What follows belongs to an exercise in optimizing a design on an open flow for small area; a production flow would make more cautious choices.
At most, simulation tests tie the RTL to the original design; equivalence was not proved.
Some runs may be left out. An edit can pass the tests and still lose a function that they never use.
Function not checked in runs 2 to 4: the RTL went through the layout flow alone.
Power and IR drop assume default switching activity.

==> flow/design.v <==
module conv(clk_i, rst, Rm, Rn, max_index, done);
    input  clk_i, rst;
    input  [15:0] Rm, Rn;
    output reg [3:0] max_index;
    output reg done;
    wire       IN  = Rn[0];
    wire [6:0] Wen = Rn[7:1];
    wire       wr  = ~IN & (|Wen);
    reg [6:0] c80;               
    reg [3:0] c9;                
    always @(posedge clk_i) begin
        if (rst) begin
            c80 <= 7'd0;
            c9  <= 4'd0;
        end else begin
            c80 <= (c80 == 7'd79) ? 7'd0 : c80 + 7'd1;
            c9  <= (c9 == 4'd8) ? 4'd0 : c9 + 4'd1;
        end
    end
    wire pol = c80[0];
    wire [7:0] rlo = Rm[7:0] ^ {8{pol}};
    wire [7:0] rhi = Rm[15:8] ^ {8{pol}};
    reg [215:0] w1;              
    integer i;
    always @(posedge clk_i) begin
        for (i = 1; i <= 14; i = i + 1)
            if (wr && Wen == i) begin
                w1[16*i-16 +: 8] <= Rm[7:0];
                if (i < 14) w1[16*i-8 +: 8] <= Rm[15:8];
            end
    end
    reg  [1:0] bl, bh, ol, oh;
    reg  [3:0] nl, nh;
    reg        okl, okh;
    reg  [6:0] xl, xh;
    always @* begin
        xl = {Wen, 1'b0} - 7'd29;            
        xh = {Wen, 1'b0} - 7'd28;            
        okl = wr && Wen >= 7'd15 && Wen <= 7'd41;
        okh = wr && Wen >= 7'd14 && Wen <= 7'd40;
        ol = (xl >= 7'd27) ? 2'd1 : 2'd0;
        oh = (xh >= 7'd27) ? 2'd1 : 2'd0;
        if (xl >= 7'd27) xl = xl - 7'd27;
        if (xh >= 7'd27) xh = xh - 7'd27;
        nl = 4'd0; bl = 2'd0; nh = 4'd0; bh = 2'd0;
        case (xl[4:0])
            5'd0:  begin nl = 4'd0; bl = 2'd0; end   5'd1:  begin nl = 4'd1; bl = 2'd0; end
            5'd2:  begin nl = 4'd2; bl = 2'd0; end   5'd3:  begin nl = 4'd0; bl = 2'd1; end
            5'd4:  begin nl = 4'd1; bl = 2'd1; end   5'd5:  begin nl = 4'd2; bl = 2'd1; end
            5'd6:  begin nl = 4'd0; bl = 2'd2; end   5'd7:  begin nl = 4'd1; bl = 2'd2; end
            5'd8:  begin nl = 4'd2; bl = 2'd2; end   5'd9:  begin nl = 4'd3; bl = 2'd0; end
            5'd10: begin nl = 4'd4; bl = 2'd0; end   5'd11: begin nl = 4'd5; bl = 2'd0; end
            5'd12: begin nl = 4'd3; bl = 2'd1; end   5'd13: begin nl = 4'd4; bl = 2'd1; end
            5'd14: begin nl = 4'd5; bl = 2'd1; end   5'd15: begin nl = 4'd3; bl = 2'd2; end
            5'd16: begin nl = 4'd4; bl = 2'd2; end   5'd17: begin nl = 4'd5; bl = 2'd2; end
            5'd18: begin nl = 4'd6; bl = 2'd0; end   5'd19: begin nl = 4'd7; bl = 2'd0; end
            5'd20: begin nl = 4'd8; bl = 2'd0; end   5'd21: begin nl = 4'd6; bl = 2'd1; end
            5'd22: begin nl = 4'd7; bl = 2'd1; end   5'd23: begin nl = 4'd8; bl = 2'd1; end
            5'd24: begin nl = 4'd6; bl = 2'd2; end   5'd25: begin nl = 4'd7; bl = 2'd2; end
            default: begin nl = 4'd8; bl = 2'd2; end
        endcase
        case (xh[4:0])
            5'd0:  begin nh = 4'd0; bh = 2'd0; end   5'd1:  begin nh = 4'd1; bh = 2'd0; end
            5'd2:  begin nh = 4'd2; bh = 2'd0; end   5'd3:  begin nh = 4'd0; bh = 2'd1; end
            5'd4:  begin nh = 4'd1; bh = 2'd1; end   5'd5:  begin nh = 4'd2; bh = 2'd1; end
            5'd6:  begin nh = 4'd0; bh = 2'd2; end   5'd7:  begin nh = 4'd1; bh = 2'd2; end
            5'd8:  begin nh = 4'd2; bh = 2'd2; end   5'd9:  begin nh = 4'd3; bh = 2'd0; end
            5'd10: begin nh = 4'd4; bh = 2'd0; end   5'd11: begin nh = 4'd5; bh = 2'd0; end
            5'd12: begin nh = 4'd3; bh = 2'd1; end   5'd13: begin nh = 4'd4; bh = 2'd1; end
            5'd14: begin nh = 4'd5; bh = 2'd1; end   5'd15: begin nh = 4'd3; bh = 2'd2; end
            5'd16: begin nh = 4'd4; bh = 2'd2; end   5'd17: begin nh = 4'd5; bh = 2'd2; end
            5'd18: begin nh = 4'd6; bh = 2'd0; end   5'd19: begin nh = 4'd7; bh = 2'd0; end
            5'd20: begin nh = 4'd8; bh = 2'd0; end   5'd21: begin nh = 4'd6; bh = 2'd1; end
            5'd22: begin nh = 4'd7; bh = 2'd1; end   5'd23: begin nh = 4'd8; bh = 2'd1; end
            5'd24: begin nh = 4'd6; bh = 2'd2; end   5'd25: begin nh = 4'd7; bh = 2'd2; end
            default: begin nh = 4'd8; bh = 2'd2; end
        endcase
    end
    wire [4:0] yl = {1'b0, nl} + 5'd8 - {1'b0, c9};
    wire [4:0] yh = {1'b0, nh} + 5'd8 - {1'b0, c9};
    wire [3:0] pl = (yl >= 5'd9) ? yl[3:0] - 4'd9 : yl[3:0];
    wire [3:0] ph = (yh >= 5'd9) ? yh[3:0] - 4'd9 : yh[3:0];
    wire [15:0]  h2 [0:2];       
    genvar gb, gp, go;
    generate
        for (gb = 0; gb < 3; gb = gb + 1) begin : g_r2
            reg [143:0] r;       
            for (gp = 0; gp < 9; gp = gp + 1) begin : g_p
                for (go = 0; go < 2; go = go + 1) begin : g_o
                    wire el = okl && bl == gb && ol == go && pl == gp;
                    wire eh = okh && bh == gb && oh == go && ph == gp;
                    wire hd = ~(el | eh);
                    always @(posedge clk_i)
                        r[16*gp + 8*go +: 8] <= ~((rlo & {8{el}}) | (rhi & {8{eh}}) |
                                                  (r[(16*gp + 16*1 + 8*go) % 144 +: 8] & {8{hd}}));
                end
            end
            assign h2[gb] = r[15:0] ^ {16{pol}};
        end
    endgenerate
    wire       wr3   = wr && Wen >= 7'd41;
    wire       hiok3 = Wen <= 7'd80;
    wire       look3 = Wen >= 7'd42;
    wire [8:0] y3    = {1'b0, Wen, 1'b0} + 9'd429 - {2'b0, c80};   
    wire [6:0] p3h   = y3[8] ? y3[6:0] + 7'd80 : y3[6:0];          
    wire [7:0] d3e   = pol ? rhi : rlo;                            
    wire [7:0] d3o   = pol ? rlo : rhi;
    reg  [639:0] r3;
    genvar gq;
    generate
        for (gq = 0; gq < 80; gq = gq + 1) begin : g_r3
            wire we = wr3 && ((p3h == gq && hiok3) || (p3h == (gq + 1) % 80 && look3));
            wire hd = ~we;
            always @(posedge clk_i)
                r3[8*gq +: 8] <= ~((((gq % 2) == 0 ? d3e : d3o) & {8{we}}) |
                                   (r3[(8*gq + 8) % 640 +: 8] & {8{hd}}));
        end
    endgenerate
    wire signed [7:0] w3 = r3[7:0] ^ {8{pol}};
    reg [3:0] kcnt;              
    reg [6:0] gin;               
    wire      last_beat = IN && kcnt == 4'd8;
    wire      grp = last_beat && gin != 7'd72;
    always @(posedge clk_i) begin
        if (rst) begin
            kcnt <= 4'd0;
            gin  <= 7'd0;
        end else if (IN) begin
            kcnt <= (kcnt == 4'd8) ? 4'd0 : kcnt + 4'd1;
            if (grp) gin <= gin + 7'd1;
        end
    end
    reg [71:0] sr;               
    reg [80:0] pb;               
    integer k;
    always @(posedge clk_i) begin
        if (IN) sr <= {sr[62:0], Rm[8:0]};
    end
    always @(posedge clk_i) begin
        if (grp) begin
            pb[80:72] <= Rm[8:0];
            for (k = 0; k < 8; k = k + 1) pb[9*k +: 9] <= sr[9*(7-k) +: 9];
        end else begin
            for (k = 0; k < 9; k = k + 1) pb[9*k +: 9] <= pb[9*k +: 9] >> 1;
        end
    end
    wire [8:0] win;              
    genvar gk, gf;
    generate
        for (gk = 0; gk < 9; gk = gk + 1) begin : g_win
            assign win[gk] = pb[9*gk];
        end
    endgenerate
    reg [3:0] c1;                
    always @(posedge clk_i) begin
        if (rst) c1 <= 4'd0;
        else if (grp) c1 <= 4'd1;
        else if (c1 == 4'd9) c1 <= 4'd0;
        else if (c1 != 4'd0) c1 <= c1 + 4'd1;
    end
    wire [17:0] mxv1;            
    generate
        for (gf = 0; gf < 3; gf = gf + 1) begin : g_c1
            reg signed [11:0] s;
            reg signed [7:0]  tm;
            reg signed [5:0]  mx;
            integer t;
            always @* begin
                s = 12'sd0;
                for (t = 0; t < 9; t = t + 1) begin
                    tm = w1[8*(9*gf+t) +: 8] & {8{win[t]}};
                    s = s + tm;
                end
            end
            wire signed [5:0] v = s[11:6];
            always @(posedge clk_i) begin
                if (c1 != 4'd0 && (c1 == 4'd1 || v > mx)) mx <= v;
            end
            assign mxv1[6*gf +: 6] = mx;
        end
    endgenerate
    reg [4:0] c2;                
    reg [1:0] b;
    reg [2:0] rho;
    reg [1:0] rm3;               
    reg [1:0] blk;
    reg       fin;
    reg       zf;                
    always @(posedge clk_i) begin
        if (rst) begin
            c2 <= 5'd0; b <= 2'd0; rho <= 3'd0; rm3 <= 2'd0; blk <= 2'd0; fin <= 1'b0;
        end else begin
            if (c1 == 4'd9) c2 <= 5'd1;
            else if (c2 == 5'd17) c2 <= 5'd0;
            else if (c2 != 5'd0) c2 <= c2 + 5'd1;
            if (c2 == 5'd17) begin
                if (b == 2'd2) begin
                    b <= 2'd0;
                    rm3 <= (rm3 == 2'd2) ? 2'd0 : rm3 + 2'd1;
                    if (rho == 3'd5) begin
                        rho <= 3'd0;
                        blk <= blk + 2'd1;
                        if (blk == 2'd3) fin <= 1'b1;
                    end else
                        rho <= rho + 3'd1;
                end else
                    b <= b + 2'd1;
            end
        end
    end
    wire       mac = c2 >= 5'd1 && c2 <= 5'd9;
    reg  [1:0] ch, a;            
    always @* begin
        case (c9)
            4'd0: begin ch = 2'd0; a = 2'd0; end
            4'd1: begin ch = 2'd0; a = 2'd1; end
            4'd2: begin ch = 2'd0; a = 2'd2; end
            4'd3: begin ch = 2'd1; a = 2'd0; end
            4'd4: begin ch = 2'd1; a = 2'd1; end
            4'd5: begin ch = 2'd1; a = 2'd2; end
            4'd6: begin ch = 2'd2; a = 2'd0; end
            4'd7: begin ch = 2'd2; a = 2'd1; end
            default: begin ch = 2'd2; a = 2'd2; end
        endcase
    end
    always @(posedge clk_i) begin
        if (c1 == 4'd9) zf <= 1'b1;
        else if (mac && a == 2'd0) zf <= 1'b0;
    end
    wire signed [5:0] pin = (ch == 2'd0) ? mxv1[5:0] : (ch == 2'd1) ? mxv1[11:6] : mxv1[17:12];
    wire [15:0] wh = (b == 2'd0) ? h2[0] : (b == 2'd1) ? h2[1] : h2[2];
    wire signed [7:0] w2a = wh[7:0];
    wire signed [7:0] w2b = wh[15:8];
    wire signed [13:0] pa  = pin * w2a;
    wire signed [13:0] pbp = pin * w2b;
    reg signed [16:0] ps0a, ps0b, ps1a, ps1b, ps2a, ps2b;
    wire [1:0] dm  = mac ? a : 2'd2;
    wire [1:0] sl  = (rm3 >= dm) ? rm3 - dm : rm3 + 2'd3 - dm;
    wire signed [16:0] psa = (sl == 2'd0) ? ps0a : (sl == 2'd1) ? ps1a : ps2a;
    wire signed [16:0] psb = (sl == 2'd0) ? ps0b : (sl == 2'd1) ? ps1b : ps2b;
    wire init = b == 2'd0 && a == 2'd0 && zf;
    wire signed [16:0] suma = (init ? 17'sd0 : psa) + pa;
    wire signed [16:0] sumb = (init ? 17'sd0 : psb) + pbp;
    always @(posedge clk_i) begin
        if (mac && sl == 2'd0) begin ps0a <= suma; ps0b <= sumb; end
        if (mac && sl == 2'd1) begin ps1a <= suma; ps1b <= sumb; end
        if (mac && sl == 2'd2) begin ps2a <= suma; ps2b <= sumb; end
    end
    reg [111:0] q;
    wire signed [13:0] q0 = q[13:0];
    wire [2:0] qe    = c80[2:0];
    wire       qupd  = c2 >= 5'd10 && b == 2'd2 && rho >= 3'd2;
    wire [2:0] j     = rho - 3'd2;
    wire       tv    = (qe[1] ? blk != 2'd0 : blk != 2'd3) &&
                       (qe[0] ? j != 3'd0 : j != 3'd3);
    wire signed [9:0] c2v = qe[2] ? psb[16:7] : psa[16:7];
    wire       qfirst = qupd && blk == 2'd0 && rho == 3'd2;
    wire signed [13:0] qsum = (qfirst ? 14'sd0 : q0) + ((qupd && tv) ? c2v : 10'sd0);
    always @(posedge clk_i) q <= {qsum, q[111:14]};
    reg [1:0] st3;               
    reg signed [23:0] acc3;
    reg signed [16:0] mxv;
    wire signed [16:0] sc3 = acc3[23:7];
    wire signed [21:0] p3 = q0 * w3;
    wire [3:0] fcur = c80[6:3];
    wire       cmp3 = (st3 == 2'd1 && qe == 3'd0 && fcur != 4'd0) || st3 == 2'd2;
    wire [3:0] fidx = (st3 == 2'd2) ? 4'd9 : fcur - 4'd1;
    always @(posedge clk_i) begin
        if (rst) begin
            st3 <= 2'd0; done <= 1'b0;
        end else begin
            if (st3 == 2'd0 && fin && c80 == 7'd79) st3 <= 2'd1;
            if (st3 == 2'd1 && c80 == 7'd79) st3 <= 2'd2;
            if (st3 == 2'd2) begin st3 <= 2'd3; done <= 1'b1; end
        end
    end
    always @(posedge clk_i) begin
        if (st3 == 2'd1) acc3 <= (qe == 3'd0 ? 24'sd0 : acc3) + p3;
        if (cmp3 && (fidx == 4'd0 || sc3 > mxv)) begin
            mxv <= sc3;
            max_index <= fidx;
        end
    end
endmodule
==> flow/run.sh <==
#!/bin/bash
# synth_recipe.tcl (not shown) runs the flow's synth.tcl, then flattens the netlist and writes it again
# the make line also repeats each setting of config.mk as NAME=value (left out here)
make -C /OpenROAD-flow-scripts/flow DESIGN_CONFIG=/design/flow/config.mk WORK_HOME=/design/flow/orfs CLKGATE_MAP_FILE= SYNTH_SCRIPT=/design/flow/synth_recipe.tcl finish
==> flow/config.mk <==
export PLATFORM = sky130hd
export DESIGN_NAME = conv
export DESIGN_NICKNAME = conv
export VERILOG_FILES = /design/flow/design.v
export SDC_FILE = /design/flow/constraint.sdc
export NUM_CORES = 4
export LEC_CHECK = 0
export CAP_MARGIN = 20
export CORE_MARGIN = 2
export CORE_UTILIZATION = 40
export SLEW_MARGIN = 20
==> flow/constraint.sdc <==
create_clock -name core_clock -period 12.0 [get_ports {clk_i}]
set_input_delay 2.4000 -clock core_clock [delete_from_list [all_inputs] [get_ports {clk_i}]]
set_output_delay 2.4000 -clock core_clock [all_outputs]
set_load 0.01 [all_outputs]
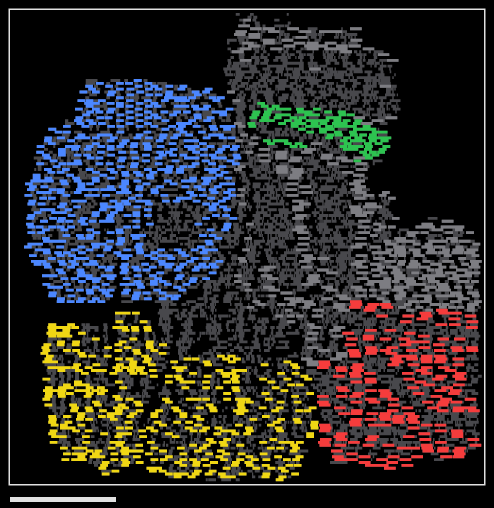
Fig. 1. Where the registers sit (run 1).
The bar under the picture is 100 um long. Other sequential cells in the stronger grey, the rest of the logic in the fainter grey.
- blue: r3 (placed flops 640)
- yellow: g_r2.r (placed flops 432)
- green: q (placed flops 112)
- red: w1 (placed flops 216; where bottom right)
- not coloured: 367
sequential share of cell area: 44.7%
post-layout util: 45.3%
P_seq: 8.39 mW
Seq. cell area: 39,900 um2

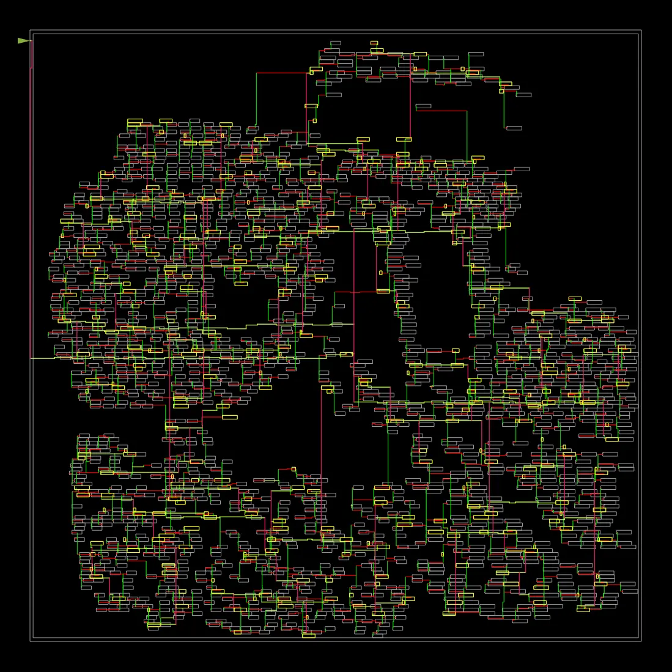
Fig. 2. The clock network (run 1).
TritonCTS Buffers: 183
Setup Skew: 35.3 ps
clock sinks: 1,767
clkbuf count: 254

==> impl_metrics.tcl, run 1 <==
set metrics [dict create \
    status "timing/DRC/antenna clean" \
    synth-main-ff-cell "dfxtp_1" \
    finalHoldViolations 0 \
    rsz0062_at_grt "no" \
    finalCriticalPeriod_ps 10180 \
    die_w_um 449 \
    cts_root_buf "clkbuf_16" \
    drt_iter0_markers 6775 \
    port_buffers 30 \
    tritoncts "built" \
    rows 163 \
    final_cells 9498 \
    io_pins 39 \
    clock.fmax_mhz 98.3 \
    grt_pass1_vias 52800 \
    grt_pass1_wl_um 320000 \
    peakVddDrop_v 0.000158 \
    synth.distinct_cells 96 \
    synth_edf_count 453 \
    relSlewSlack_pct 30.2 \
    grt_max_degree 120 \
    placedCellCount 9148 \
    grt_usage_pct 20.5 \
    crit_path_end_kind "flip-flop" \
    ys_warn_count 1 \
    finalCritPeriodShare_pct 84.8 \
    gp_congestion 0.897 \
    tightest_slew_ps 1050 \
    setup-tns-final_ps 0 \
    syn-num-nets 7411 \
    setup_viol 0 \
    syn-cell-area_um2 79200 \
    cts-resized-gates 0 \
    drive_above_1_share_pct 9.85 \
    cts_setup_buffers 0 \
    clockBufferDepth 3 \
    final_common_cell "dfxtp_1" \
    worstSetupPathType "in -> reg" \
    r2r_slack_ps 4000 \
    antenna_found_initial 8 \
    hold_path.class "reg -> reg" \
    initial_core_util_pct 40.2 \
    first_pass_iters 12 \
    drv_cap 0 \
    ys_seq_area_share_pct 50.4 \
    drc_errors 0 \
    slew_viol_final 0 \
    async_flop_share_pct 0 \
    hold_buffers 0 \
    htreeDepth 4 \
    design.core.area_um2 197000 \
    nets 7416 \
    cp_max_fo 23 \
    synth_cells 6688 \
    wl_per_cell_um 22.1 \
    die_area_um2 201000 \
    area.growth.synth_to_final_pct 12.8 \
    wl_um 210000 \
    leakagePower_nw 34.3 \
    vias 51900 \
    viasPerCell 5.47 \
    post-dp-hpwl_um 137000 \
    antenna_left 0 \
    ys_ff_latch 1767 \
    arrival_ps 10890 \
    start_kind "input port" \
    layout_common_cells "dfxtp_1, mux2i_1, inv_1" \
    die_height_um 449 \
    clkLatencyLatePin_ps 840 \
    clkTransAtPathRegs_ps 60 \
    critPathRequiredTime_ps 12710 \
    power_density_nw_per_um2 212 \
    syn_area_per_cell_um2 11.8 \
    grt-ovfl-total 0 \
]
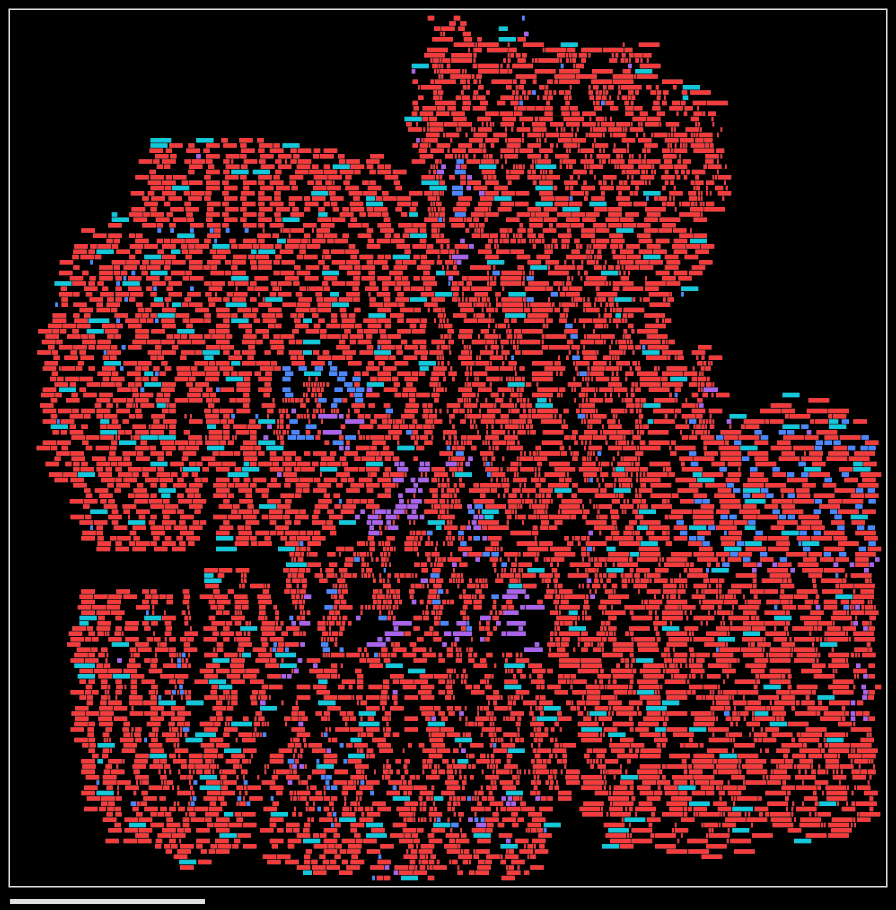
Fig. 3. Cell sizes after repair (run 1).
The bar under the picture is 100 um long.
- blue: _2 cells (cells 251; most used mux2_2)
- cyan: _6 and larger (cells 263; most used clkbuf_16)
- red: _0 and _1 cells (cells 6,176; most used dfxtp_1)
- purple: _3 and _4 cells (cells 161; most used buf_4)

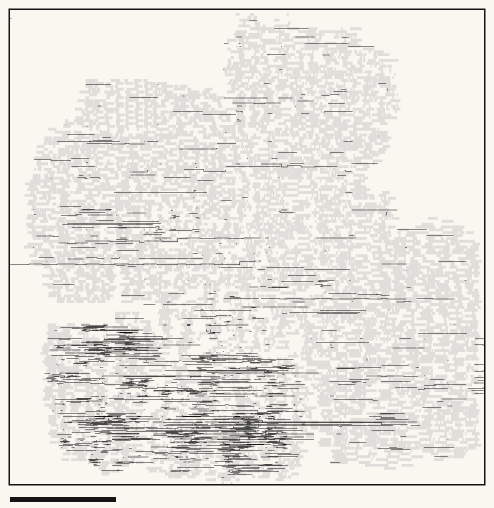
Fig. 4. Met3 routing (run 1).
The bar under the picture is 100 um long.
- share of all routed wire: 7.4%
- longest straight run: 201 um
- wire length on this layer: 15,400 um
- nets with wire on the layer: 529

[run 1: power breakdown]
group,internal (mW),switching [mW],total [mW],leakage (nW)
registers,7.80,0.591,8.39,15.7
clock network,3.57,2.43,6.00,3.19
logic,1.71,2.82,4.53,15.4
total,13.1,5.84,18.9,34.3
[run 1: worst paths after layout]
kind | from | endpoint | cells past startpoint
setup / recovery | Rn[1] | g_r2[0].r[87] | 23
hold / removal | q[48] | q[34] | 0
setup reg to reg | c2[1] | ps0a[16] | 30
hold reg to reg | q[48] | q[34] | 0
[run 1: layer usage]
metal  up-vias  GRT usage (%)  routed length, um
met2      1958           32.1              94100
met3       464           3.85              15400
met1     25800           28.0              91900
met4         0           8.23               8330
li1      23700              -                  -
met5         -              0                  0
[run 1: metrics by stage]
stage	setup WS, ps	power (mW)	utilization (%)	hold WS [ps]	cell area (um2)
6_report	1820	18.9	45.3	316	89300
4_1_cts	2110	19.0	45.3	313	89200
5_1_grt	1570	19.8	45.3	318	89300
3_5_place_dp	1230	12.9	42.0	312	82700
2_1_floorplan	3570	11.4	-	310	79200
3_3_place_gp	1340	12.8	42.0	310	82700
[run 1: area by class of cell]
cell class              count  area [um2]
flip-flops and latches   1767       39900
well taps                2640        3300
inverters                 520        1950
clock inverters            89        1180
diodes                      7        17.5
repair buffers            139        1110
fillers                 17900      108000
multi-input cells        4082       36500
clock buffers             254        5290
[run 1: critical path: stages]
cell and delay (ps):
clkdlybuf4s50_1 770, buf_4 380, ha_1 530, nor2b_1 200, a32oi_1 310, o22ai_2 200
nand2b_1 300, ha_1 450, nor3_1 290, nor3_1 90, a31oi_1 360, ha_1 310
ha_1 220, fa_1 610, or4b_1 500, a32o_1 270, or2_1 330, or3_4 380
a21oi_4 430, nand2_1 600, nor2_1 640, a22o_1 240, a21oi_1 40
[run 1: Yosys cell counts (14+ instances only)]
library cell	number	share of area, %
nor2_1	491	2.3
xnor2_1	130	1.4
and2_1	229	1.8
nand3_1	48	0.30
nor2b_1	23	0.18
a222oi_1	339	4.3
and3_1	21	0.17
buf_1	35	0.17
buf_2	49	0.31
o21ai_0	89	0.56
edfxtp_1	453	17
ha_1	286	4.5
nand2_1	395	1.9
o22ai_1	59	0.47
nor3_1	41	0.26
mux2i_1	716	9.1
a21oi_1	151	0.95
o21a_1	14	0.13
a211oi_1	43	0.41
nand2b_1	43	0.34
a221oi_1	54	0.60
a31oi_1	24	0.19
mux2_2	90	1.3
xor2_1	62	0.69
clkbuf_1	230	1.1
o22ai_2	24	0.38
dfxtp_1	1314	33
a21o_1	37	0.35
fa_1	403	10
o21bai_1	15	0.14
inv_1	518	2.5
or2_2	21	0.17
or3_1	18	0.14
nor2_2	43	0.34
[run 1: logic make-up (layout without fill, tap and decap cells)]
logic type / Yosys count / count (layout) / synth area share [%]
buffers and inverters: 839 / 1002 / 4.09
multiplexers: 808 / 808 / 10.4
flip-flops: 1767 / 1767 / 50.4
AND/OR/NAND/NOR: 1431 / 1431 / 8.49
AO/OA/AOI/OAI: 961 / 961 / 9.76
other: 0 / 7 / 0
XOR/XNOR: 193 / 193 / 2.16
adder cells (fa/ha/maj): 689 / 689 / 14.7
[run 1: sequential cells by signal (all words and copies together) (netlist names), 17 cells and up, named ones only]
name / cells
ps2b: 17
g_c1.mx: 18
ps0b: 17
sr: 72
acc3: 24
ps1a: 17
q: 112
mxv: 17
g_r2.r: 432
ps0a: 17
r3: 640
w1: 216
ps2a: 17
ps1b: 17
pb: 81
Fig. 5: run 1, wiring by layer
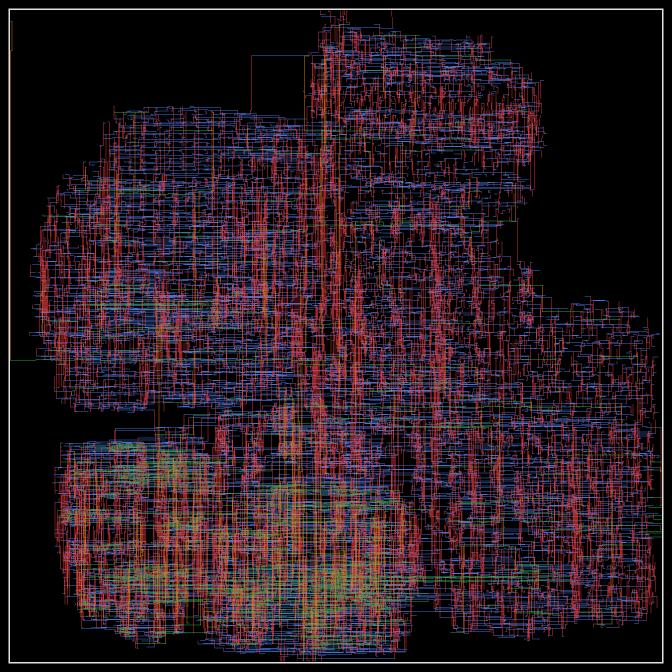

--- run 2: outline of the changes from run 1 ---
flow/design.v: 284 -> 727 lines; modules unchanged: 0
  conv: edited, 284 -> 727 lines
--- a/flow/config.mk
+++ b/flow/config.mk
@@ -6,6 +6,6 @@
 export NUM_CORES = 4
 export LEC_CHECK = 0
-export CAP_MARGIN = 20
+export CAP_MARGIN = 30
 export CORE_MARGIN = 2
-export CORE_UTILIZATION = 40
+export CORE_UTILIZATION = 65
 export SLEW_MARGIN = 20
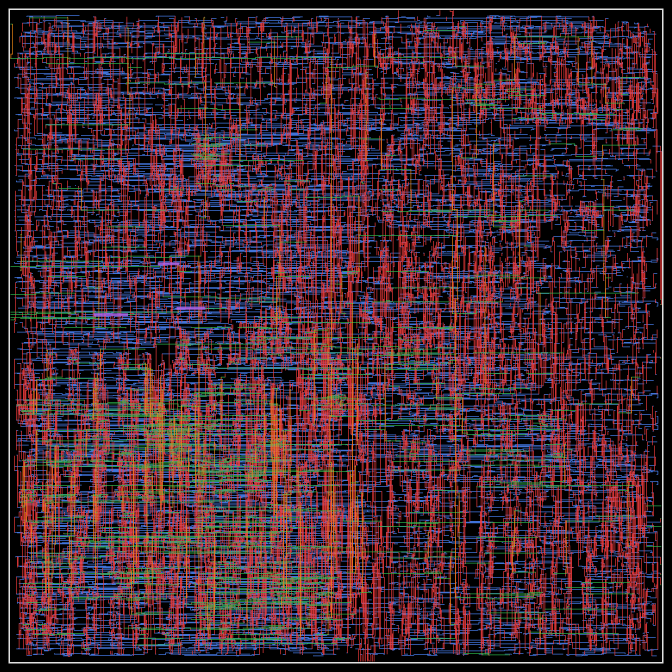
Fig. 6. Wiring by layer (run 2).
- blue: metal 1 (wire length 78.8 mm)
- red: metal 2 (wire length 83.2 mm)
- green: metal 3 (wire length 12,900 um)
- purple: metal 5 (wire length 40.5 um)
- orange: metal 4 (wire length 5,350 um)

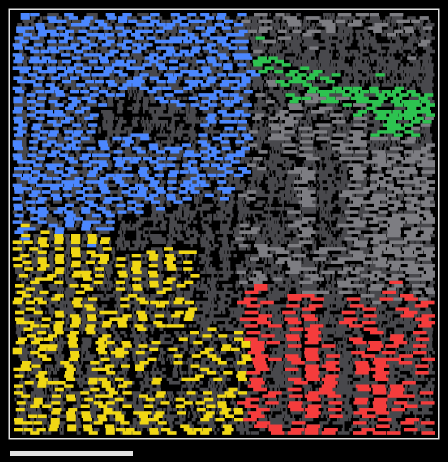
Fig. 7. Where the registers sit (run 2).
The bar under the picture is 100 um long. Other sequential cells in the stronger grey, the rest of the logic in the fainter grey.
- blue: r3 (placed flops 640)
- yellow: g_r2.r (placed flops 432)
- red: w1 (placed flops 216)
- green: q (placed flops 112; where top right)
P_seq: 8.29 mW
sequential share of cell area: 46.6%
post-layout util: 72.4%
Seq. cell area: 39,700 um2

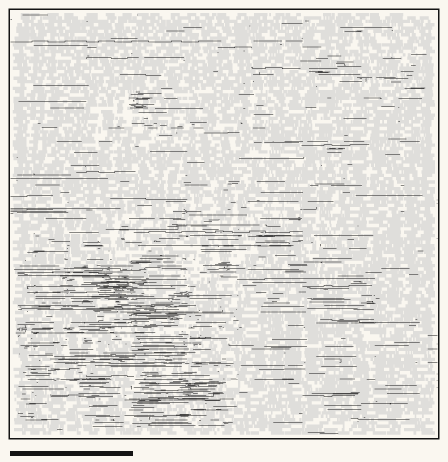
Fig. 8. Met3 routing (run 2).
The bar under the picture is 100 um long.
- share of all routed wire: 7.1%
- wire length on this layer: 12,900 um
drt total wl: 180,000 um
DR vias: 48,800
met3 Use GR: 5.54%

==> run 2 against run 1 <==
  * Still clean on timing, DRC and antenna
  * Power is 5.9% lower
  * Final cell count is 14% lower
  * Clock power is 7.8% lower
  * Final area is 4.6% lower
  * Critical path depth is 10 higher
  * Clock skew is 2.2 ps lower
  * Utilization is 27 points higher
  * Count of clock-buffer cells in the layout is 7 higher
  * Routed wire length is 14% lower
  * Area after synthesis is 2.9% lower
  * Critical path type is now reg -> reg
==> impl_metrics.tcl, run 2 <==
set metrics [dict create \
    syn_area_per_cell_um2 11.8 \
    largest_reg_flops 640 \
    async_flop_share_pct 0 \
    die_w_um 348 \
    grt-ovfl-total 0 \
    crit_buf_inv 7 \
    worstSetupPathType "reg -> reg" \
    htreeDepth 4 \
    setup_viol 0 \
    io_pins 39 \
    rsz0062_at_grt "no" \
    finalCriticalPeriod_ps 9760 \
    hold_path.class "reg -> reg" \
    synth-main-ff-cell "dfxtp_1" \
    cp_slowest_cell "o21ai_0" \
    critPathMaxStageDelay_ps 720 \
    hold_buffers 0 \
    design.core.area_um2 118000 \
    grt_max_degree 60 \
    ys_ff_latch 1767 \
    finalHoldViolations 0 \
    ys_warn_count 1 \
    antenna_left 0 \
    cts-resized-gates 0 \
    area.growth.synth_to_final_pct 10.8 \
    drive_above_1_share_pct 10.6 \
    tritoncts "built" \
    rows 126 \
    power_mw 17.8 \
    syn-cell-area_um2 76900 \
    cts_inserted_buffers 174 \
    clockBufferDepth 3 \
    post-dp-hpwl_um 114000 \
    drc_errors 0 \
    clkSinkCount 1767 \
    syn-num-nets 7100 \
    arrival_ps 10370 \
    clock.fmax_mhz 103 \
    worst-path-stages 33 \
    postPlaceCellArea_um2 79200 \
    port_buffers 30 \
    critPathRequiredTime_ps 12610 \
    cp_top_family "adder cells" \
    synth_top_area_cell "dfxtp_1" \
    relSlewSlack_pct 26.2 \
    hold_depth 0 \
    drv_cap 0 \
    synth_top_area_share_pct 34.8 \
    cts_setup_buffers 0 \
    synth_area_leaders "dfxtp_1, edfxtp_1, fa_1" \
    finalCritPeriodShare_pct 81.3 \
    cts_root_buf "clkbuf_16" \
    die_height_um 348 \
    first_pass_iters 8 \
    yosysMostFrequentCell "dfxtp_1" \
    setup-tns-final_ps 0 \
    crit_top_cell "fa_1" \
    peakVddDrop_v 0.000164 \
    start_kind "flip-flop" \
    cp_max_fo 30 \
    synth_cells 6497 \
    synth.distinct_cells 102 \
    tightest_slew_ps 1110 \
    clock_skew_ps 33.1 \
    leakagePower_nw 33.5 \
    clkLatencyLatePin_ps 820 \
    ys_top_cells_by_count "dfxtp_1, mux2i_1, nor2_1" \
    final_common_cell "dfxtp_1" \
    antenna_found_initial 9 \
    grt_pass1_wl_um 283000 \
    layout_common_cells "dfxtp_1, mux2i_1, nor2_1" \
    viasPerCell 5.97 \
    clkTransAtPathRegs_ps 70 \
    regMostFlops "r3" \
    drt_iter0_markers 4062 \
    power_density_nw_per_um2 209 \
    crit_path_end_kind "flip-flop" \
    die_area_um2 121000 \
    grt_pass1_vias 49200 \
    wl_per_cell_um 22.0 \
    gp_congestion 0.957 \
    ys_seq_area_share_pct 51.6 \
    ff2ff_path_depth 33 \
    fin_area_um2 85200 \
    nets 7108 \
    status "timing/DRC/antenna clean" \
    reg.largest.list "r3 (640), g_r2.r (432), w1 (216)" \
    grt_usage_pct 30.1 \
    synth_edf_count 429 \
    slew_viol_final 0 \
    initial_core_util_pct 65.4 \
]
[run 2: through the flow]
step           util (%)  setup WS, ps  hold WS (ps)  cells
2_1_floorplan         -          2760           310   6497
3_3_place_gp       67.2          1860           310   7852
3_5_place_dp       67.3          1740           312   7856
4_1_cts            72.3          2210           318   8172
5_1_grt            72.4          1720           329   8181
6_report           72.4          2240           319   8182
[run 2: where the power goes]
group	internal [mW]	switching, mW
sequential	7.84	0.453
clock	3.20	2.33
combinational	1.50	2.49
total	12.5	5.27
[run 2: kinds of logic after synthesis]
| kind of cell | Yosys count | synth area share [%] |
|---|---|---|
| flops | 1767 | 51.6 |
| simple gates | 1495 | 9.46 |
| compound gates | 969 | 10.2 |
| mux | 793 | 10.5 |
| buf+inv | 770 | 3.94 |
| fa+ha+maj | 570 | 12.8 |
| xor+xnor | 133 | 1.53 |
[run 2: final timing paths]
kind | from | end | slack (ps)
worst min register to register | q[18] | q[4] | 320
worst max-delay path | c2[1] | ps0a[16] | 2240
worst max register to register | c2[1] | ps0a[16] | 2240
worst min-delay path | q[18] | q[4] | 320
[run 2: cell type report]
type | instances | area (um2)
Sequential cell | 1767 | 39700
Multi-Input combinational cell | 3960 | 34700
Fill cell | 8226 | 32500
Clock buffer | 261 | 5210
Tap cell | 1536 | 1920
Inverter | 449 | 1690
Timing Repair Buffer | 153 | 1300
Clock inverter | 55 | 683
Antenna cell | 1 | 2.50
[run 2: per-layer routing]
| metal | vias to the layer above | global-route usage [%] | share of wire, % |
|---|---|---|---|
| met5 | - | 0 | 0.022 |
| met4 | 6 | 9.74 | 3.0 |
| met3 | 386 | 5.54 | 7.1 |
| met2 | 1673 | 48.0 | 46 |
| met1 | 24200 | 41.8 | 44 |
| li1 | 22600 | - | - |
Fig. 9: run 2, cell sizes after repair
The bar under the picture is 100 um long.
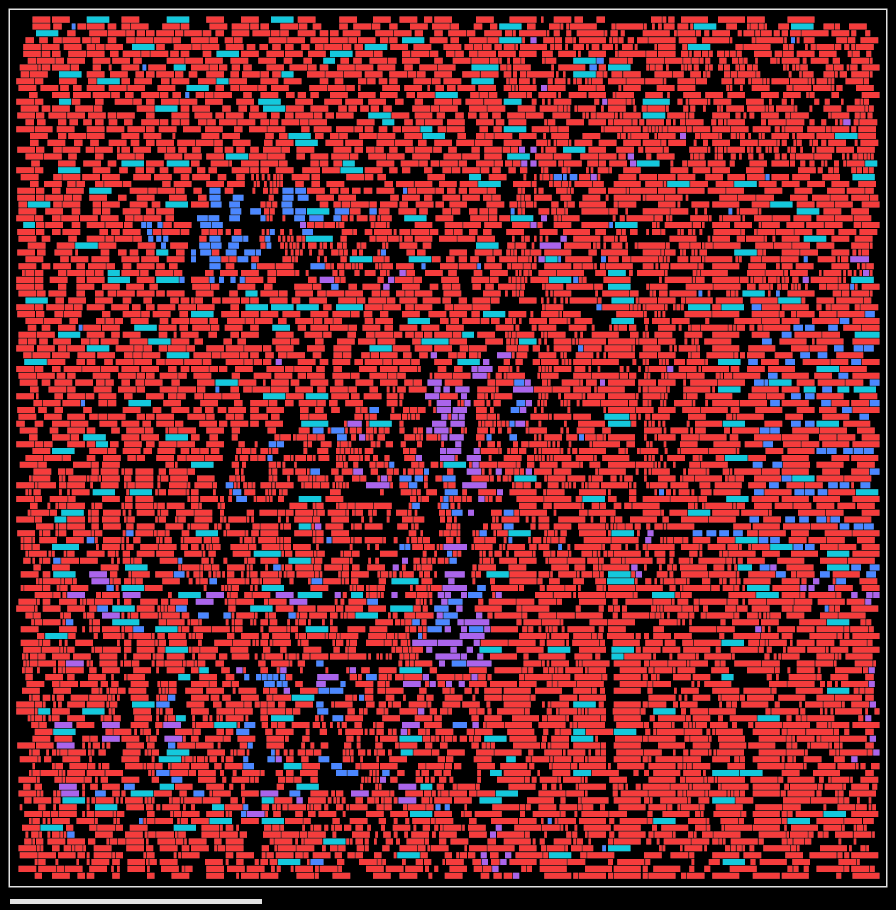

==> run 3, diff against run 2 <==
--- a/flow/design.v
+++ b/flow/design.v
@@ -117,18 +117,14 @@
         end
     endgenerate
     wire signed [7:0] w3 = r3[7:0] ^ {8{pol}};
+    reg       fin;               
     reg [3:0] kcnt;              
-    reg [6:0] gin;               
-    wire      last_beat = IN && kcnt == 4'd8;
-    wire      grp = last_beat && gin != 7'd72;
+    wire      grp = IN && kcnt == 4'd8 && !fin;
     always @(posedge clk_i) begin
-        if (rst) begin
+        if (rst)
             kcnt <= 4'd0;
-            gin  <= 7'd0;
-        end else if (IN) begin
+        else if (IN)
             kcnt <= (kcnt == 4'd8) ? 4'd0 : kcnt + 4'd1;
-            if (grp) gin <= gin + 7'd1;
-        end
     end
     reg [71:0] sr;               
     reg [80:0] pb;               
@@ -379,7 +375,6 @@
     reg [2:0] rho;
     reg [1:0] rm3;               
     reg [1:0] blk;
-    reg       fin;
     reg       zf;                
     always @(posedge clk_i) begin
         if (rst) begin
--- a/flow/config.mk
+++ b/flow/config.mk
@@ -8,4 +8,5 @@
 export CAP_MARGIN = 30
 export CORE_MARGIN = 2
 export CORE_UTILIZATION = 65
+export CTS_BUF_LIST = sky130_fd_sc_hd__clkbuf_4
 export SLEW_MARGIN = 20
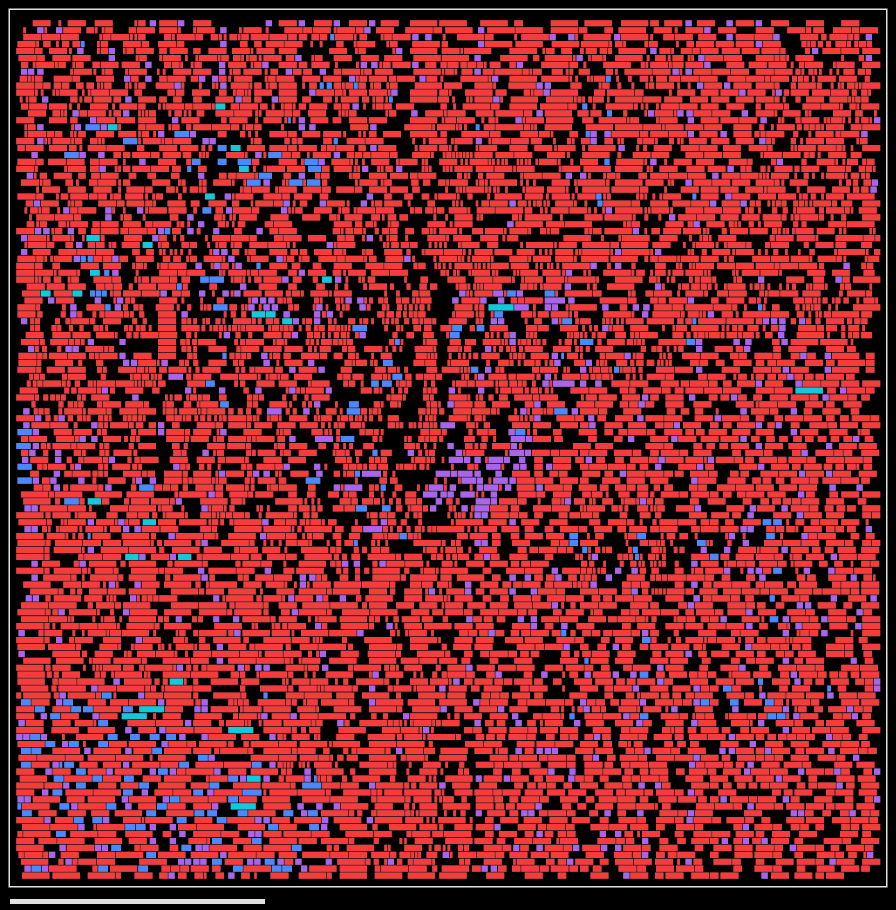
Fig. 10. Cell sizes after repair (run 3).
The bar under the picture is 100 um long.
- red: _0 and _1 cells (cells 5,968; most used dfxtp_1)
- blue: _2 cells (cells 196; most used mux2_2)
- cyan: _6 and larger (cells 26; most used buf_6)
- purple: _3 and _4 cells (cells 792; most used clkbuf_4)
design area: 83,000 um2
worst setup margin: 2110 ps
Buffers, non-clock: 184
area grow syn2layout: 10.6%

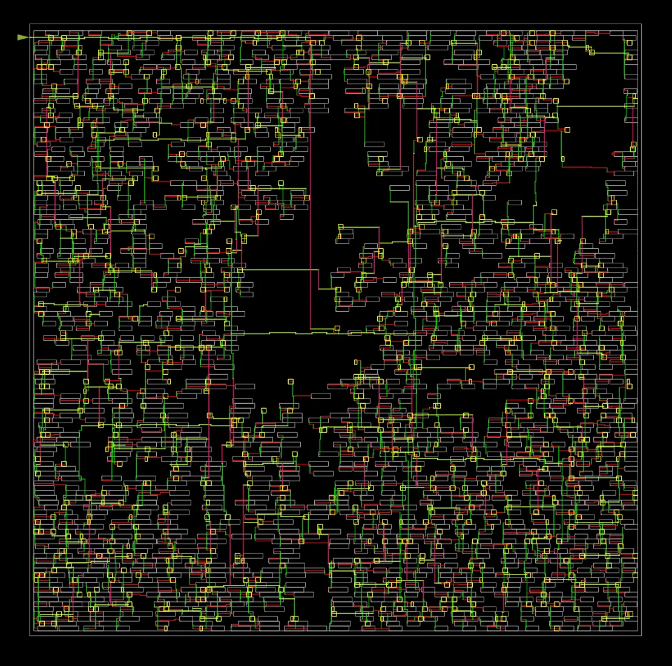
Fig. 11. The clock network (run 3).
seq_cells: 1,760
Power Clock: 4.75 mW
Setup Skew: 112 ps
worst-skew pair later-pin latency: 1300 ps
TritonCTS Buffers: 440

==> run 3 against run 2 <==
  * Highest routed layer is now met4
  * Still clean
  * Worst hold slack worse by 27 ps
  * Largest power group unchanged
  * Global-route usage is 1.8 points higher
  * Worst setup slack worse by 140 ps
  * Area after synthesis is 2.3% lower
  * Utilization is 0.10 points higher
  * Synthesized cell count is 2.0% lower
==> impl_metrics.tcl, run 3 <==
set metrics [dict create \
    tritoncts "built" \
    grt_pass1_vias 51000 \
    power_density_nw_per_um2 268 \
    clock.fmax_mhz 101 \
    syn-num-nets 6971 \
    synth_cells 6368 \
    cts-resized-gates 0 \
    synth_top_area_cell "dfxtp_1" \
    ys_ff_latch 1760 \
    ys_top_cells_by_count "dfxtp_1, mux2i_1, nor2_1" \
    synth.distinct_cells 85 \
    vias 50100 \
    gp_congestion 0.926 \
    port_buffers 30 \
    syn_area_per_cell_um2 11.8 \
    ff2ff_path_depth 36 \
    relSlewSlack_pct 12.5 \
    antenna_left 0 \
    drive_above_1_share_pct 14.5 \
    viasPerCell 5.90 \
    die_height_um 344 \
    hold_buffers 0 \
    synth_edf_count 429 \
    r2r_slack_ps 2110 \
    clockBufferDepth 4 \
    nets 7272 \
    slew_viol_final 0 \
    power.switching_mw 7.63 \
    clkTransAtPathRegs_ps 80 \
    critPathMaxStageDelay_ps 640 \
    power_mw 22.2 \
    p_int_mw 14.6 \
    start_kind "flip-flop" \
    largest_reg_flops 640 \
    finalCritPeriodShare_pct 82.5 \
    async_flop_share_pct 0 \
    status "timing/DRC/antenna clean" \
    hold_depth 0 \
    clkSinkCount 1760 \
    crit_top_cell "fa_1" \
    leakagePower_nw 33.3 \
    seqPwrFrac_pct 42.7 \
    drc_errors 0 \
    worstSetupPathType "reg -> reg" \
    rsz0062_at_grt "no" \
    grt_pass1_wl_um 289000 \
    ys_warn_count 1 \
    ys_seq_area_share_pct 52.6 \
    post-dp-hpwl_um 117000 \
    rows 124 \
    grt_usage_pct 31.9 \
    syn-cell-area_um2 75100 \
    arrival_ps 10870 \
    synth_top_area_share_pct 35.5 \
    cts_root_buf "clkbuf_4" \
    peakVddDrop_v 0.000447 \
    min_from "q[17]" \
    cp_max_fo 30 \
    setup-tns-final_ps 0 \
    crit_path_end_kind "flip-flop" \
    wl_per_cell_um 21.9 \
    setup_viol 0 \
    design.core.area_um2 115000 \
    timing.hold.ws_ps 292 \
    postPlaceCellArea_um2 77600 \
    comb_power_share_pct 35.9 \
    drt_iter0_markers 4846 \
    dp_slack_ps 1150 \
    initial_core_util_pct 65.6 \
    hold_path.class "reg -> reg" \
    netSwitchingFraction_pct 34.3 \
    pwr-share-clk_pct 21.4 \
    reg.largest.list "r3 (640), g_r2.r (432), w1 (216)" \
    drv_cap 0 \
    final_common_cell "dfxtp_1" \
    tightest_slew_ps 1310 \
    io_pins 39 \
    regMostFlops "r3" \
    reg2reg_from "c2[1]" \
    critPathRequiredTime_ps 12980 \
    wl_um 186000 \
    finalCriticalPeriod_ps 9890 \
    cp_slowest_cell "mux2_2" \
    die_w_um 344 \
    grt-ovfl-total 0 \
    cts_setup_buffers 0 \
    antenna_found_initial 9 \
    r2r-end "ps2b[16]" \
    first_pass_iters 10 \
    layout_common_cells "dfxtp_1, mux2i_1, clkbuf_4" \
    finalHoldViolations 0 \
    grt_max_degree 80 \
    synth-main-ff-cell "dfxtp_1" \
    min_to "q[3]" \
    htreeDepth 5 \
    synth_area_leaders "dfxtp_1, edfxtp_1, fa_1" \
    die_area_um2 118000 \
    yosysMostFrequentCell "dfxtp_1" \
]
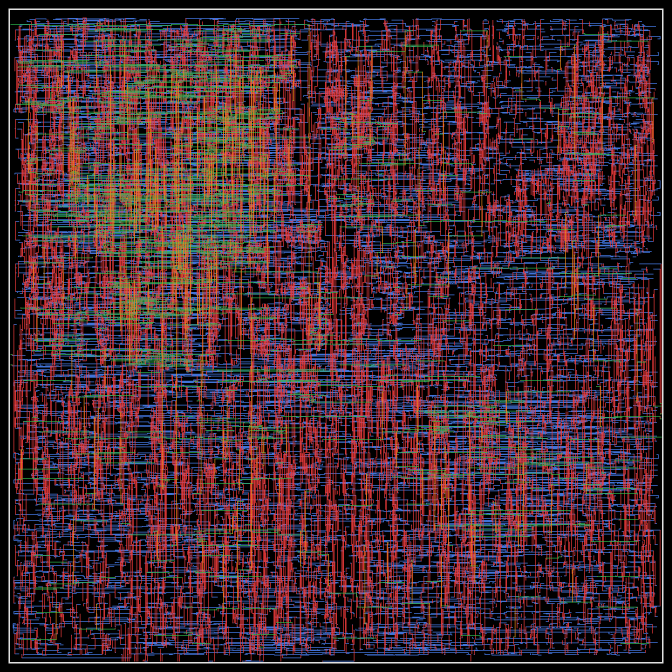
Fig. 12. Wiring by layer (run 3).
- orange: metal 4 (wire length 7,000 um)
- green: metal 3 (wire length 14,600 um)
- red: metal 2 (wire length 88.0 mm)
- blue: metal 1 (wire length 76.9 mm)

[run 3: changes by cell type in the layout (fill, tap and decap cells not counted), moves of 23 or more]
cell / before / now
clkbuf_16: 184 / 0
clkbuf_1: 45 / 0
a22o_1: 96 / 0
a211oi_4: 25 / 2
a221oi_1: 339 / 260
o22ai_2: 34 / 0
nor2_1: 573 / 518
o22ai_1: 12 / 111
a222oi_1: 0 / 61
nor3_2: 4 / 29
clkinv_1: 4 / 96
clkbuf_4: 1 / 636
clkbuf_8: 32 / 0
[run 3: cell type report]
class	instances	area [um2]
diodes	4	10.0
clock buffers	636	4770
clock inverters	119	503
fillers	8296	31500
inverters	452	1700
multi-input cells	3831	33000
flip-flops and latches	1760	39500
well taps	1512	1890
repair buffers	184	1650
[run 3: critical path, delay by kind of cell (launching register included)]
| family | cells | cell delay (ps) |
|---|---|---|
| xor gates and xnor gates | 2 | 300 |
| buffers and inverters | 7 | 500 |
| AOI/OAI and AO/OA | 4 | 860 |
| and+or+nand+nor | 3 | 910 |
| DFF | 1 | 380 |
| muxes | 1 | 640 |
| adders and majority gates | 19 | 6000 |
[run 3: power groups by stage]
stage | Clock [mW] | Sequential (mW) | Combinational (mW)
2_1_floorplan | 0 | 9.37 | 5.63
3_3_place_gp | 0 | 9.58 | 7.51
3_5_place_dp | 0 | 9.58 | 7.93
4_1_cts | 4.86 | 9.47 | 7.99
5_1_grt | 5.16 | 9.58 | 9.09
6_report | 4.75 | 9.49 | 7.98
[run 3: per-layer routing]
| metal | part of all wire [%] | track usage (%) |
|---|---|---|
| met5 | 0 | 0 |
| met4 | 3.8 | 14.3 |
| met3 | 7.8 | 6.84 |
| met2 | 47 | 51.3 |
| met1 | 41 | 41.6 |
[run 3: cells by family (layout without fill, tap and decap cells)]
family | count (synthesis) | in the layout | share of synthesized area [%]
AO/OA/AOI/OAI | 897 | 897 | 8.72
XOR/XNOR | 124 | 124 | 1.45
adder cells (fa/ha/maj) | 570 | 570 | 13.2
buffers and inverters | 777 | 1391 | 3.94
flip-flops | 1760 | 1760 | 52.6
multiplexers | 787 | 787 | 10.6
other | 0 | 4 | 0
AND/OR/NAND/NOR | 1453 | 1453 | 9.47
[run 3: worst max-delay path by stage]
stage / startpoint / cells after the start / slack [ps] / to
after floorplan: c2[1] / 40 / 2620 / ps0a[16]
after global placement: Rn[2] / 26 / 1320 / g_r2[2].r[54]
after detailed placement: Rn[2] / 26 / 1150 / g_r2[2].r[52]
after CTS: c2[1] / 36 / 2080 / ps1b[16]
after global routing: c2[0] / 35 / 1560 / ps0b[16]
final: c2[1] / 36 / 2110 / ps2b[16]
[run 3: through the flow]
stage / std cells / utilization [%]
floorplan: 6368 / -
global placement: 7703 / 67.5
detailed placement: 7725 / 67.8
CTS: 8480 / 72.4
global route: 8498 / 72.5
finish: 8498 / 72.5
Fig. 13: run 3, met3 routing
The bar under the picture is 100 um long.
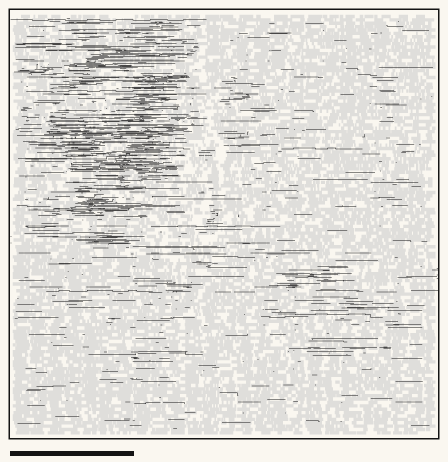

==> run 4, diff against run 3 <==
--- a/flow/design.v
+++ b/flow/design.v
@@ -126,33 +126,31 @@
         else if (IN)
             kcnt <= (kcnt == 4'd8) ? 4'd0 : kcnt + 4'd1;
     end
-    reg [71:0] sr;               
-    reg [80:0] pb;               
-    integer k;
+    reg [80:0] A;                
+    reg        par;
+    reg        first;            
+    integer r, cc;
     always @(posedge clk_i) begin
-        if (IN) sr <= {sr[62:0], Rm[8:0]};
-    end
-    always @(posedge clk_i) begin
-        if (grp) begin
-            pb[80:72] <= Rm[8:0];
-            for (k = 0; k < 8; k = k + 1) pb[9*k +: 9] <= sr[9*(7-k) +: 9];
-        end else begin
-            for (k = 0; k < 9; k = k + 1) pb[9*k +: 9] <= pb[9*k +: 9] >> 1;
-        end
+        if (IN)
+            for (r = 0; r < 9; r = r + 1)
+                for (cc = 0; cc < 9; cc = cc + 1)
+                    if (par) A[9*r+cc] <= (r == 8) ? Rm[cc] : A[9*(r+1)+cc];
+                    else     A[9*r+cc] <= (cc == 8) ? Rm[r] : A[9*r+cc+1];
     end
     wire [8:0] win;              
     genvar gk, gf;
     generate
         for (gk = 0; gk < 9; gk = gk + 1) begin : g_win
-            assign win[gk] = pb[9*gk];
+            assign win[gk] = par ? A[gk] : A[9*gk];
         end
     endgenerate
-    reg [3:0] c1;                
+    wire trig = grp && !first;
     always @(posedge clk_i) begin
-        if (rst) c1 <= 4'd0;
-        else if (grp) c1 <= 4'd1;
-        else if (c1 == 4'd9) c1 <= 4'd0;
-        else if (c1 != 4'd0) c1 <= c1 + 4'd1;
+        if (rst) begin
+            par <= 1'b0; first <= 1'b1;
+        end else if (grp) begin
+            par <= ~par; first <= 1'b0;
+        end
     end
     wire [17:0] mxv1;            
     wire [35:0] s1;              
@@ -362,12 +360,14 @@
     assign s1[35:24] = {(1'b1 ^ t2_134), t2_133, t2_131, t2_129, t2_127, t2_125, t2_123, t2_121, t2_119, t2_97, t2_81, t2_49};
     generate
         for (gf = 0; gf < 3; gf = gf + 1) begin : g_c1
-            reg signed [5:0]  mx;
+            reg signed [5:0]  mx, mxc;
             wire signed [5:0] v = s1[12*gf+6 +: 6];
+            wire signed [5:0] mn = (kcnt == 4'd0 || v > mx) ? v : mx;
             always @(posedge clk_i) begin
-                if (c1 != 4'd0 && (c1 == 4'd1 || v > mx)) mx <= v;
+                if (IN) mx <= mn;
+                if (trig) mxc <= mn;
             end
-            assign mxv1[6*gf +: 6] = mx;
+            assign mxv1[6*gf +: 6] = mxc;
         end
     endgenerate
     reg [4:0] c2;                
@@ -380,7 +380,7 @@
         if (rst) begin
             c2 <= 5'd0; b <= 2'd0; rho <= 3'd0; rm3 <= 2'd0; blk <= 2'd0; fin <= 1'b0;
         end else begin
-            if (c1 == 4'd9) c2 <= 5'd1;
+            if (trig) c2 <= 5'd1;
             else if (c2 == 5'd17) c2 <= 5'd0;
             else if (c2 != 5'd0) c2 <= c2 + 5'd1;
             if (c2 == 5'd17) begin
@@ -414,7 +414,7 @@
         endcase
     end
     always @(posedge clk_i) begin
-        if (c1 == 4'd9) zf <= 1'b1;
+        if (trig) zf <= 1'b1;
         else if (mac && a == 2'd0) zf <= 1'b0;
     end
     wire signed [5:0] pin = (ch == 2'd0) ? mxv1[5:0] : (ch == 2'd1) ? mxv1[11:6] : mxv1[17:12];
--- a/flow/config.mk
+++ b/flow/config.mk
@@ -8,5 +8,6 @@
 export CAP_MARGIN = 30
 export CORE_MARGIN = 2
 export CORE_UTILIZATION = 65
-export CTS_BUF_LIST = sky130_fd_sc_hd__clkbuf_4
+export CTS_CLUSTER_DIAMETER = 100
+export CTS_CLUSTER_SIZE = 26
 export SLEW_MARGIN = 20
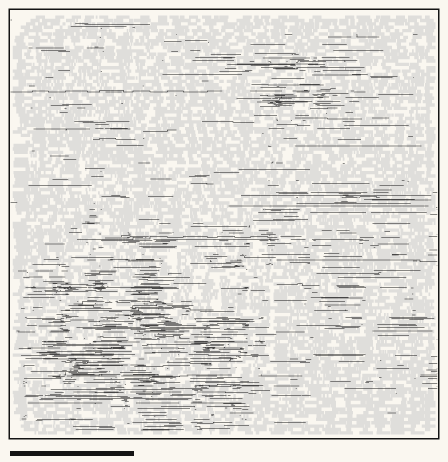
Fig. 14. Met3 routing (run 4).
The bar under the picture is 100 um long.
- nets with wire on the layer: 464
- longest straight run: 161 um
- main direction: horizontal
met3 Use GR: 4.53%
DR vias: 48,400
drt total wl: 181,000 um

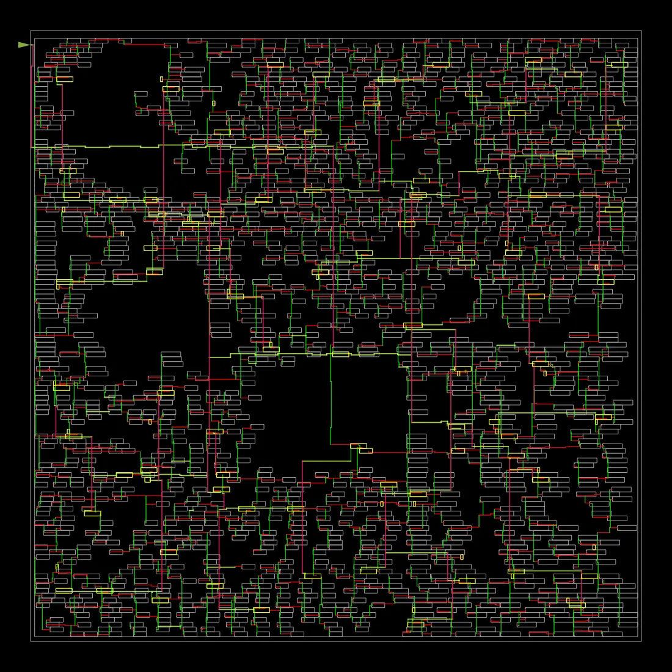
Fig. 15. The clock network (run 4).
clkbuf count: 105
TritonCTS Buffers: 76
clock sinks: 1,704
worst-skew pair later-pin latency: 720 ps

==> run 4 against run 3 <==
  * Still clean
  * Sequential power shrank 6.1%
  * Synthesized cell count up 2.7%
  * Fmax is 0.47% lower
  * Highest routed layer is now met5
  * Routed wire length is 3.0% lower
==> impl_metrics.tcl, run 4 <==
set metrics [dict create \
    comb_power_share_pct 36.6 \
    arrival_ps 10540 \
    gp_congestion 0.889 \
    synth_top_area_cell "dfxtp_1" \
    final_cells 8009 \
    rows 124 \
    seqPwrFrac_pct 47.5 \
    initial_core_util_pct 65.7 \
    ys_seq_area_share_pct 51.4 \
    tightest_slew_ps 1060 \
    fillCellCount 8380 \
    p_int_mw 12.4 \
    port_buffers 30 \
    tritoncts "built" \
    worstSetupPathType "in -> reg" \
    finalCritPeriodShare_pct 82.8 \
    first_pass_iters 6 \
    status "timing/DRC/antenna clean" \
    cts-resized-gates 0 \
    critPathMaxStageDelay_ps 950 \
    setup-tns-final_ps 0 \
    hold_buffers 0 \
    power_density_nw_per_um2 234 \
    async_flop_share_pct 0 \
    clock_skew_ps 33.7 \
    fin_ws_ps 2060 \
    hold_path.class "reg -> reg" \
    synth-main-ff-cell "dfxtp_1" \
    post-dp-hpwl_um 117000 \
    die_area_um2 119000 \
    synth.distinct_cells 108 \
    final_common_cell "dfxtp_1" \
    synth_edf_count 456 \
    slew_viol_final 0 \
    syn-num-nets 7139 \
    clkTransAtPathRegs_ps 100 \
    cp_max_fo 25 \
    netSwitchingFraction_pct 33.9 \
    viasPerCell 6.05 \
    finalHoldViolations 0 \
    finalCriticalPeriod_ps 9940 \
    design.core.area_um2 115000 \
    grt_max_degree 61 \
    setup_viol 0 \
    yosysMostFrequentCell "dfxtp_1" \
    cp_slowest_cell "o2bb2a_1" \
    cts_root_buf "clkbuf_16" \
    reg.largest.list "r3 (640), g_r2.r (432), w1 (216)" \
    drc_errors 0 \
    syn-cell-area_um2 75300 \
    synth_cells 6542 \
    die_w_um 344 \
    antenna_left 0 \
    ys_warn_count 1 \
    layout_common_cells "dfxtp_1, mux2i_1, nor2_1" \
    drv_cap 0 \
    ys_top_cells_by_count "dfxtp_1, mux2i_1, nor2_1" \
    placedCellCount 7881 \
    io_pins 39 \
    cts_setup_buffers 0 \
    nets 7057 \
    synth_top_area_share_pct 33.2 \
    clock.fmax_mhz 101 \
    crit_path_end_kind "flip-flop" \
    critPathRequiredTime_ps 12600 \
    rsz0062_at_grt "no" \
    peakVddDrop_v 0.000390 \
    start_kind "input port" \
    power.switching_mw 6.36 \
    htreeDepth 3 \
    antenna_found_initial 7 \
]
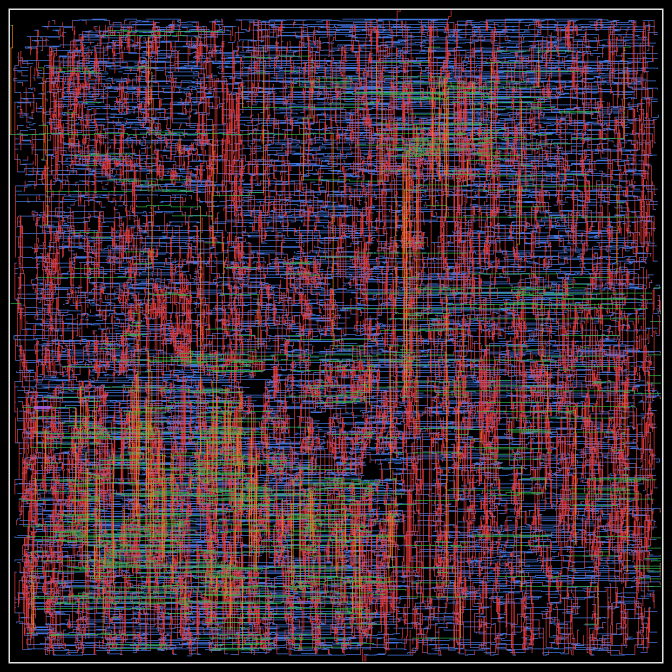
Fig. 16. Wiring by layer (run 4).
- blue: metal 1 (wire length 81.1 mm)
- orange: metal 4 (wire length 5,910 um)
- red: metal 2 (wire length 79.6 mm)
- purple: metal 5 (wire length 7.40 um)
- green: metal 3 (wire length 14,300 um)
Wirelength per Cell: 22.6 um
total track usage: 30.8%

[run 4: changes by cell type after synthesis, sizes merged, moves of 39 or more]
cell,previous run,this run
nor2b,27,233
and2,350,151
nor2,532,624
dfxtp,1331,1248
a221oi,268,333
mux2i,707,642
o21ai,75,140
a222oi,61,0
nand2,296,341
a21oi,212,251
[run 4: power by group through the flow]
stage	clock (mW)	sequential, mW	combinational (mW)
after CTS	3.05	8.89	6.88
final	2.99	8.91	6.86
after detailed placement	0	9.00	6.81
after floorplan	0	8.78	4.89
after global placement	0	9.00	6.57
after global routing	3.23	9.01	7.82
[run 4: routing by layer]
layer,up-vias,routed length (um),global-route usage (%)
met5,-,7,0
met4,2,5910,9.84
met3,336,14300,4.53
met2,1845,79600,47.1
met1,23800,81100,45.4
li1,22400,-,-
[run 4: final cells by class]
cell class | count | area [um2] | share of cell area [%]
inverter | 473 | 1780 | 2.22
antenna | 2 | 5.00 | 0.00625
multi-input combinational | 4035 | 34100 | 42.6
sequential | 1704 | 38700 | 48.3
clock inverter | 8 | 145 | 0.181
timing repair buffer | 170 | 1440 | 1.79
clock buffer | 105 | 2010 | 2.51
tap | 1512 | 1890 | 2.36
[run 4: cell families (layout without fill, tap and decap cells)]
kind of cell             count (synthesis)  in the layout  synth area share (%)
XOR/XNOR                               113            113                  1.34
AND/OR/NAND/NOR                       1628           1628                  10.9
flip-flops                            1704           1704                  51.4
AO/OA/AOI/OAI                          987            987                  9.20
other                                    0              2                     0
multiplexers                           743            743                  10.1
buffers and inverters                  803            756                  4.15
adder cells (fa/ha/maj)                564            564                  13.0
[run 4: critical path: cells and delay by family]
family	cells	cell delay, ps
compound gates	6	2530
fa+ha+maj	6	2260
buf+inv	6	1390
simple gates	11	1950
[run 4: through the flow]
stage / hold WS, ps / area, um2 / total power, mW
final: 325 / 80100 / 18.8
after global routing: 335 / 80100 / 20.1
after CTS: 329 / 79900 / 18.8
after detailed placement: 312 / 77800 / 15.8
after global placement: 310 / 77700 / 15.6
after floorplan: 310 / 75300 / 13.7
[run 4: final timing paths]
kind,end,slack [ps],startpoint,cells after the start
max,g_r2[0].r[86],2060,Rn[2],29
max reg2reg,ps1a[16],2280,c2[1],36
min reg2reg,q[1],320,q[15],0
min,q[1],320,q[15],0
Fig. 17: run 4, where the registers sit
The bar under the picture is 100 um long. Other sequential cells in the stronger grey, the rest of the logic in the fainter grey.
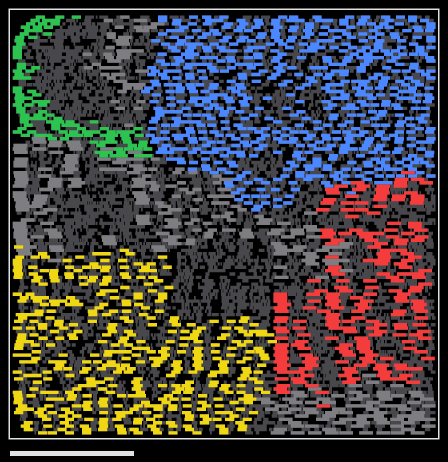

## Run 5: large edit since run 4, in outline
flow/design.v: 722 -> 681 lines; modules unchanged: 0
  conv: edited, 722 -> 681 lines
--- a/flow/config.mk
+++ b/flow/config.mk
@@ -9,5 +9,5 @@
 export CORE_MARGIN = 2
 export CORE_UTILIZATION = 65
-export CTS_CLUSTER_DIAMETER = 100
-export CTS_CLUSTER_SIZE = 26
+export CTS_CLUSTER_DIAMETER = 90
+export CTS_CLUSTER_SIZE = 30
 export SLEW_MARGIN = 20
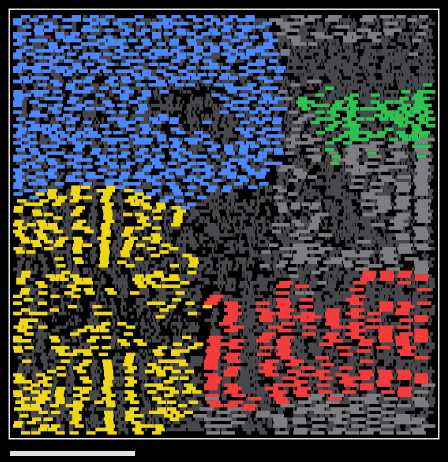
Fig. 18. Where the registers sit (run 5).
The bar under the picture is 100 um long. Other sequential cells in the stronger grey, the rest of the logic in the fainter grey.
- red: w1 (placed flops 216)
- yellow: g_r2.r (placed flops 432)
- green: q (placed flops 112; where top right)
- blue: r3 (placed flops 640)
- not coloured: 314
post-layout util: 69.9%
Seq. cell area: 38,800 um2
sequential share of cell area: 49.2%
P_seq: 8.38 mW

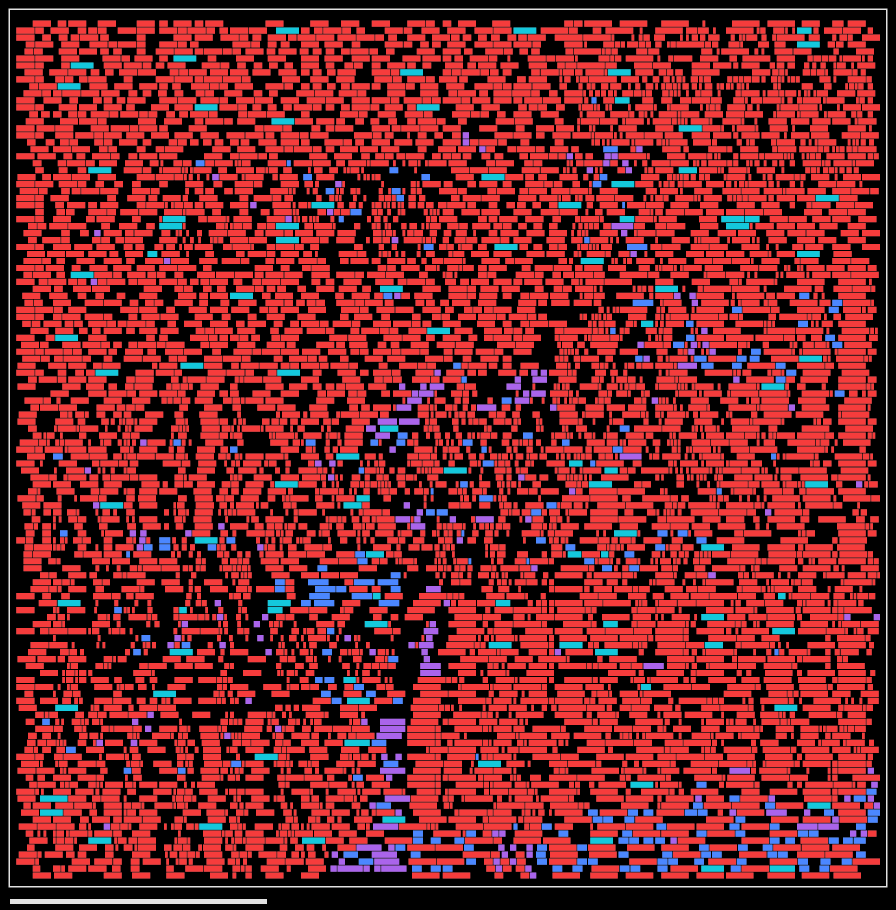
Fig. 19. Cell sizes after repair (run 5).
The bar under the picture is 100 um long.
- cyan: _6 and larger (cells 98; most used clkbuf_16)
- blue: _2 cells (cells 216; most used mux2_2)
- purple: _3 and _4 cells (cells 178; most used buf_4)
- red: _0 and _1 cells (cells 5,688; most used dfxtp_1)
Buffers, non-clock: 179
worst setup margin: 1460 ps

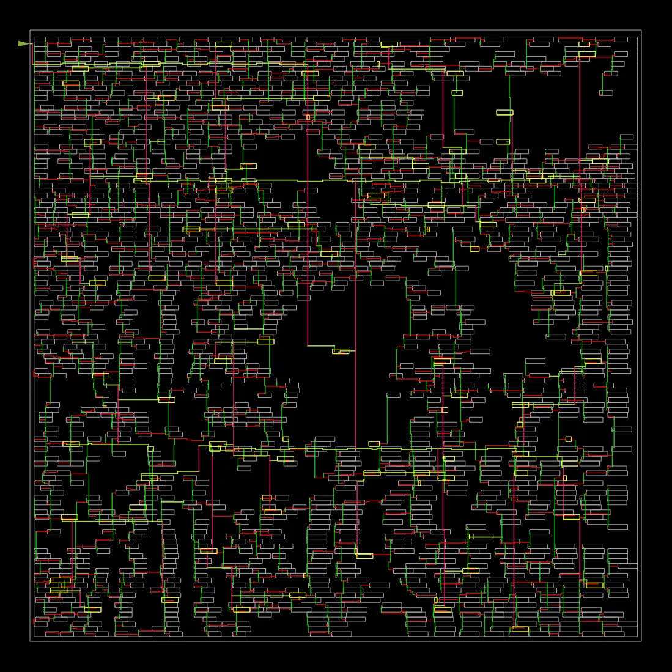
Fig. 20. The clock network (run 5).
TritonCTS Buffers: 70
seq_cells: 1,714
Power Clock: 2.92 mW
clock sinks: 1,714

==> run 5 against run 4 <==
  * First-iteration DRC count is 26% higher
  * Die area is 1.8% lower
  * Clock skew is 8.1 ps higher
  * Non-clock buffer count is 9 higher
  * Critical path type unchanged
  * Power is 9.4% lower
  * Still clean on timing, DRC and antenna
  * Via count is 1.8% lower
  * Fmax is 5.7% lower
==> impl_metrics.tcl, run 5 <==
set metrics [dict create \
    critPathRequiredTime_ps 12560 \
    placedCellCount 7562 \
    status "timing/DRC/antenna clean" \
    initial_core_util_pct 65.6 \
    wl_um 180000 \
    ys_warn_count 1 \
    reg.largest.list "r3 (640), g_r2.r (432), w1 (216)" \
    drv_cap 0 \
    reg2reg_from "c9[3]" \
    grt_usage_pct 30.9 \
    crit_path_end_kind "flip-flop" \
    synth_edf_count 444 \
    finalCritPeriodShare_pct 87.8 \
    gp_congestion 0.964 \
    setup-tns-final_ps 0 \
    clkTransAtPathRegs_ps 110 \
    synth_top_area_share_pct 34.4 \
    syn-cell-area_um2 73900 \
    cts_root_buf "clkbuf_16" \
    synth-main-ff-cell "dfxtp_1" \
    rsz0062_at_grt "no" \
    r2r_slack_ps 2230 \
    finalCriticalPeriod_ps 10540 \
    worstSetupPathType "in -> reg" \
    ff2ff_path_depth 35 \
    arrival_ps 11100 \
    start_kind "input port" \
    synth_top_area_cell "dfxtp_1" \
    clock.fmax_mhz 94.9 \
    multi_input_area_um2 33000 \
    final_cells 7681 \
    port_buffers 30 \
    tritoncts "built" \
    worstSetupStartpoint "Rn[3]" \
    antenna_found_initial 7 \
    first_pass_iters 13 \
    antenna_left 0 \
    fillCellCount 8188 \
    nets 6692 \
    final_common_cell "dfxtp_1" \
    design.core.area_um2 113000 \
    wl_per_cell_um 23.4 \
    synth.distinct_cells 91 \
    grt_max_degree 147 \
    peakVddDrop_v 0.000222 \
    viasPerCell 6.19 \
    post-dp-hpwl_um 120000 \
    yosysMostFrequentCell "dfxtp_1" \
    r2r-end "ps1a[16]" \
    clock_skew_ps 41.8 \
    drc_errors 0 \
    vias 47500 \
    io_pins 39 \
]
-- run 5: cell count changes after synthesis, moves of 52 or more --
cell and delta:
o21ai_0 -52, inv_1 -72, nand2_1 -71, nor2_1 -139
a221oi_1 -230, a222oi_1 +201, a22o_1 +83, o22ai_1 -60
mux2i_1 +67
-- run 5: layout make-up --
type	count	area share [%]
well taps	1500	2.38
multi-input cells	3782	41.9
inverters	404	1.93
repair buffers	179	1.93
diodes	1	0.00318
clock buffers	84	2.34
flip-flops and latches	1714	49.2
clock inverters	17	0.300
-- run 5: per-stage QoR --
step	utilization, %	hold WS, ps	worst slack, ps	cell area, um2	total power, mW
5_1_grt	69.9	336	1050	78700	18.0
2_1_floorplan	-	310	2910	73900	12.3
4_1_cts	69.7	333	1730	78500	17.0
3_5_place_dp	67.9	312	1020	76500	14.1
3_3_place_gp	67.8	310	1220	76400	13.9
6_report	69.9	331	1460	78700	17.0
-- run 5: worst min-delay path by stage --
stage               endpoint  slack [ps]    from
floorplan               q[0]         310   q[14]
global placement       q[82]         310   q[96]
detailed placement     q[55]         310   q[69]
CTS                    q[26]         330   q[40]
global route           q[26]         340   q[40]
finish                 q[87]         330  q[101]
-- run 5: per-layer routing --
metal	routed length [um]	global-route usage [%]	part of all wire (%)
met4	6480	10.3	3.6
met5	39	0	0.022
met2	81200	48.7	45
met1	77200	43.7	43
met3	15100	5.44	8.4
-- run 5: where the power goes --
part	total (mW)	leakage [nW]	internal [mW]	switching, mW
Sequential	8.38	15.3	7.81	0.565
Clock	2.92	1.01	1.14	1.78
Combinational	5.71	14.5	2.28	3.42
-- run 5: cells by family after synthesis --
kind of cell,count (synthesis),share of synthesized area [%]
compound gates,938,9.58
xor+xnor,113,1.34
fa+ha+maj,509,11.9
buf+inv,714,3.71
flops,1714,52.4
mux,846,11.9
simple gates,1376,9.21
-- run 5: worst max-delay path: stages --
cell             delay, ps
clkdlybuf4s50_1        900
inv_1                  380
ha_1                   690
inv_2                  210
o311ai_1               450
a21o_1                 390
inv_2                  270
xnor2_1                390
o21ai_0                130
or3_1                  360
and2_1                 160
ha_1                   300
inv_1                   70
fa_1                   730
nand2_1                110
o21a_1                 200
o21ai_0                310
xor2_1                 500
nand2_1                460
nor3_2                 740
a21oi_1                320
a222oi_1               600
Fig. 21: run 5, wiring by layer
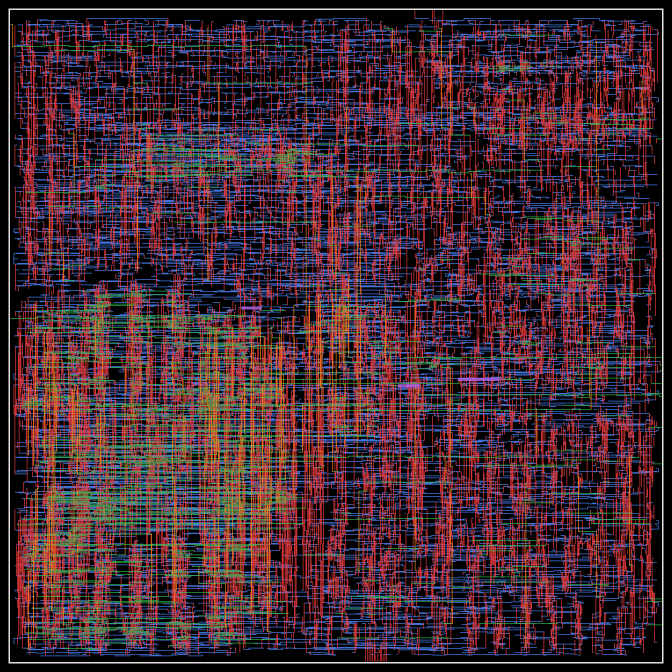

==> run 6, diff against run 5 <==
--- a/flow/config.mk
+++ b/flow/config.mk
@@ -8,6 +8,6 @@
 export CAP_MARGIN = 30
 export CORE_MARGIN = 2
 export CORE_UTILIZATION = 65
-export CTS_CLUSTER_DIAMETER = 90
-export CTS_CLUSTER_SIZE = 30
+export CTS_CLUSTER_DIAMETER = 100
+export CTS_CLUSTER_SIZE = 26
 export SLEW_MARGIN = 20
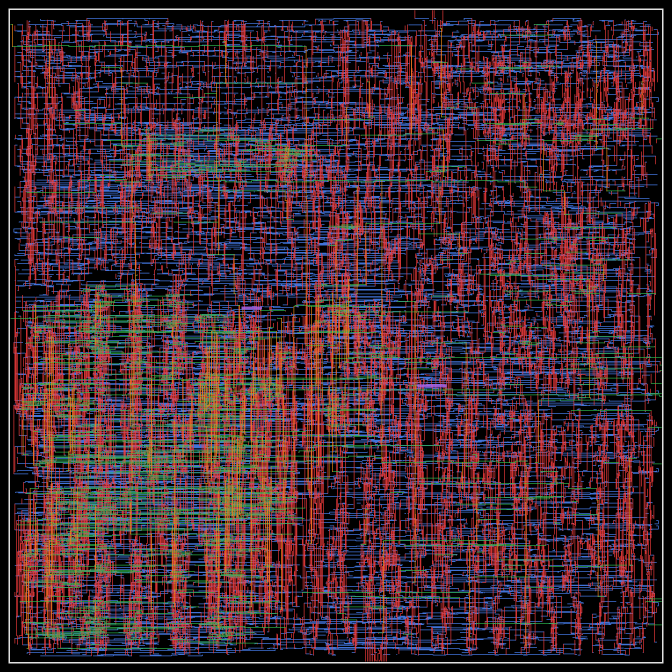
Fig. 22. Wiring by layer (run 6).
- purple: metal 5 (wire length 23.0 um)
- blue: metal 1 (wire length 77.3 mm)
- red: metal 2 (wire length 81.5 mm)
- orange: metal 4 (wire length 6,590 um)
- green: metal 3 (wire length 14,900 um)

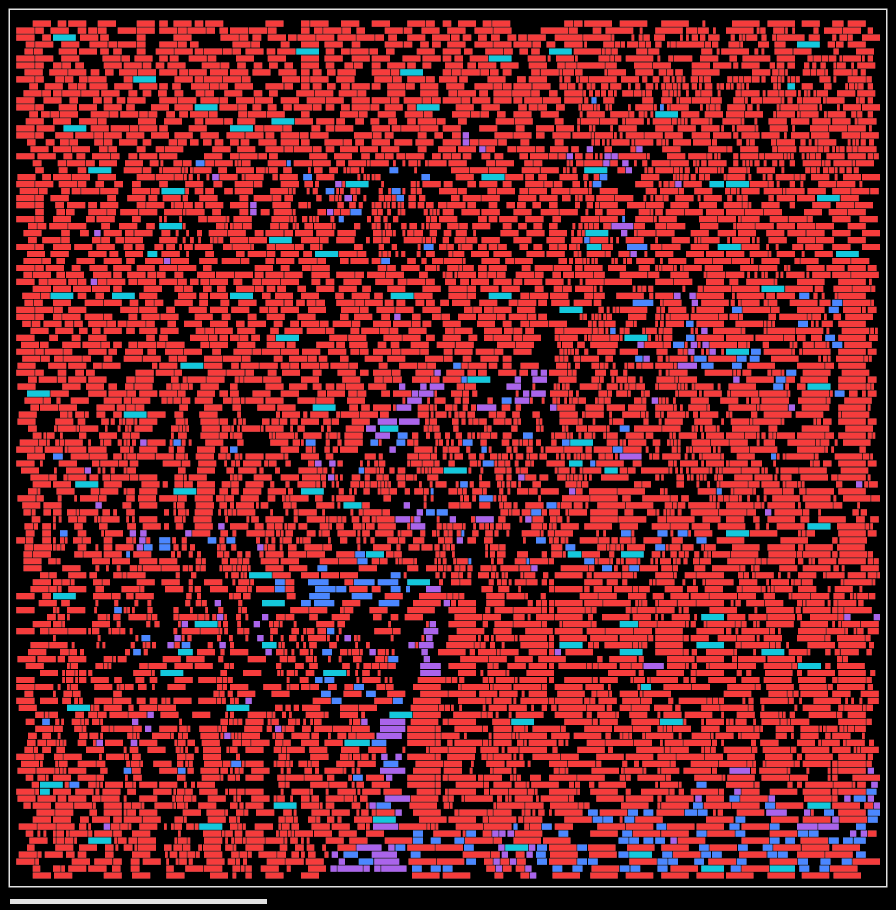
Fig. 23. Cell sizes after repair (run 6).
The bar under the picture is 100 um long.
- cyan: _6 and larger (cells 94; most used clkbuf_16)
- purple: _3 and _4 cells (cells 178; most used buf_4)
- red: _0 and _1 cells (cells 5,699; most used dfxtp_1)
- blue: _2 cells (cells 215; most used mux2_2)
Buffers, non-clock: 178
worst setup margin: 1430 ps
design area: 78,800 um2
area grow syn2layout: 6.57%

==> run 6 against run 5 <==
  * Worst setup slack worse by 26 ps
  * Sequential share of layout area about the same
  * Fmax down 0.24%
  * Count of clock-buffer cells in the layout rose by 13
  * Register-to-register slack lost 50 ps
  * First-iteration DRC count is 0.85% higher
  * Sequential power about the same
  * Global-route usage rose by 0.078 points
  * Non-clock buffer count shrank 1
  * Final area hardly changed
  * Clock power rose by 2%
  * Final cell count hardly changed
  * Largest cell class unchanged
  * Largest power group unchanged
==> impl_metrics.tcl, run 6 <==
set metrics [dict create \
    drc_errors 0 \
    setup-tns-final_ps 0 \
    cts_inserted_buffers 76 \
    drv_cap 0 \
    antenna_found_initial 5 \
    io_pins 39 \
    min_from "q[109]" \
    ff2ff_path_depth 35 \
    clkTransAtPathRegs_ps 100 \
    r2r-end "ps0b[16]" \
    arrival_ps 11140 \
    min_to "q[95]" \
    finalCritPeriodShare_pct 88.1 \
    tritoncts "built" \
    status "timing/DRC/antenna clean" \
    nets 6697 \
    clock_skew_ps 37.8 \
    crit_path_end_kind "flip-flop" \
    crit_buf_inv 5 \
    start_kind "input port" \
    cts_root_buf "clkbuf_16" \
    final_common_cell "dfxtp_1" \
    clock.fmax_mhz 94.6 \
    r2r_slack_ps 2180 \
    synth.distinct_cells 91 \
    synth_top_area_cell "dfxtp_1" \
    initial_core_util_pct 65.6 \
    reg.largest.list "r3 (640), g_r2.r (432), w1 (216)" \
    first_pass_iters 14 \
    viasPerCell 6.18 \
    finalCriticalPeriod_ps 10570 \
    ys_warn_count 1 \
    cp_slowest_cell "clkdlybuf4s50_1" \
    final_cells 7687 \
    worstSetupPathType "in -> reg" \
    wl_um 180000 \
    synth_top_area_share_pct 34.4 \
    reg2reg_from "c9[3]" \
    syn-cell-area_um2 73900 \
    critPathMaxStageDelay_ps 910 \
    grt_usage_pct 31.0 \
    critPathRequiredTime_ps 12570 \
    wl_per_cell_um 23.5 \
]
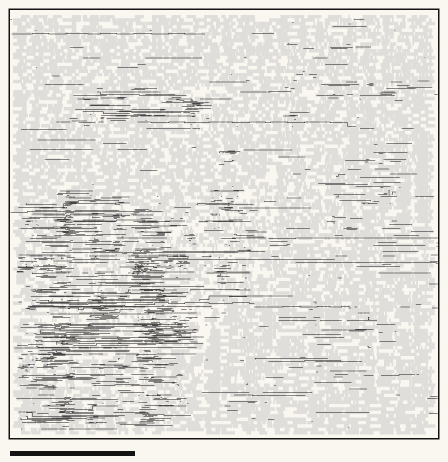
Fig. 24. Met3 routing (run 6).
The bar under the picture is 100 um long.
- wire length on this layer: 14,900 um
- share of all routed wire: 8.3%

## run 6: cell counts after synthesis
Identical to the previous run, type by type.
## run 6: routing by layer
| layer | vias up | GRT usage (%) | part of all wire [%] |
|---|---|---|---|
| met5 | - | 0 | 0.013 |
| met4 | 4 | 10.6 | 3.7 |
| met3 | 413 | 5.12 | 8.3 |
| met2 | 2069 | 48.7 | 45 |
| met1 | 23300 | 44.0 | 43 |
| li1 | 21800 | - | - |
## run 6: cell families (layout without fill, tap and decap cells)
| logic type | after synthesis | count (layout) | synth area share, % |
|---|---|---|---|
| adders and majority gates | 509 | 509 | 11.9 |
| xor gates and xnor gates | 113 | 113 | 1.34 |
| DFF | 1714 | 1714 | 52.4 |
| and+or+nand+nor | 1376 | 1376 | 9.21 |
| buffers and inverters | 714 | 690 | 3.71 |
| muxes | 846 | 846 | 11.9 |
| AOI/OAI and AO/OA | 938 | 938 | 9.58 |
| other | 0 | 1 | 0 |
## run 6: worst register-to-register path: cells and delay by family, from the launching register on
| family | cells | cell delay [ps] |
|---|---|---|
| AO/OA/AOI/OAI | 4 | 1200 |
| XOR/XNOR | 2 | 590 |
| adder cells (fa/ha/maj) | 17 | 5430 |
| buffers and inverters | 8 | 750 |
| flip-flops | 1 | 650 |
| multiplexers | 1 | 320 |
| AND/OR/NAND/NOR | 3 | 620 |
## run 6: final cells by class
class | instances | area [um2]
Timing Repair Buffer | 178 | 1510
Clock buffer | 97 | 1980
Tap cell | 1500 | 1880
Multi-Input combinational cell | 3782 | 33000
Clock inverter | 11 | 154
Sequential cell | 1714 | 38800
Fill cell | 8208 | 33900
Inverter | 404 | 1520
Antenna cell | 1 | 2.50
## run 6: worst max-delay path by stage
stage | cells past startpoint | to | from | slack [ps]
CTS | 22 | g_r2[1].r[103] | Rn[3] | 1710
global placement | 22 | g_r2[1].r[103] | Rn[3] | 1220
detailed placement | 22 | g_r2[1].r[103] | Rn[3] | 1020
finish | 22 | g_r2[1].r[103] | Rn[3] | 1430
global route | 22 | g_r2[1].r[103] | Rn[3] | 1010
floorplan | 26 | g_r2[1].r[119] | Rn[2] | 2910
## run 6: where the power goes
part	internal [mW]	switching [mW]
Combinational	2.28	3.43
Clock	1.19	1.77
Sequential	7.82	0.562
## run 6: metrics by stage
step / setup slack [ps] / hold slack (ps) / power, mW
final: 1430 / 333 / 17.1
after global placement: 1220 / 310 / 13.9
after detailed placement: 1020 / 312 / 14.1
after global routing: 1010 / 338 / 18.1
after floorplan: 2910 / 310 / 12.3
after CTS: 1710 / 332 / 17.0
Fig. 25: run 6, where the registers sit
The bar under the picture is 100 um long. Other sequential cells in the stronger grey, the rest of the logic in the fainter grey.
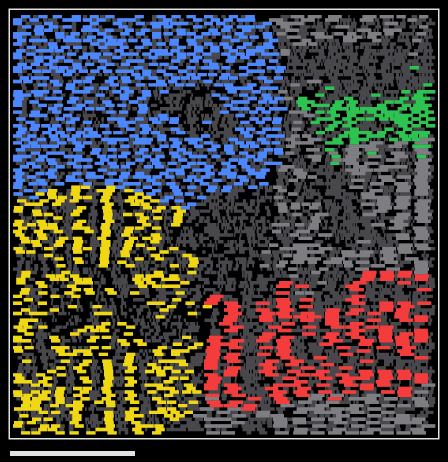

## Run 7: large edit since run 6, in outline
flow/design.v: 681 -> 566 lines; modules unchanged: 0
  conv: edited, 681 -> 566 lines
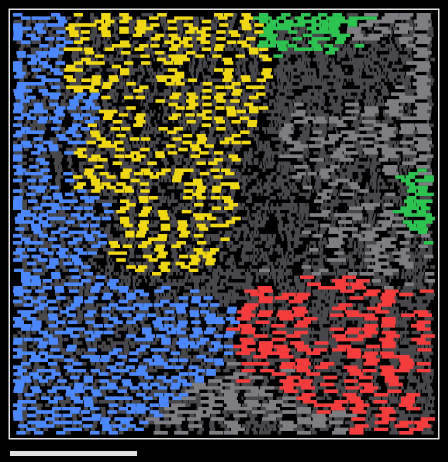
Fig. 26. Where the registers sit (run 7).
The bar under the picture is 100 um long. Other sequential cells in the stronger grey, the rest of the logic in the fainter grey.
- yellow: g_r2.r (placed flops 432)
- blue: r3 (placed flops 640)
- red: w1 (placed flops 216; where bottom right)
- green: q (placed flops 112)
- not coloured: 316
sequential share of cell area: 50.7%
P_seq: 8.98 mW
post-layout util: 69.5%
Seq. cell area: 38,900 um2

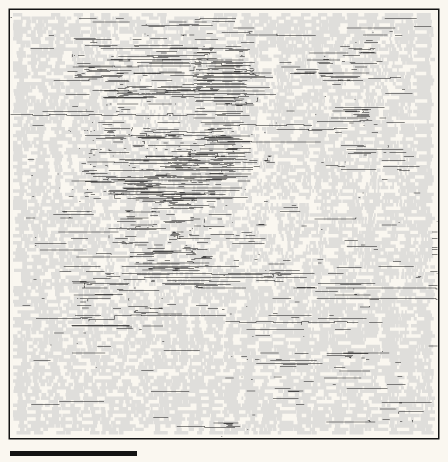
Fig. 27. Met3 routing (run 7).
The bar under the picture is 100 um long.
- wire length on this layer: 12,900 um
- longest straight run: 104 um
- share of all routed wire: 7.1%
- nets with wire on the layer: 457
- main direction: horizontal
DR vias: 46,900
drt total wl: 182,000 um
met3 Use GR: 4.97%

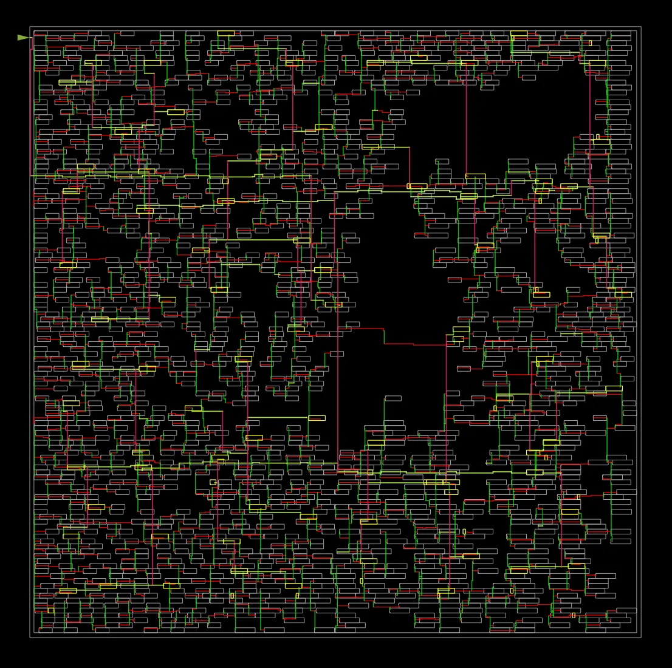
Fig. 28. The clock network (run 7).
seq_cells: 1,716
clock sinks: 1,716
Power Clock: 2.97 mW
clkbuf count: 96

==> run 7 against run 6 <==
  * Still clean
  * Routed wire length rose by 0.70%
  * Via count fell by 1.3%
  * Worst setup slack improved by 490 ps
  * Critical path type unchanged
  * Critical endpoint is now g_r2[1].r[119]
  * Highest routed layer unchanged
==> impl_metrics.tcl, run 7 <==
set metrics [dict create \
    antenna_found_initial 5 \
    cp_max_fo 28 \
    synth_edf_count 450 \
    power_density_nw_per_um2 259 \
    post-dp-hpwl_um 119000 \
    die_height_um 337 \
    io_pins 39 \
    worstSetupPathType "in -> reg" \
    finalCritPeriodShare_pct 84.0 \
    synth-main-ff-cell "dfxtp_1" \
    syn-cell-area_um2 72000 \
    ff2ff_path_depth 29 \
    synth.distinct_cells 101 \
    synth_cells 6058 \
    ys_top_cells_by_count "dfxtp_1, mux2i_1, nor2_1" \
    gp_congestion 0.911 \
    synth_area_leaders "dfxtp_1, edfxtp_1, mux2i_1" \
    drt_iter0_markers 4700 \
    clockBufferDepth 3 \
    rows 122 \
    clkLatencyLatePin_ps 730 \
    hold_depth 0 \
    tightest_slew_ps 1140 \
    grt-ovfl-total 0 \
    port_buffers 30 \
    clock.fmax_mhz 99.2 \
    grt_max_degree 77 \
    first_pass_iters 10 \
    cts-resized-gates 0 \
    yosysMostFrequentCell "dfxtp_1" \
    final_common_cell "dfxtp_1" \
    die_area_um2 113000 \
    synth_top_area_cell "dfxtp_1" \
    hold_path.class "reg -> reg" \
    area.growth.synth_to_final_pct 6.40 \
    syn_area_per_cell_um2 11.9 \
    drc_errors 0 \
    start_kind "input port" \
    htreeDepth 3 \
    cts_inserted_buffers 76 \
    async_flop_share_pct 0 \
    power_mw 19.9 \
    r2r_slack_ps 3400 \
    layout_common_cells "dfxtp_1, mux2i_1, nor2_1" \
    regMostFlops "r3" \
    rsz0062_at_grt "no" \
    cts_root_buf "clkbuf_16" \
    hold_buffers 0 \
    initial_core_util_pct 65.3 \
    relSlewSlack_pct 23.5 \
    peakVddDrop_v 0.000870 \
    grt_pass1_wl_um 275000 \
    cts_setup_buffers 0 \
    finalCriticalPeriod_ps 10080 \
    min_to "q[62]" \
    arrival_ps 10690 \
    clkTransAtPathRegs_ps 100 \
    setup-tns-final_ps 0 \
    crit_path_end_kind "flip-flop" \
    min_from "q[76]" \
    ys_seq_area_share_pct 54.0 \
    ys_warn_count 1 \
    setup_viol 0 \
    drv_cap 0 \
    antenna_left 0 \
    ys_ff_latch 1716 \
    grt_usage_pct 31.8 \
    tritoncts "built" \
    syn-num-nets 6472 \
    reg2reg_from "par" \
    synth_top_area_share_pct 35.2 \
    finalHoldViolations 0 \
    nets 6386 \
    largest_reg_flops 640 \
    critPathRequiredTime_ps 12610 \
    wl_per_cell_um 24.2 \
    viasPerCell 6.26 \
    slew_viol_final 0 \
    grt_pass1_vias 45900 \
    drive_above_1_share_pct 10.3 \
    clock_skew_ps 43.8 \
    r2r-end "mxc2[1]" \
    reg.largest.list "r3 (640), g_r2.r (432), w1 (216)" \
    die_w_um 337 \
    design.core.area_um2 110000 \
    status "timing/DRC/antenna clean" \
    leakagePower_nw 28.6 \
]
run 7: worst max-delay path by stage:
stage,startpoint,endpoint,slack (ps)
6_report,Rn[2],g_r2[1].r[119],1920
3_3_place_gp,Rn[2],g_r2[1].r[119],1640
2_1_floorplan,Rn[3],g_r2[0].r[15],3920
3_5_place_dp,Rn[2],g_r2[1].r[119],1520
5_1_grt,Rn[2],g_r2[0].r[127],1480
4_1_cts,Rn[2],g_r2[1].r[112],2250
run 7: cells by family after synthesis:
kind of cell    synth area share (%)
flops                           54.0
fa+ha+maj                       8.88
xor+xnor                        1.16
buf+inv                         3.34
mux                             12.9
compound gates                  11.3
simple gates                    8.44
run 7: layout make-up:
class / instances / area (um2)
clock inverters: 9 / 140
flip-flops and latches: 1716 / 38900
well taps: 1488 / 1860
inverters: 256 / 961
diodes: 4 / 10.0
multi-input cells: 3737 / 31300
repair buffers: 185 / 1520
fillers: 8082 / 33600
clock buffers: 96 / 1980
run 7: stage by stage:
step                hold slack [ps]  setup slack [ps]  instance area, um2  instances  utilization (%)
floorplan                       310              3920               72000       6058                -
global placement                310              1640               74200       7349             67.3
detailed placement              312              1520               74300       7363             67.4
CTS                             321              2250               76400       7468             69.4
global route                    336              1480               76600       7488             69.5
finish                          327              1920               76600       7491             69.5
run 7: where the power goes:
| part | leakage [nW] | internal, mW | switching (mW) |
|---|---|---|---|
| registers | 15.3 | 8.48 | 0.502 |
| logic | 12.3 | 2.92 | 5.01 |
| clock network | 1.02 | 1.19 | 1.78 |
run 7: layer usage:
metal	part of all wire, %	vias up	GRT usage, %
li1	-	21500	-
met1	42	23300	43.0
met2	47	1717	52.0
met3	7.1	397	4.97
met4	4.1	4	11.9
met5	0.012	-	0
run 7: worst max-delay path: stages:
cell and delay, ps:
clkdlybuf4s50_1 460, buf_4 310, inv_2 220, ha_1 770
nor2b_1 270, a21o_1 180, a21o_2 320, inv_2 220
ha_1 280, nand2_1 80, a31oi_1 100, o32ai_1 180
nor2_1 80, o21a_1 180, ha_1 270, ha_1 180
inv_1 60, fa_1 550, nor4bb_1 240, o32ai_1 160
o21ai_0 250, xor2_1 630, nor3b_2 1030, nand3_1 480
a21boi_2 350, a221oi_1 400
Fig. 29: run 7, wiring by layer
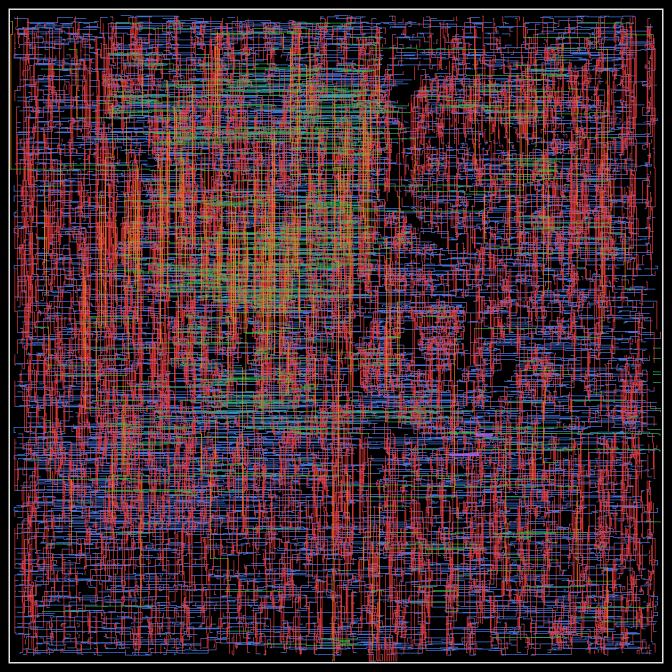

==> run 8, diff against run 7 <==
--- a/flow/design.v
+++ b/flow/design.v
@@ -116,7 +116,6 @@
                                    (r3[(8*gq + 8) % 640 +: 8] & {8{hd}}));
         end
     endgenerate
-    wire signed [7:0] w3 = r3[7:0] ^ {8{pol}};
     reg       fin;               
     reg [3:0] kcnt;              
     wire      grp = IN && kcnt == 4'd8 && !fin;
@@ -153,12 +152,7 @@
         end
     end
     wire [17:0] mxv1;            
-    reg  [1:0] wph;              
-    always @(posedge clk_i) begin
-        if (rst || IN) wph <= 2'd0;
-        else if (wph != 2'd2) wph <= wph + 2'd1;
-    end
-    wire       ph1 = wph == 2'd1;
+    wire       ph1 = pol;
     wire [71:0] wta = ph1 ? w1[143:72] : w1[71:0];
     wire [23:0] s1;              
     wire t0_1, t0_2; assign {t0_2, t0_1} = (wta[0] & win[0]) + (wta[8] & win[1]) + (wta[16] & win[2]);
@@ -307,7 +301,7 @@
         if (ph1)  mx1 <= mn1;
         mx2 <= mn2;
         if (trig) begin
-            mxc0 <= mx0;
+            mxc0 <= ph1 ? mx0 : mn0;
             mxc1 <= ph1 ? mn1 : mx1;
             mxc2 <= mn2;
         end
@@ -377,7 +371,7 @@
     end
     wire signed [5:0] pin = (ch == 2'd0) ? mxv1[5:0] : (ch == 2'd1) ? mxv1[11:6] : mxv1[17:12];
     wire [15:0] whr = (b == 2'd0) ? h2[0] : (b == 2'd1) ? h2[1] : h2[2];
-    wire [7:0]  w2 = (lapb ? whr[15:8] : whr[7:0]) ^ {8{pol}};
+    wire [7:0]  w2r = lapb ? whr[15:8] : whr[7:0];
     reg signed [16:0] ps0a, ps0b, ps1a, ps1b, ps2a, ps2b;
     wire [1:0] slm = (rm3 >= a) ? rm3 - a : rm3 + 2'd3 - a;       
     wire [1:0] slr = (rm3 == 2'd2) ? 2'd0 : rm3 + 2'd1;           
@@ -437,7 +431,7 @@
     wire signed [16:0] sc3 = acc3[23:7];
     wire [23:0] acc3g = acc3 & {24{qe != 3'd0}};
     wire [13:0] mA = fin ? q0 : {{8{pin[5]}}, pin};
-    wire [7:0]  mB = fin ? w3 : w2;
+    wire [7:0]  mB = (fin ? r3[7:0] : w2r) ^ {8{pol}};
     wire [23:0] mC = fin ? acc3g : {{7{psg[16]}}, psg};
     wire [23:0] acc3n;           
     wire m3_1, m3_2; assign {m3_2, m3_1} = (mA[0] & mB[1]) + (mA[1] & mB[0]) + mC[1];
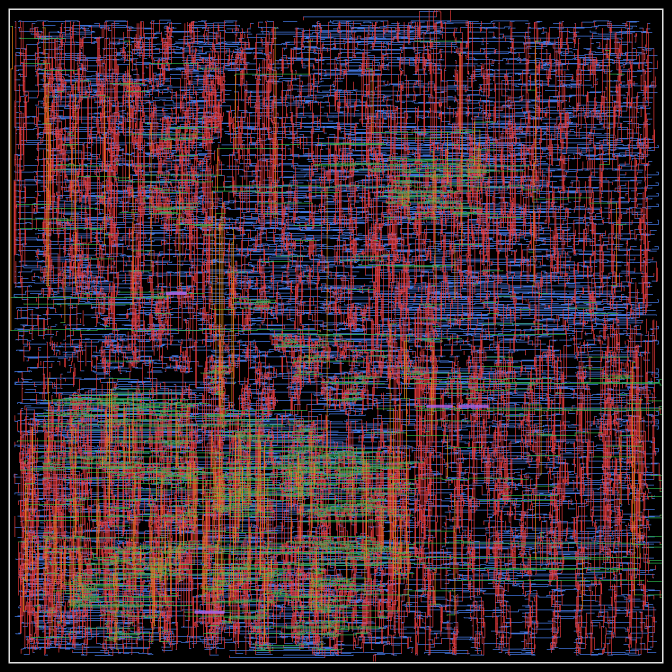
Fig. 30. Wiring by layer (run 8).
- orange: metal 4 (wire length 7,100 um)
- green: metal 3 (wire length 14,700 um)
- blue: metal 1 (wire length 75.5 mm)
- purple: metal 5 (wire length 48.8 um)
- red: metal 2 (wire length 80.6 mm)

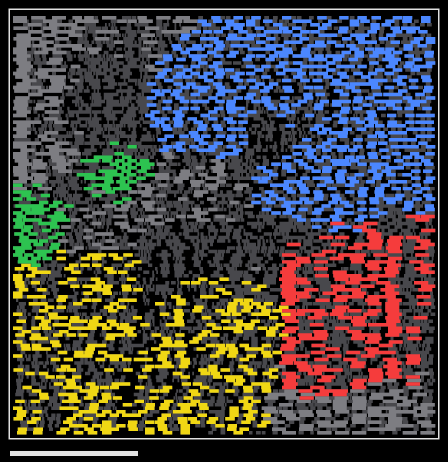
Fig. 31. Where the registers sit (run 8).
The bar under the picture is 100 um long. Other sequential cells in the stronger grey, the rest of the logic in the fainter grey.
- red: w1 (placed flops 216)
- yellow: g_r2.r (placed flops 432)
- green: q (placed flops 112; where left middle)
- blue: r3 (placed flops 640)
- not coloured: 314
post-layout util: 69.9%
P_seq: 8.90 mW
Seq. cell area: 38,800 um2
sequential share of cell area: 51.6%

==> run 8 against run 7 <==
  * Sequential share of layout area is 0.86 points higher
  * Synthesized cell count decreased by 2.3%
  * Largest power group unchanged
  * Final cell count is 3.1% lower
  * Non-clock buffer count fell by 34
  * Final area is 1.9% lower
  * Sequential power fell by 0.9%
  * Still clean
  * First-iteration DRC count rose by 38%
  * Combinational power decreased by 7.8%
==> impl_metrics.tcl, run 8 <==
set metrics [dict create \
    status "timing/DRC/antenna clean" \
    tightest_slew_ps 1080 \
    wl_per_cell_um 24.5 \
    cts_root_buf "clkbuf_16" \
    min_from "q[51]" \
    viasPerCell 6.40 \
    reg.largest.list "r3 (640), g_r2.r (432), w1 (216)" \
    clock.fmax_mhz 96.1 \
    io_pins 39 \
    die_height_um 334 \
    crit_path_end_kind "flip-flop" \
    ys_top_cells_by_count "dfxtp_1, mux2i_1, nor2_1" \
    fin_ws_ps 1600 \
    synth_top_family_by_area "multiplexers" \
    area.growth.synth_to_final_pct 6.30 \
    power_density_nw_per_um2 255 \
    setup_viol 0 \
    synth_simple_gate_area_share_pct 8.46 \
    initial_core_util_pct 65.8 \
    relSlewSlack_pct 28.2 \
    syn-num-nets 6334 \
    layout_common_cells "dfxtp_1, mux2i_1, nor2_1" \
    arrival_ps 10980 \
    ys_ff_latch 1714 \
    reg2reg_from "c80[0]" \
    r2r-end "mxc0[1]" \
    synth_fa_ha_area_share_pct 9.03 \
    grt_pass1_wl_um 273000 \
    clock_skew_ps 36.7 \
    yosysMostFrequentCell "dfxtp_1" \
    vias 46500 \
    synth_top_area_cell "dfxtp_1" \
    synth_cells 5921 \
    hold_path.class "reg -> reg" \
    syn_area_per_cell_um2 11.9 \
    nets 6230 \
    ys_seq_area_share_pct 54.8 \
    design.core.area_um2 108000 \
    die_area_um2 111000 \
    min_to "q[37]" \
    first_pass_iters 15 \
    finalHoldViolations 0 \
    grt_pass1_vias 45700 \
    cts_inserted_buffers 76 \
    ff2ff_path_depth 28 \
    post-dp-hpwl_um 118000 \
    regMostFlops "r3" \
    clockBufferDepth 3 \
    antenna_left 0 \
    setup-tns-final_ps 0 \
    drive_above_1_share_pct 8.80 \
    clkSinkCount 1714 \
    peakVddDrop_v 0.000687 \
    synth-xor-area-share_pct 1.20 \
    hold_depth 0 \
    antenna_found_initial 8 \
    grt_usage_pct 31.8 \
    drc_errors 0 \
    hold_buffers 0 \
    wl_um 178000 \
    finalCriticalPeriod_ps 10400 \
    muxShareOfSynthArea_pct 13.1 \
    synth_area_leaders "dfxtp_1, edfxtp_1, mux2i_1" \
    clkLatencyLatePin_ps 710 \
    grt_max_degree 163 \
    finalCritPeriodShare_pct 86.7 \
    synth-main-ff-cell "dfxtp_1" \
    rsz0062_at_grt "no" \
    cts-resized-gates 0 \
    worstSetupPathType "in -> reg" \
    drt_iter0_markers 6476 \
    cp_max_fo 20 \
    largest_reg_flops 640 \
    rows 120 \
    r2r_slack_ps 3420 \
    async_flop_share_pct 0 \
    die_w_um 334 \
    synth_top_area_share_pct 36.0 \
    grt-ovfl-total 0 \
    synth_compound_gate_area_share_pct 10.3 \
    synth.distinct_cells 85 \
    syn-cell-area_um2 70700 \
    dp_slack_ps 1170 \
    tritoncts "built" \
    synth_edf_count 444 \
    cts_setup_buffers 0 \
    critPathRequiredTime_ps 12580 \
    gp_congestion 0.948 \
    start_kind "input port" \
    clkTransAtPathRegs_ps 100 \
    ys_warn_count 1 \
]
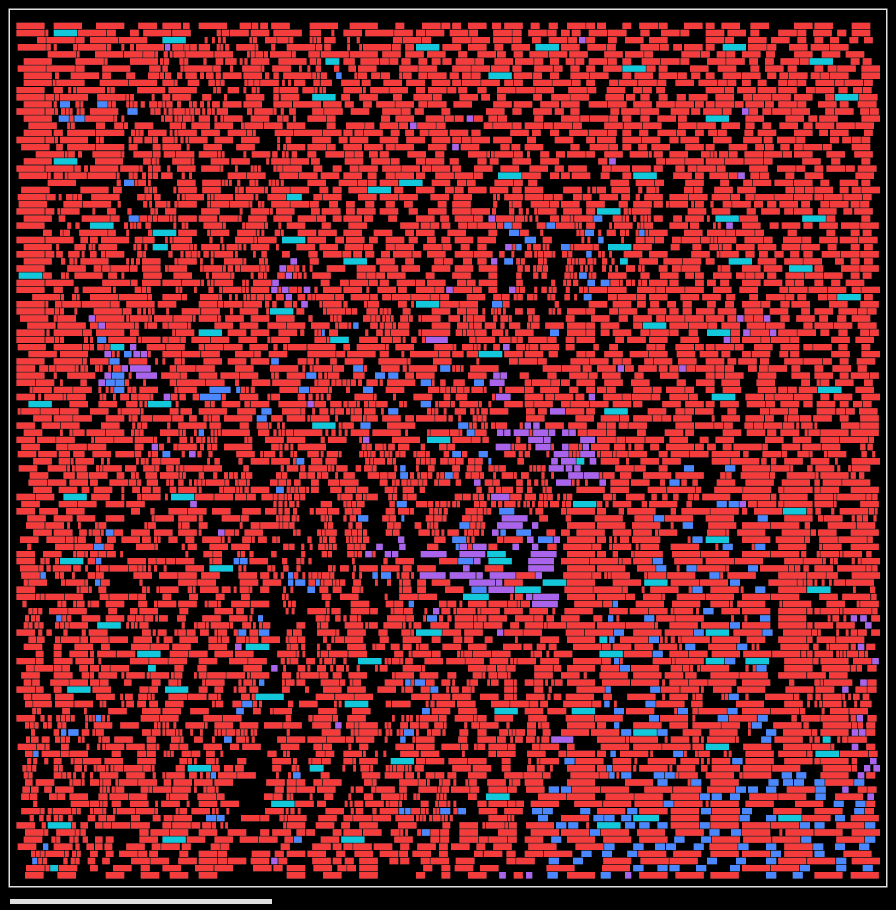
Fig. 32. Cell sizes after repair (run 8).
The bar under the picture is 100 um long.
- purple: _3 and _4 cells (cells 148; most used buf_4)
- cyan: _6 and larger (cells 95; most used clkbuf_16)
- red: _0 and _1 cells (cells 5,336; most used dfxtp_1)
- blue: _2 cells (cells 272; most used mux2_2)

[run 8: cell count changes after synthesis, sizes merged, moves of 23 or more]
cell	change
a21oi	+40
a21boi	-28
mux2i	-30
nor3	+47
a222oi	+217
o21ai	-28
buf	-27
and2	-26
nand3	-23
nor2	-31
a2bb2oi	+49
o22ai	-98
mux2	+24
a221oi	-187
[run 8: per-layer routing]
| metal | track usage [%] | share of wire, % | wire [um] | up-vias |
|---|---|---|---|---|
| met5 | 0 | 0.027 | 48 | - |
| met4 | 11.4 | 4.0 | 7100 | 8 |
| met3 | 5.78 | 8.3 | 14700 | 435 |
| met2 | 49.9 | 45 | 80600 | 2152 |
| met1 | 44.6 | 42 | 75500 | 22800 |
| li1 | - | - | - | 21100 |
[run 8: layout make-up]
cell class              instances  area, um2
flip-flops and latches       1714      38800
well taps                    1403       1760
inverters                     248        931
clock buffers                 101       2000
fillers                      7839      32400
repair buffers                151       1330
multi-input cells            3626      30200
clock inverters                11        141
diodes                          2       5.00
[run 8: critical path, stage by stage]
cell and delay (ps):
clkdlybuf4s50_1 970, inv_2 340, ha_1 470, or3b_1 370, a211oi_1 370, a211o_1 160
buf_4 240, inv_2 210, o221a_4 370, xnor2_2 380, nor2_1 100, a211oi_1 230
a21oi_1 110, ha_1 350, ha_1 160, inv_1 60, fa_1 410, xor2_1 350
o22ai_1 280, o31ai_1 790, nand2_1 680, nor2_1 410, a21oi_1 310, a222oi_1 430
[run 8: cells by family (layout without fill, tap and decap cells)]
| family | Yosys count | count (layout) |
|---|---|---|
| XOR/XNOR | 92 | 92 |
| buffers and inverters | 581 | 511 |
| multiplexers | 900 | 900 |
| AND/OR/NAND/NOR | 1315 | 1315 |
| adder cells (fa/ha/maj) | 379 | 379 |
| flip-flops | 1714 | 1714 |
| AO/OA/AOI/OAI | 940 | 940 |
| other | 0 | 2 |
[run 8: metrics by stage]
step / hold WS, ps / instances / total power [mW] / instance area [um2] / util [%]
detailed placement: 312 / 7134 / 16.1 / 72900 / 67.8
finish: 324 / 7256 / 19.2 / 75200 / 69.9
CTS: 324 / 7246 / 19.1 / 75000 / 69.8
floorplan: 310 / 5921 / 13.9 / 70700 / -
global route: 328 / 7254 / 20.3 / 75100 / 69.9
global placement: 310 / 7116 / 15.9 / 72700 / 67.6
[run 8: report_power, final]
part           total, mW  internal, mW  switching, mW
clock network       2.96          1.20           1.76
logic               7.31          2.70           4.61
registers           8.90          8.33          0.566
total               19.2          12.2           6.94
[run 8: worst max path at each step]
stage                                 to  cells after the start  slack [ps]  startpoint
after global placement    g_r2[2].r[118]                     24        1260       Rn[2]
after global routing      g_r2[2].r[118]                     24        1060       Rn[2]
after CTS                 g_r2[2].r[118]                     24        1880       Rn[2]
after detailed placement  g_r2[2].r[118]                     24        1170       Rn[2]
after floorplan                  mxc0[1]                     30        3530      c80[0]
final                     g_r2[0].r[103]                     24        1600       Rn[2]

==> notes/layouts.md <==
Pictures saved along the way, in no particular order.

The clock network.
image #1
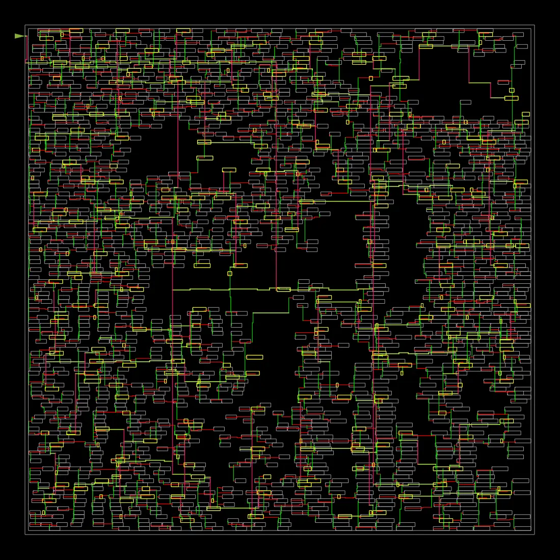
image #2
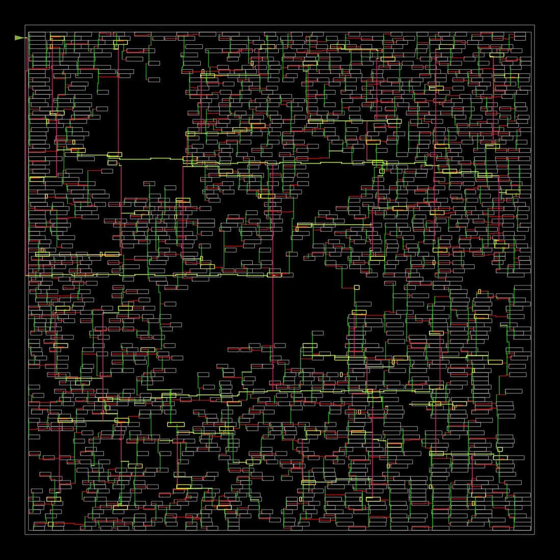
image #3
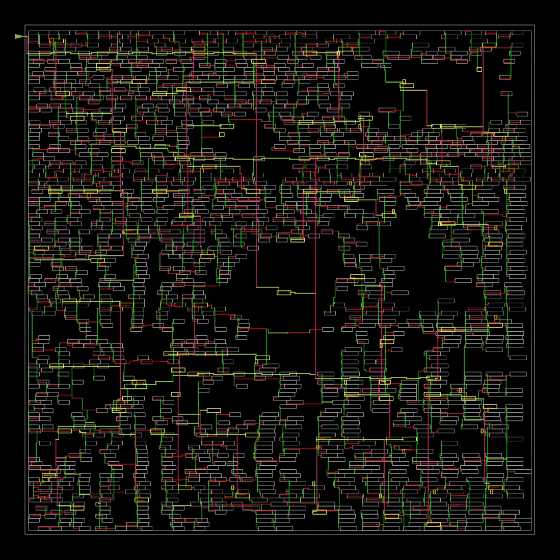
image #3: run 6
image #2: run 8
image #1: run 2
- most clock buffers: image #1

==> re-timing with driven ports <==
In the flow no input, the clock included, has a driving cell. The finished layouts below were timed again as built, in two steps. Step 1 (the two cells are an assumption about what drives the block):
set clk [get_ports {clk_i}]
set_driving_cell -lib_cell sky130_fd_sc_hd__clkbuf_16 $clk
set_driving_cell -lib_cell sky130_fd_sc_hd__buf_2 [delete_from_list [all_inputs] $clk]
Step 2 moves the port delays by t, midway between the first and last clock arrival at a register: inputs arrive t later, outputs are due t later. That takes back most of the time a late clock gives input paths. Three values: ideal, step 1, step 2; two values: the first two.
run	shift t [ns]	slack for setup (ns)	hold slack, ns	worst slew at a driven data input, ns	pins driven straight from the clock port
run 1	0.917	1.822 / 1.887 / 0.969	0.316 / 0.316 / 0.316	0.16	1
run 2	0.885	2.245 / 2.245 / 1.448	0.319 / 0.319 / 0.319	0.17	1
run 3	1.331	2.106 / 2.106 / 0.864	0.292 / 0.292 / 0.292	0.13	1
run 4	0.776	2.059 / 2.110 / 1.334	0.325 / 0.325 / 0.325	0.14	1
run 5	0.772	1.458 / 1.402 / 0.630	0.331 / 0.331 / 0.331	0.16	1
run 6	0.786	1.432 / 1.381 / 0.595	0.333 / 0.333 / 0.333	0.16	1
run 7	0.776	1.921 / 1.941 / 1.165	0.327 / 0.327 / 0.327	0.12	1
run 8	0.761	1.598 / 1.507 / 0.746	0.324 / 0.324 / 0.324	0.16	1
After both steps every run listed still meets setup and hold. For run 3, which loses most, drivers alone change the setup slack by 0.000 ns; drivers and shift together by -1.242 ns.
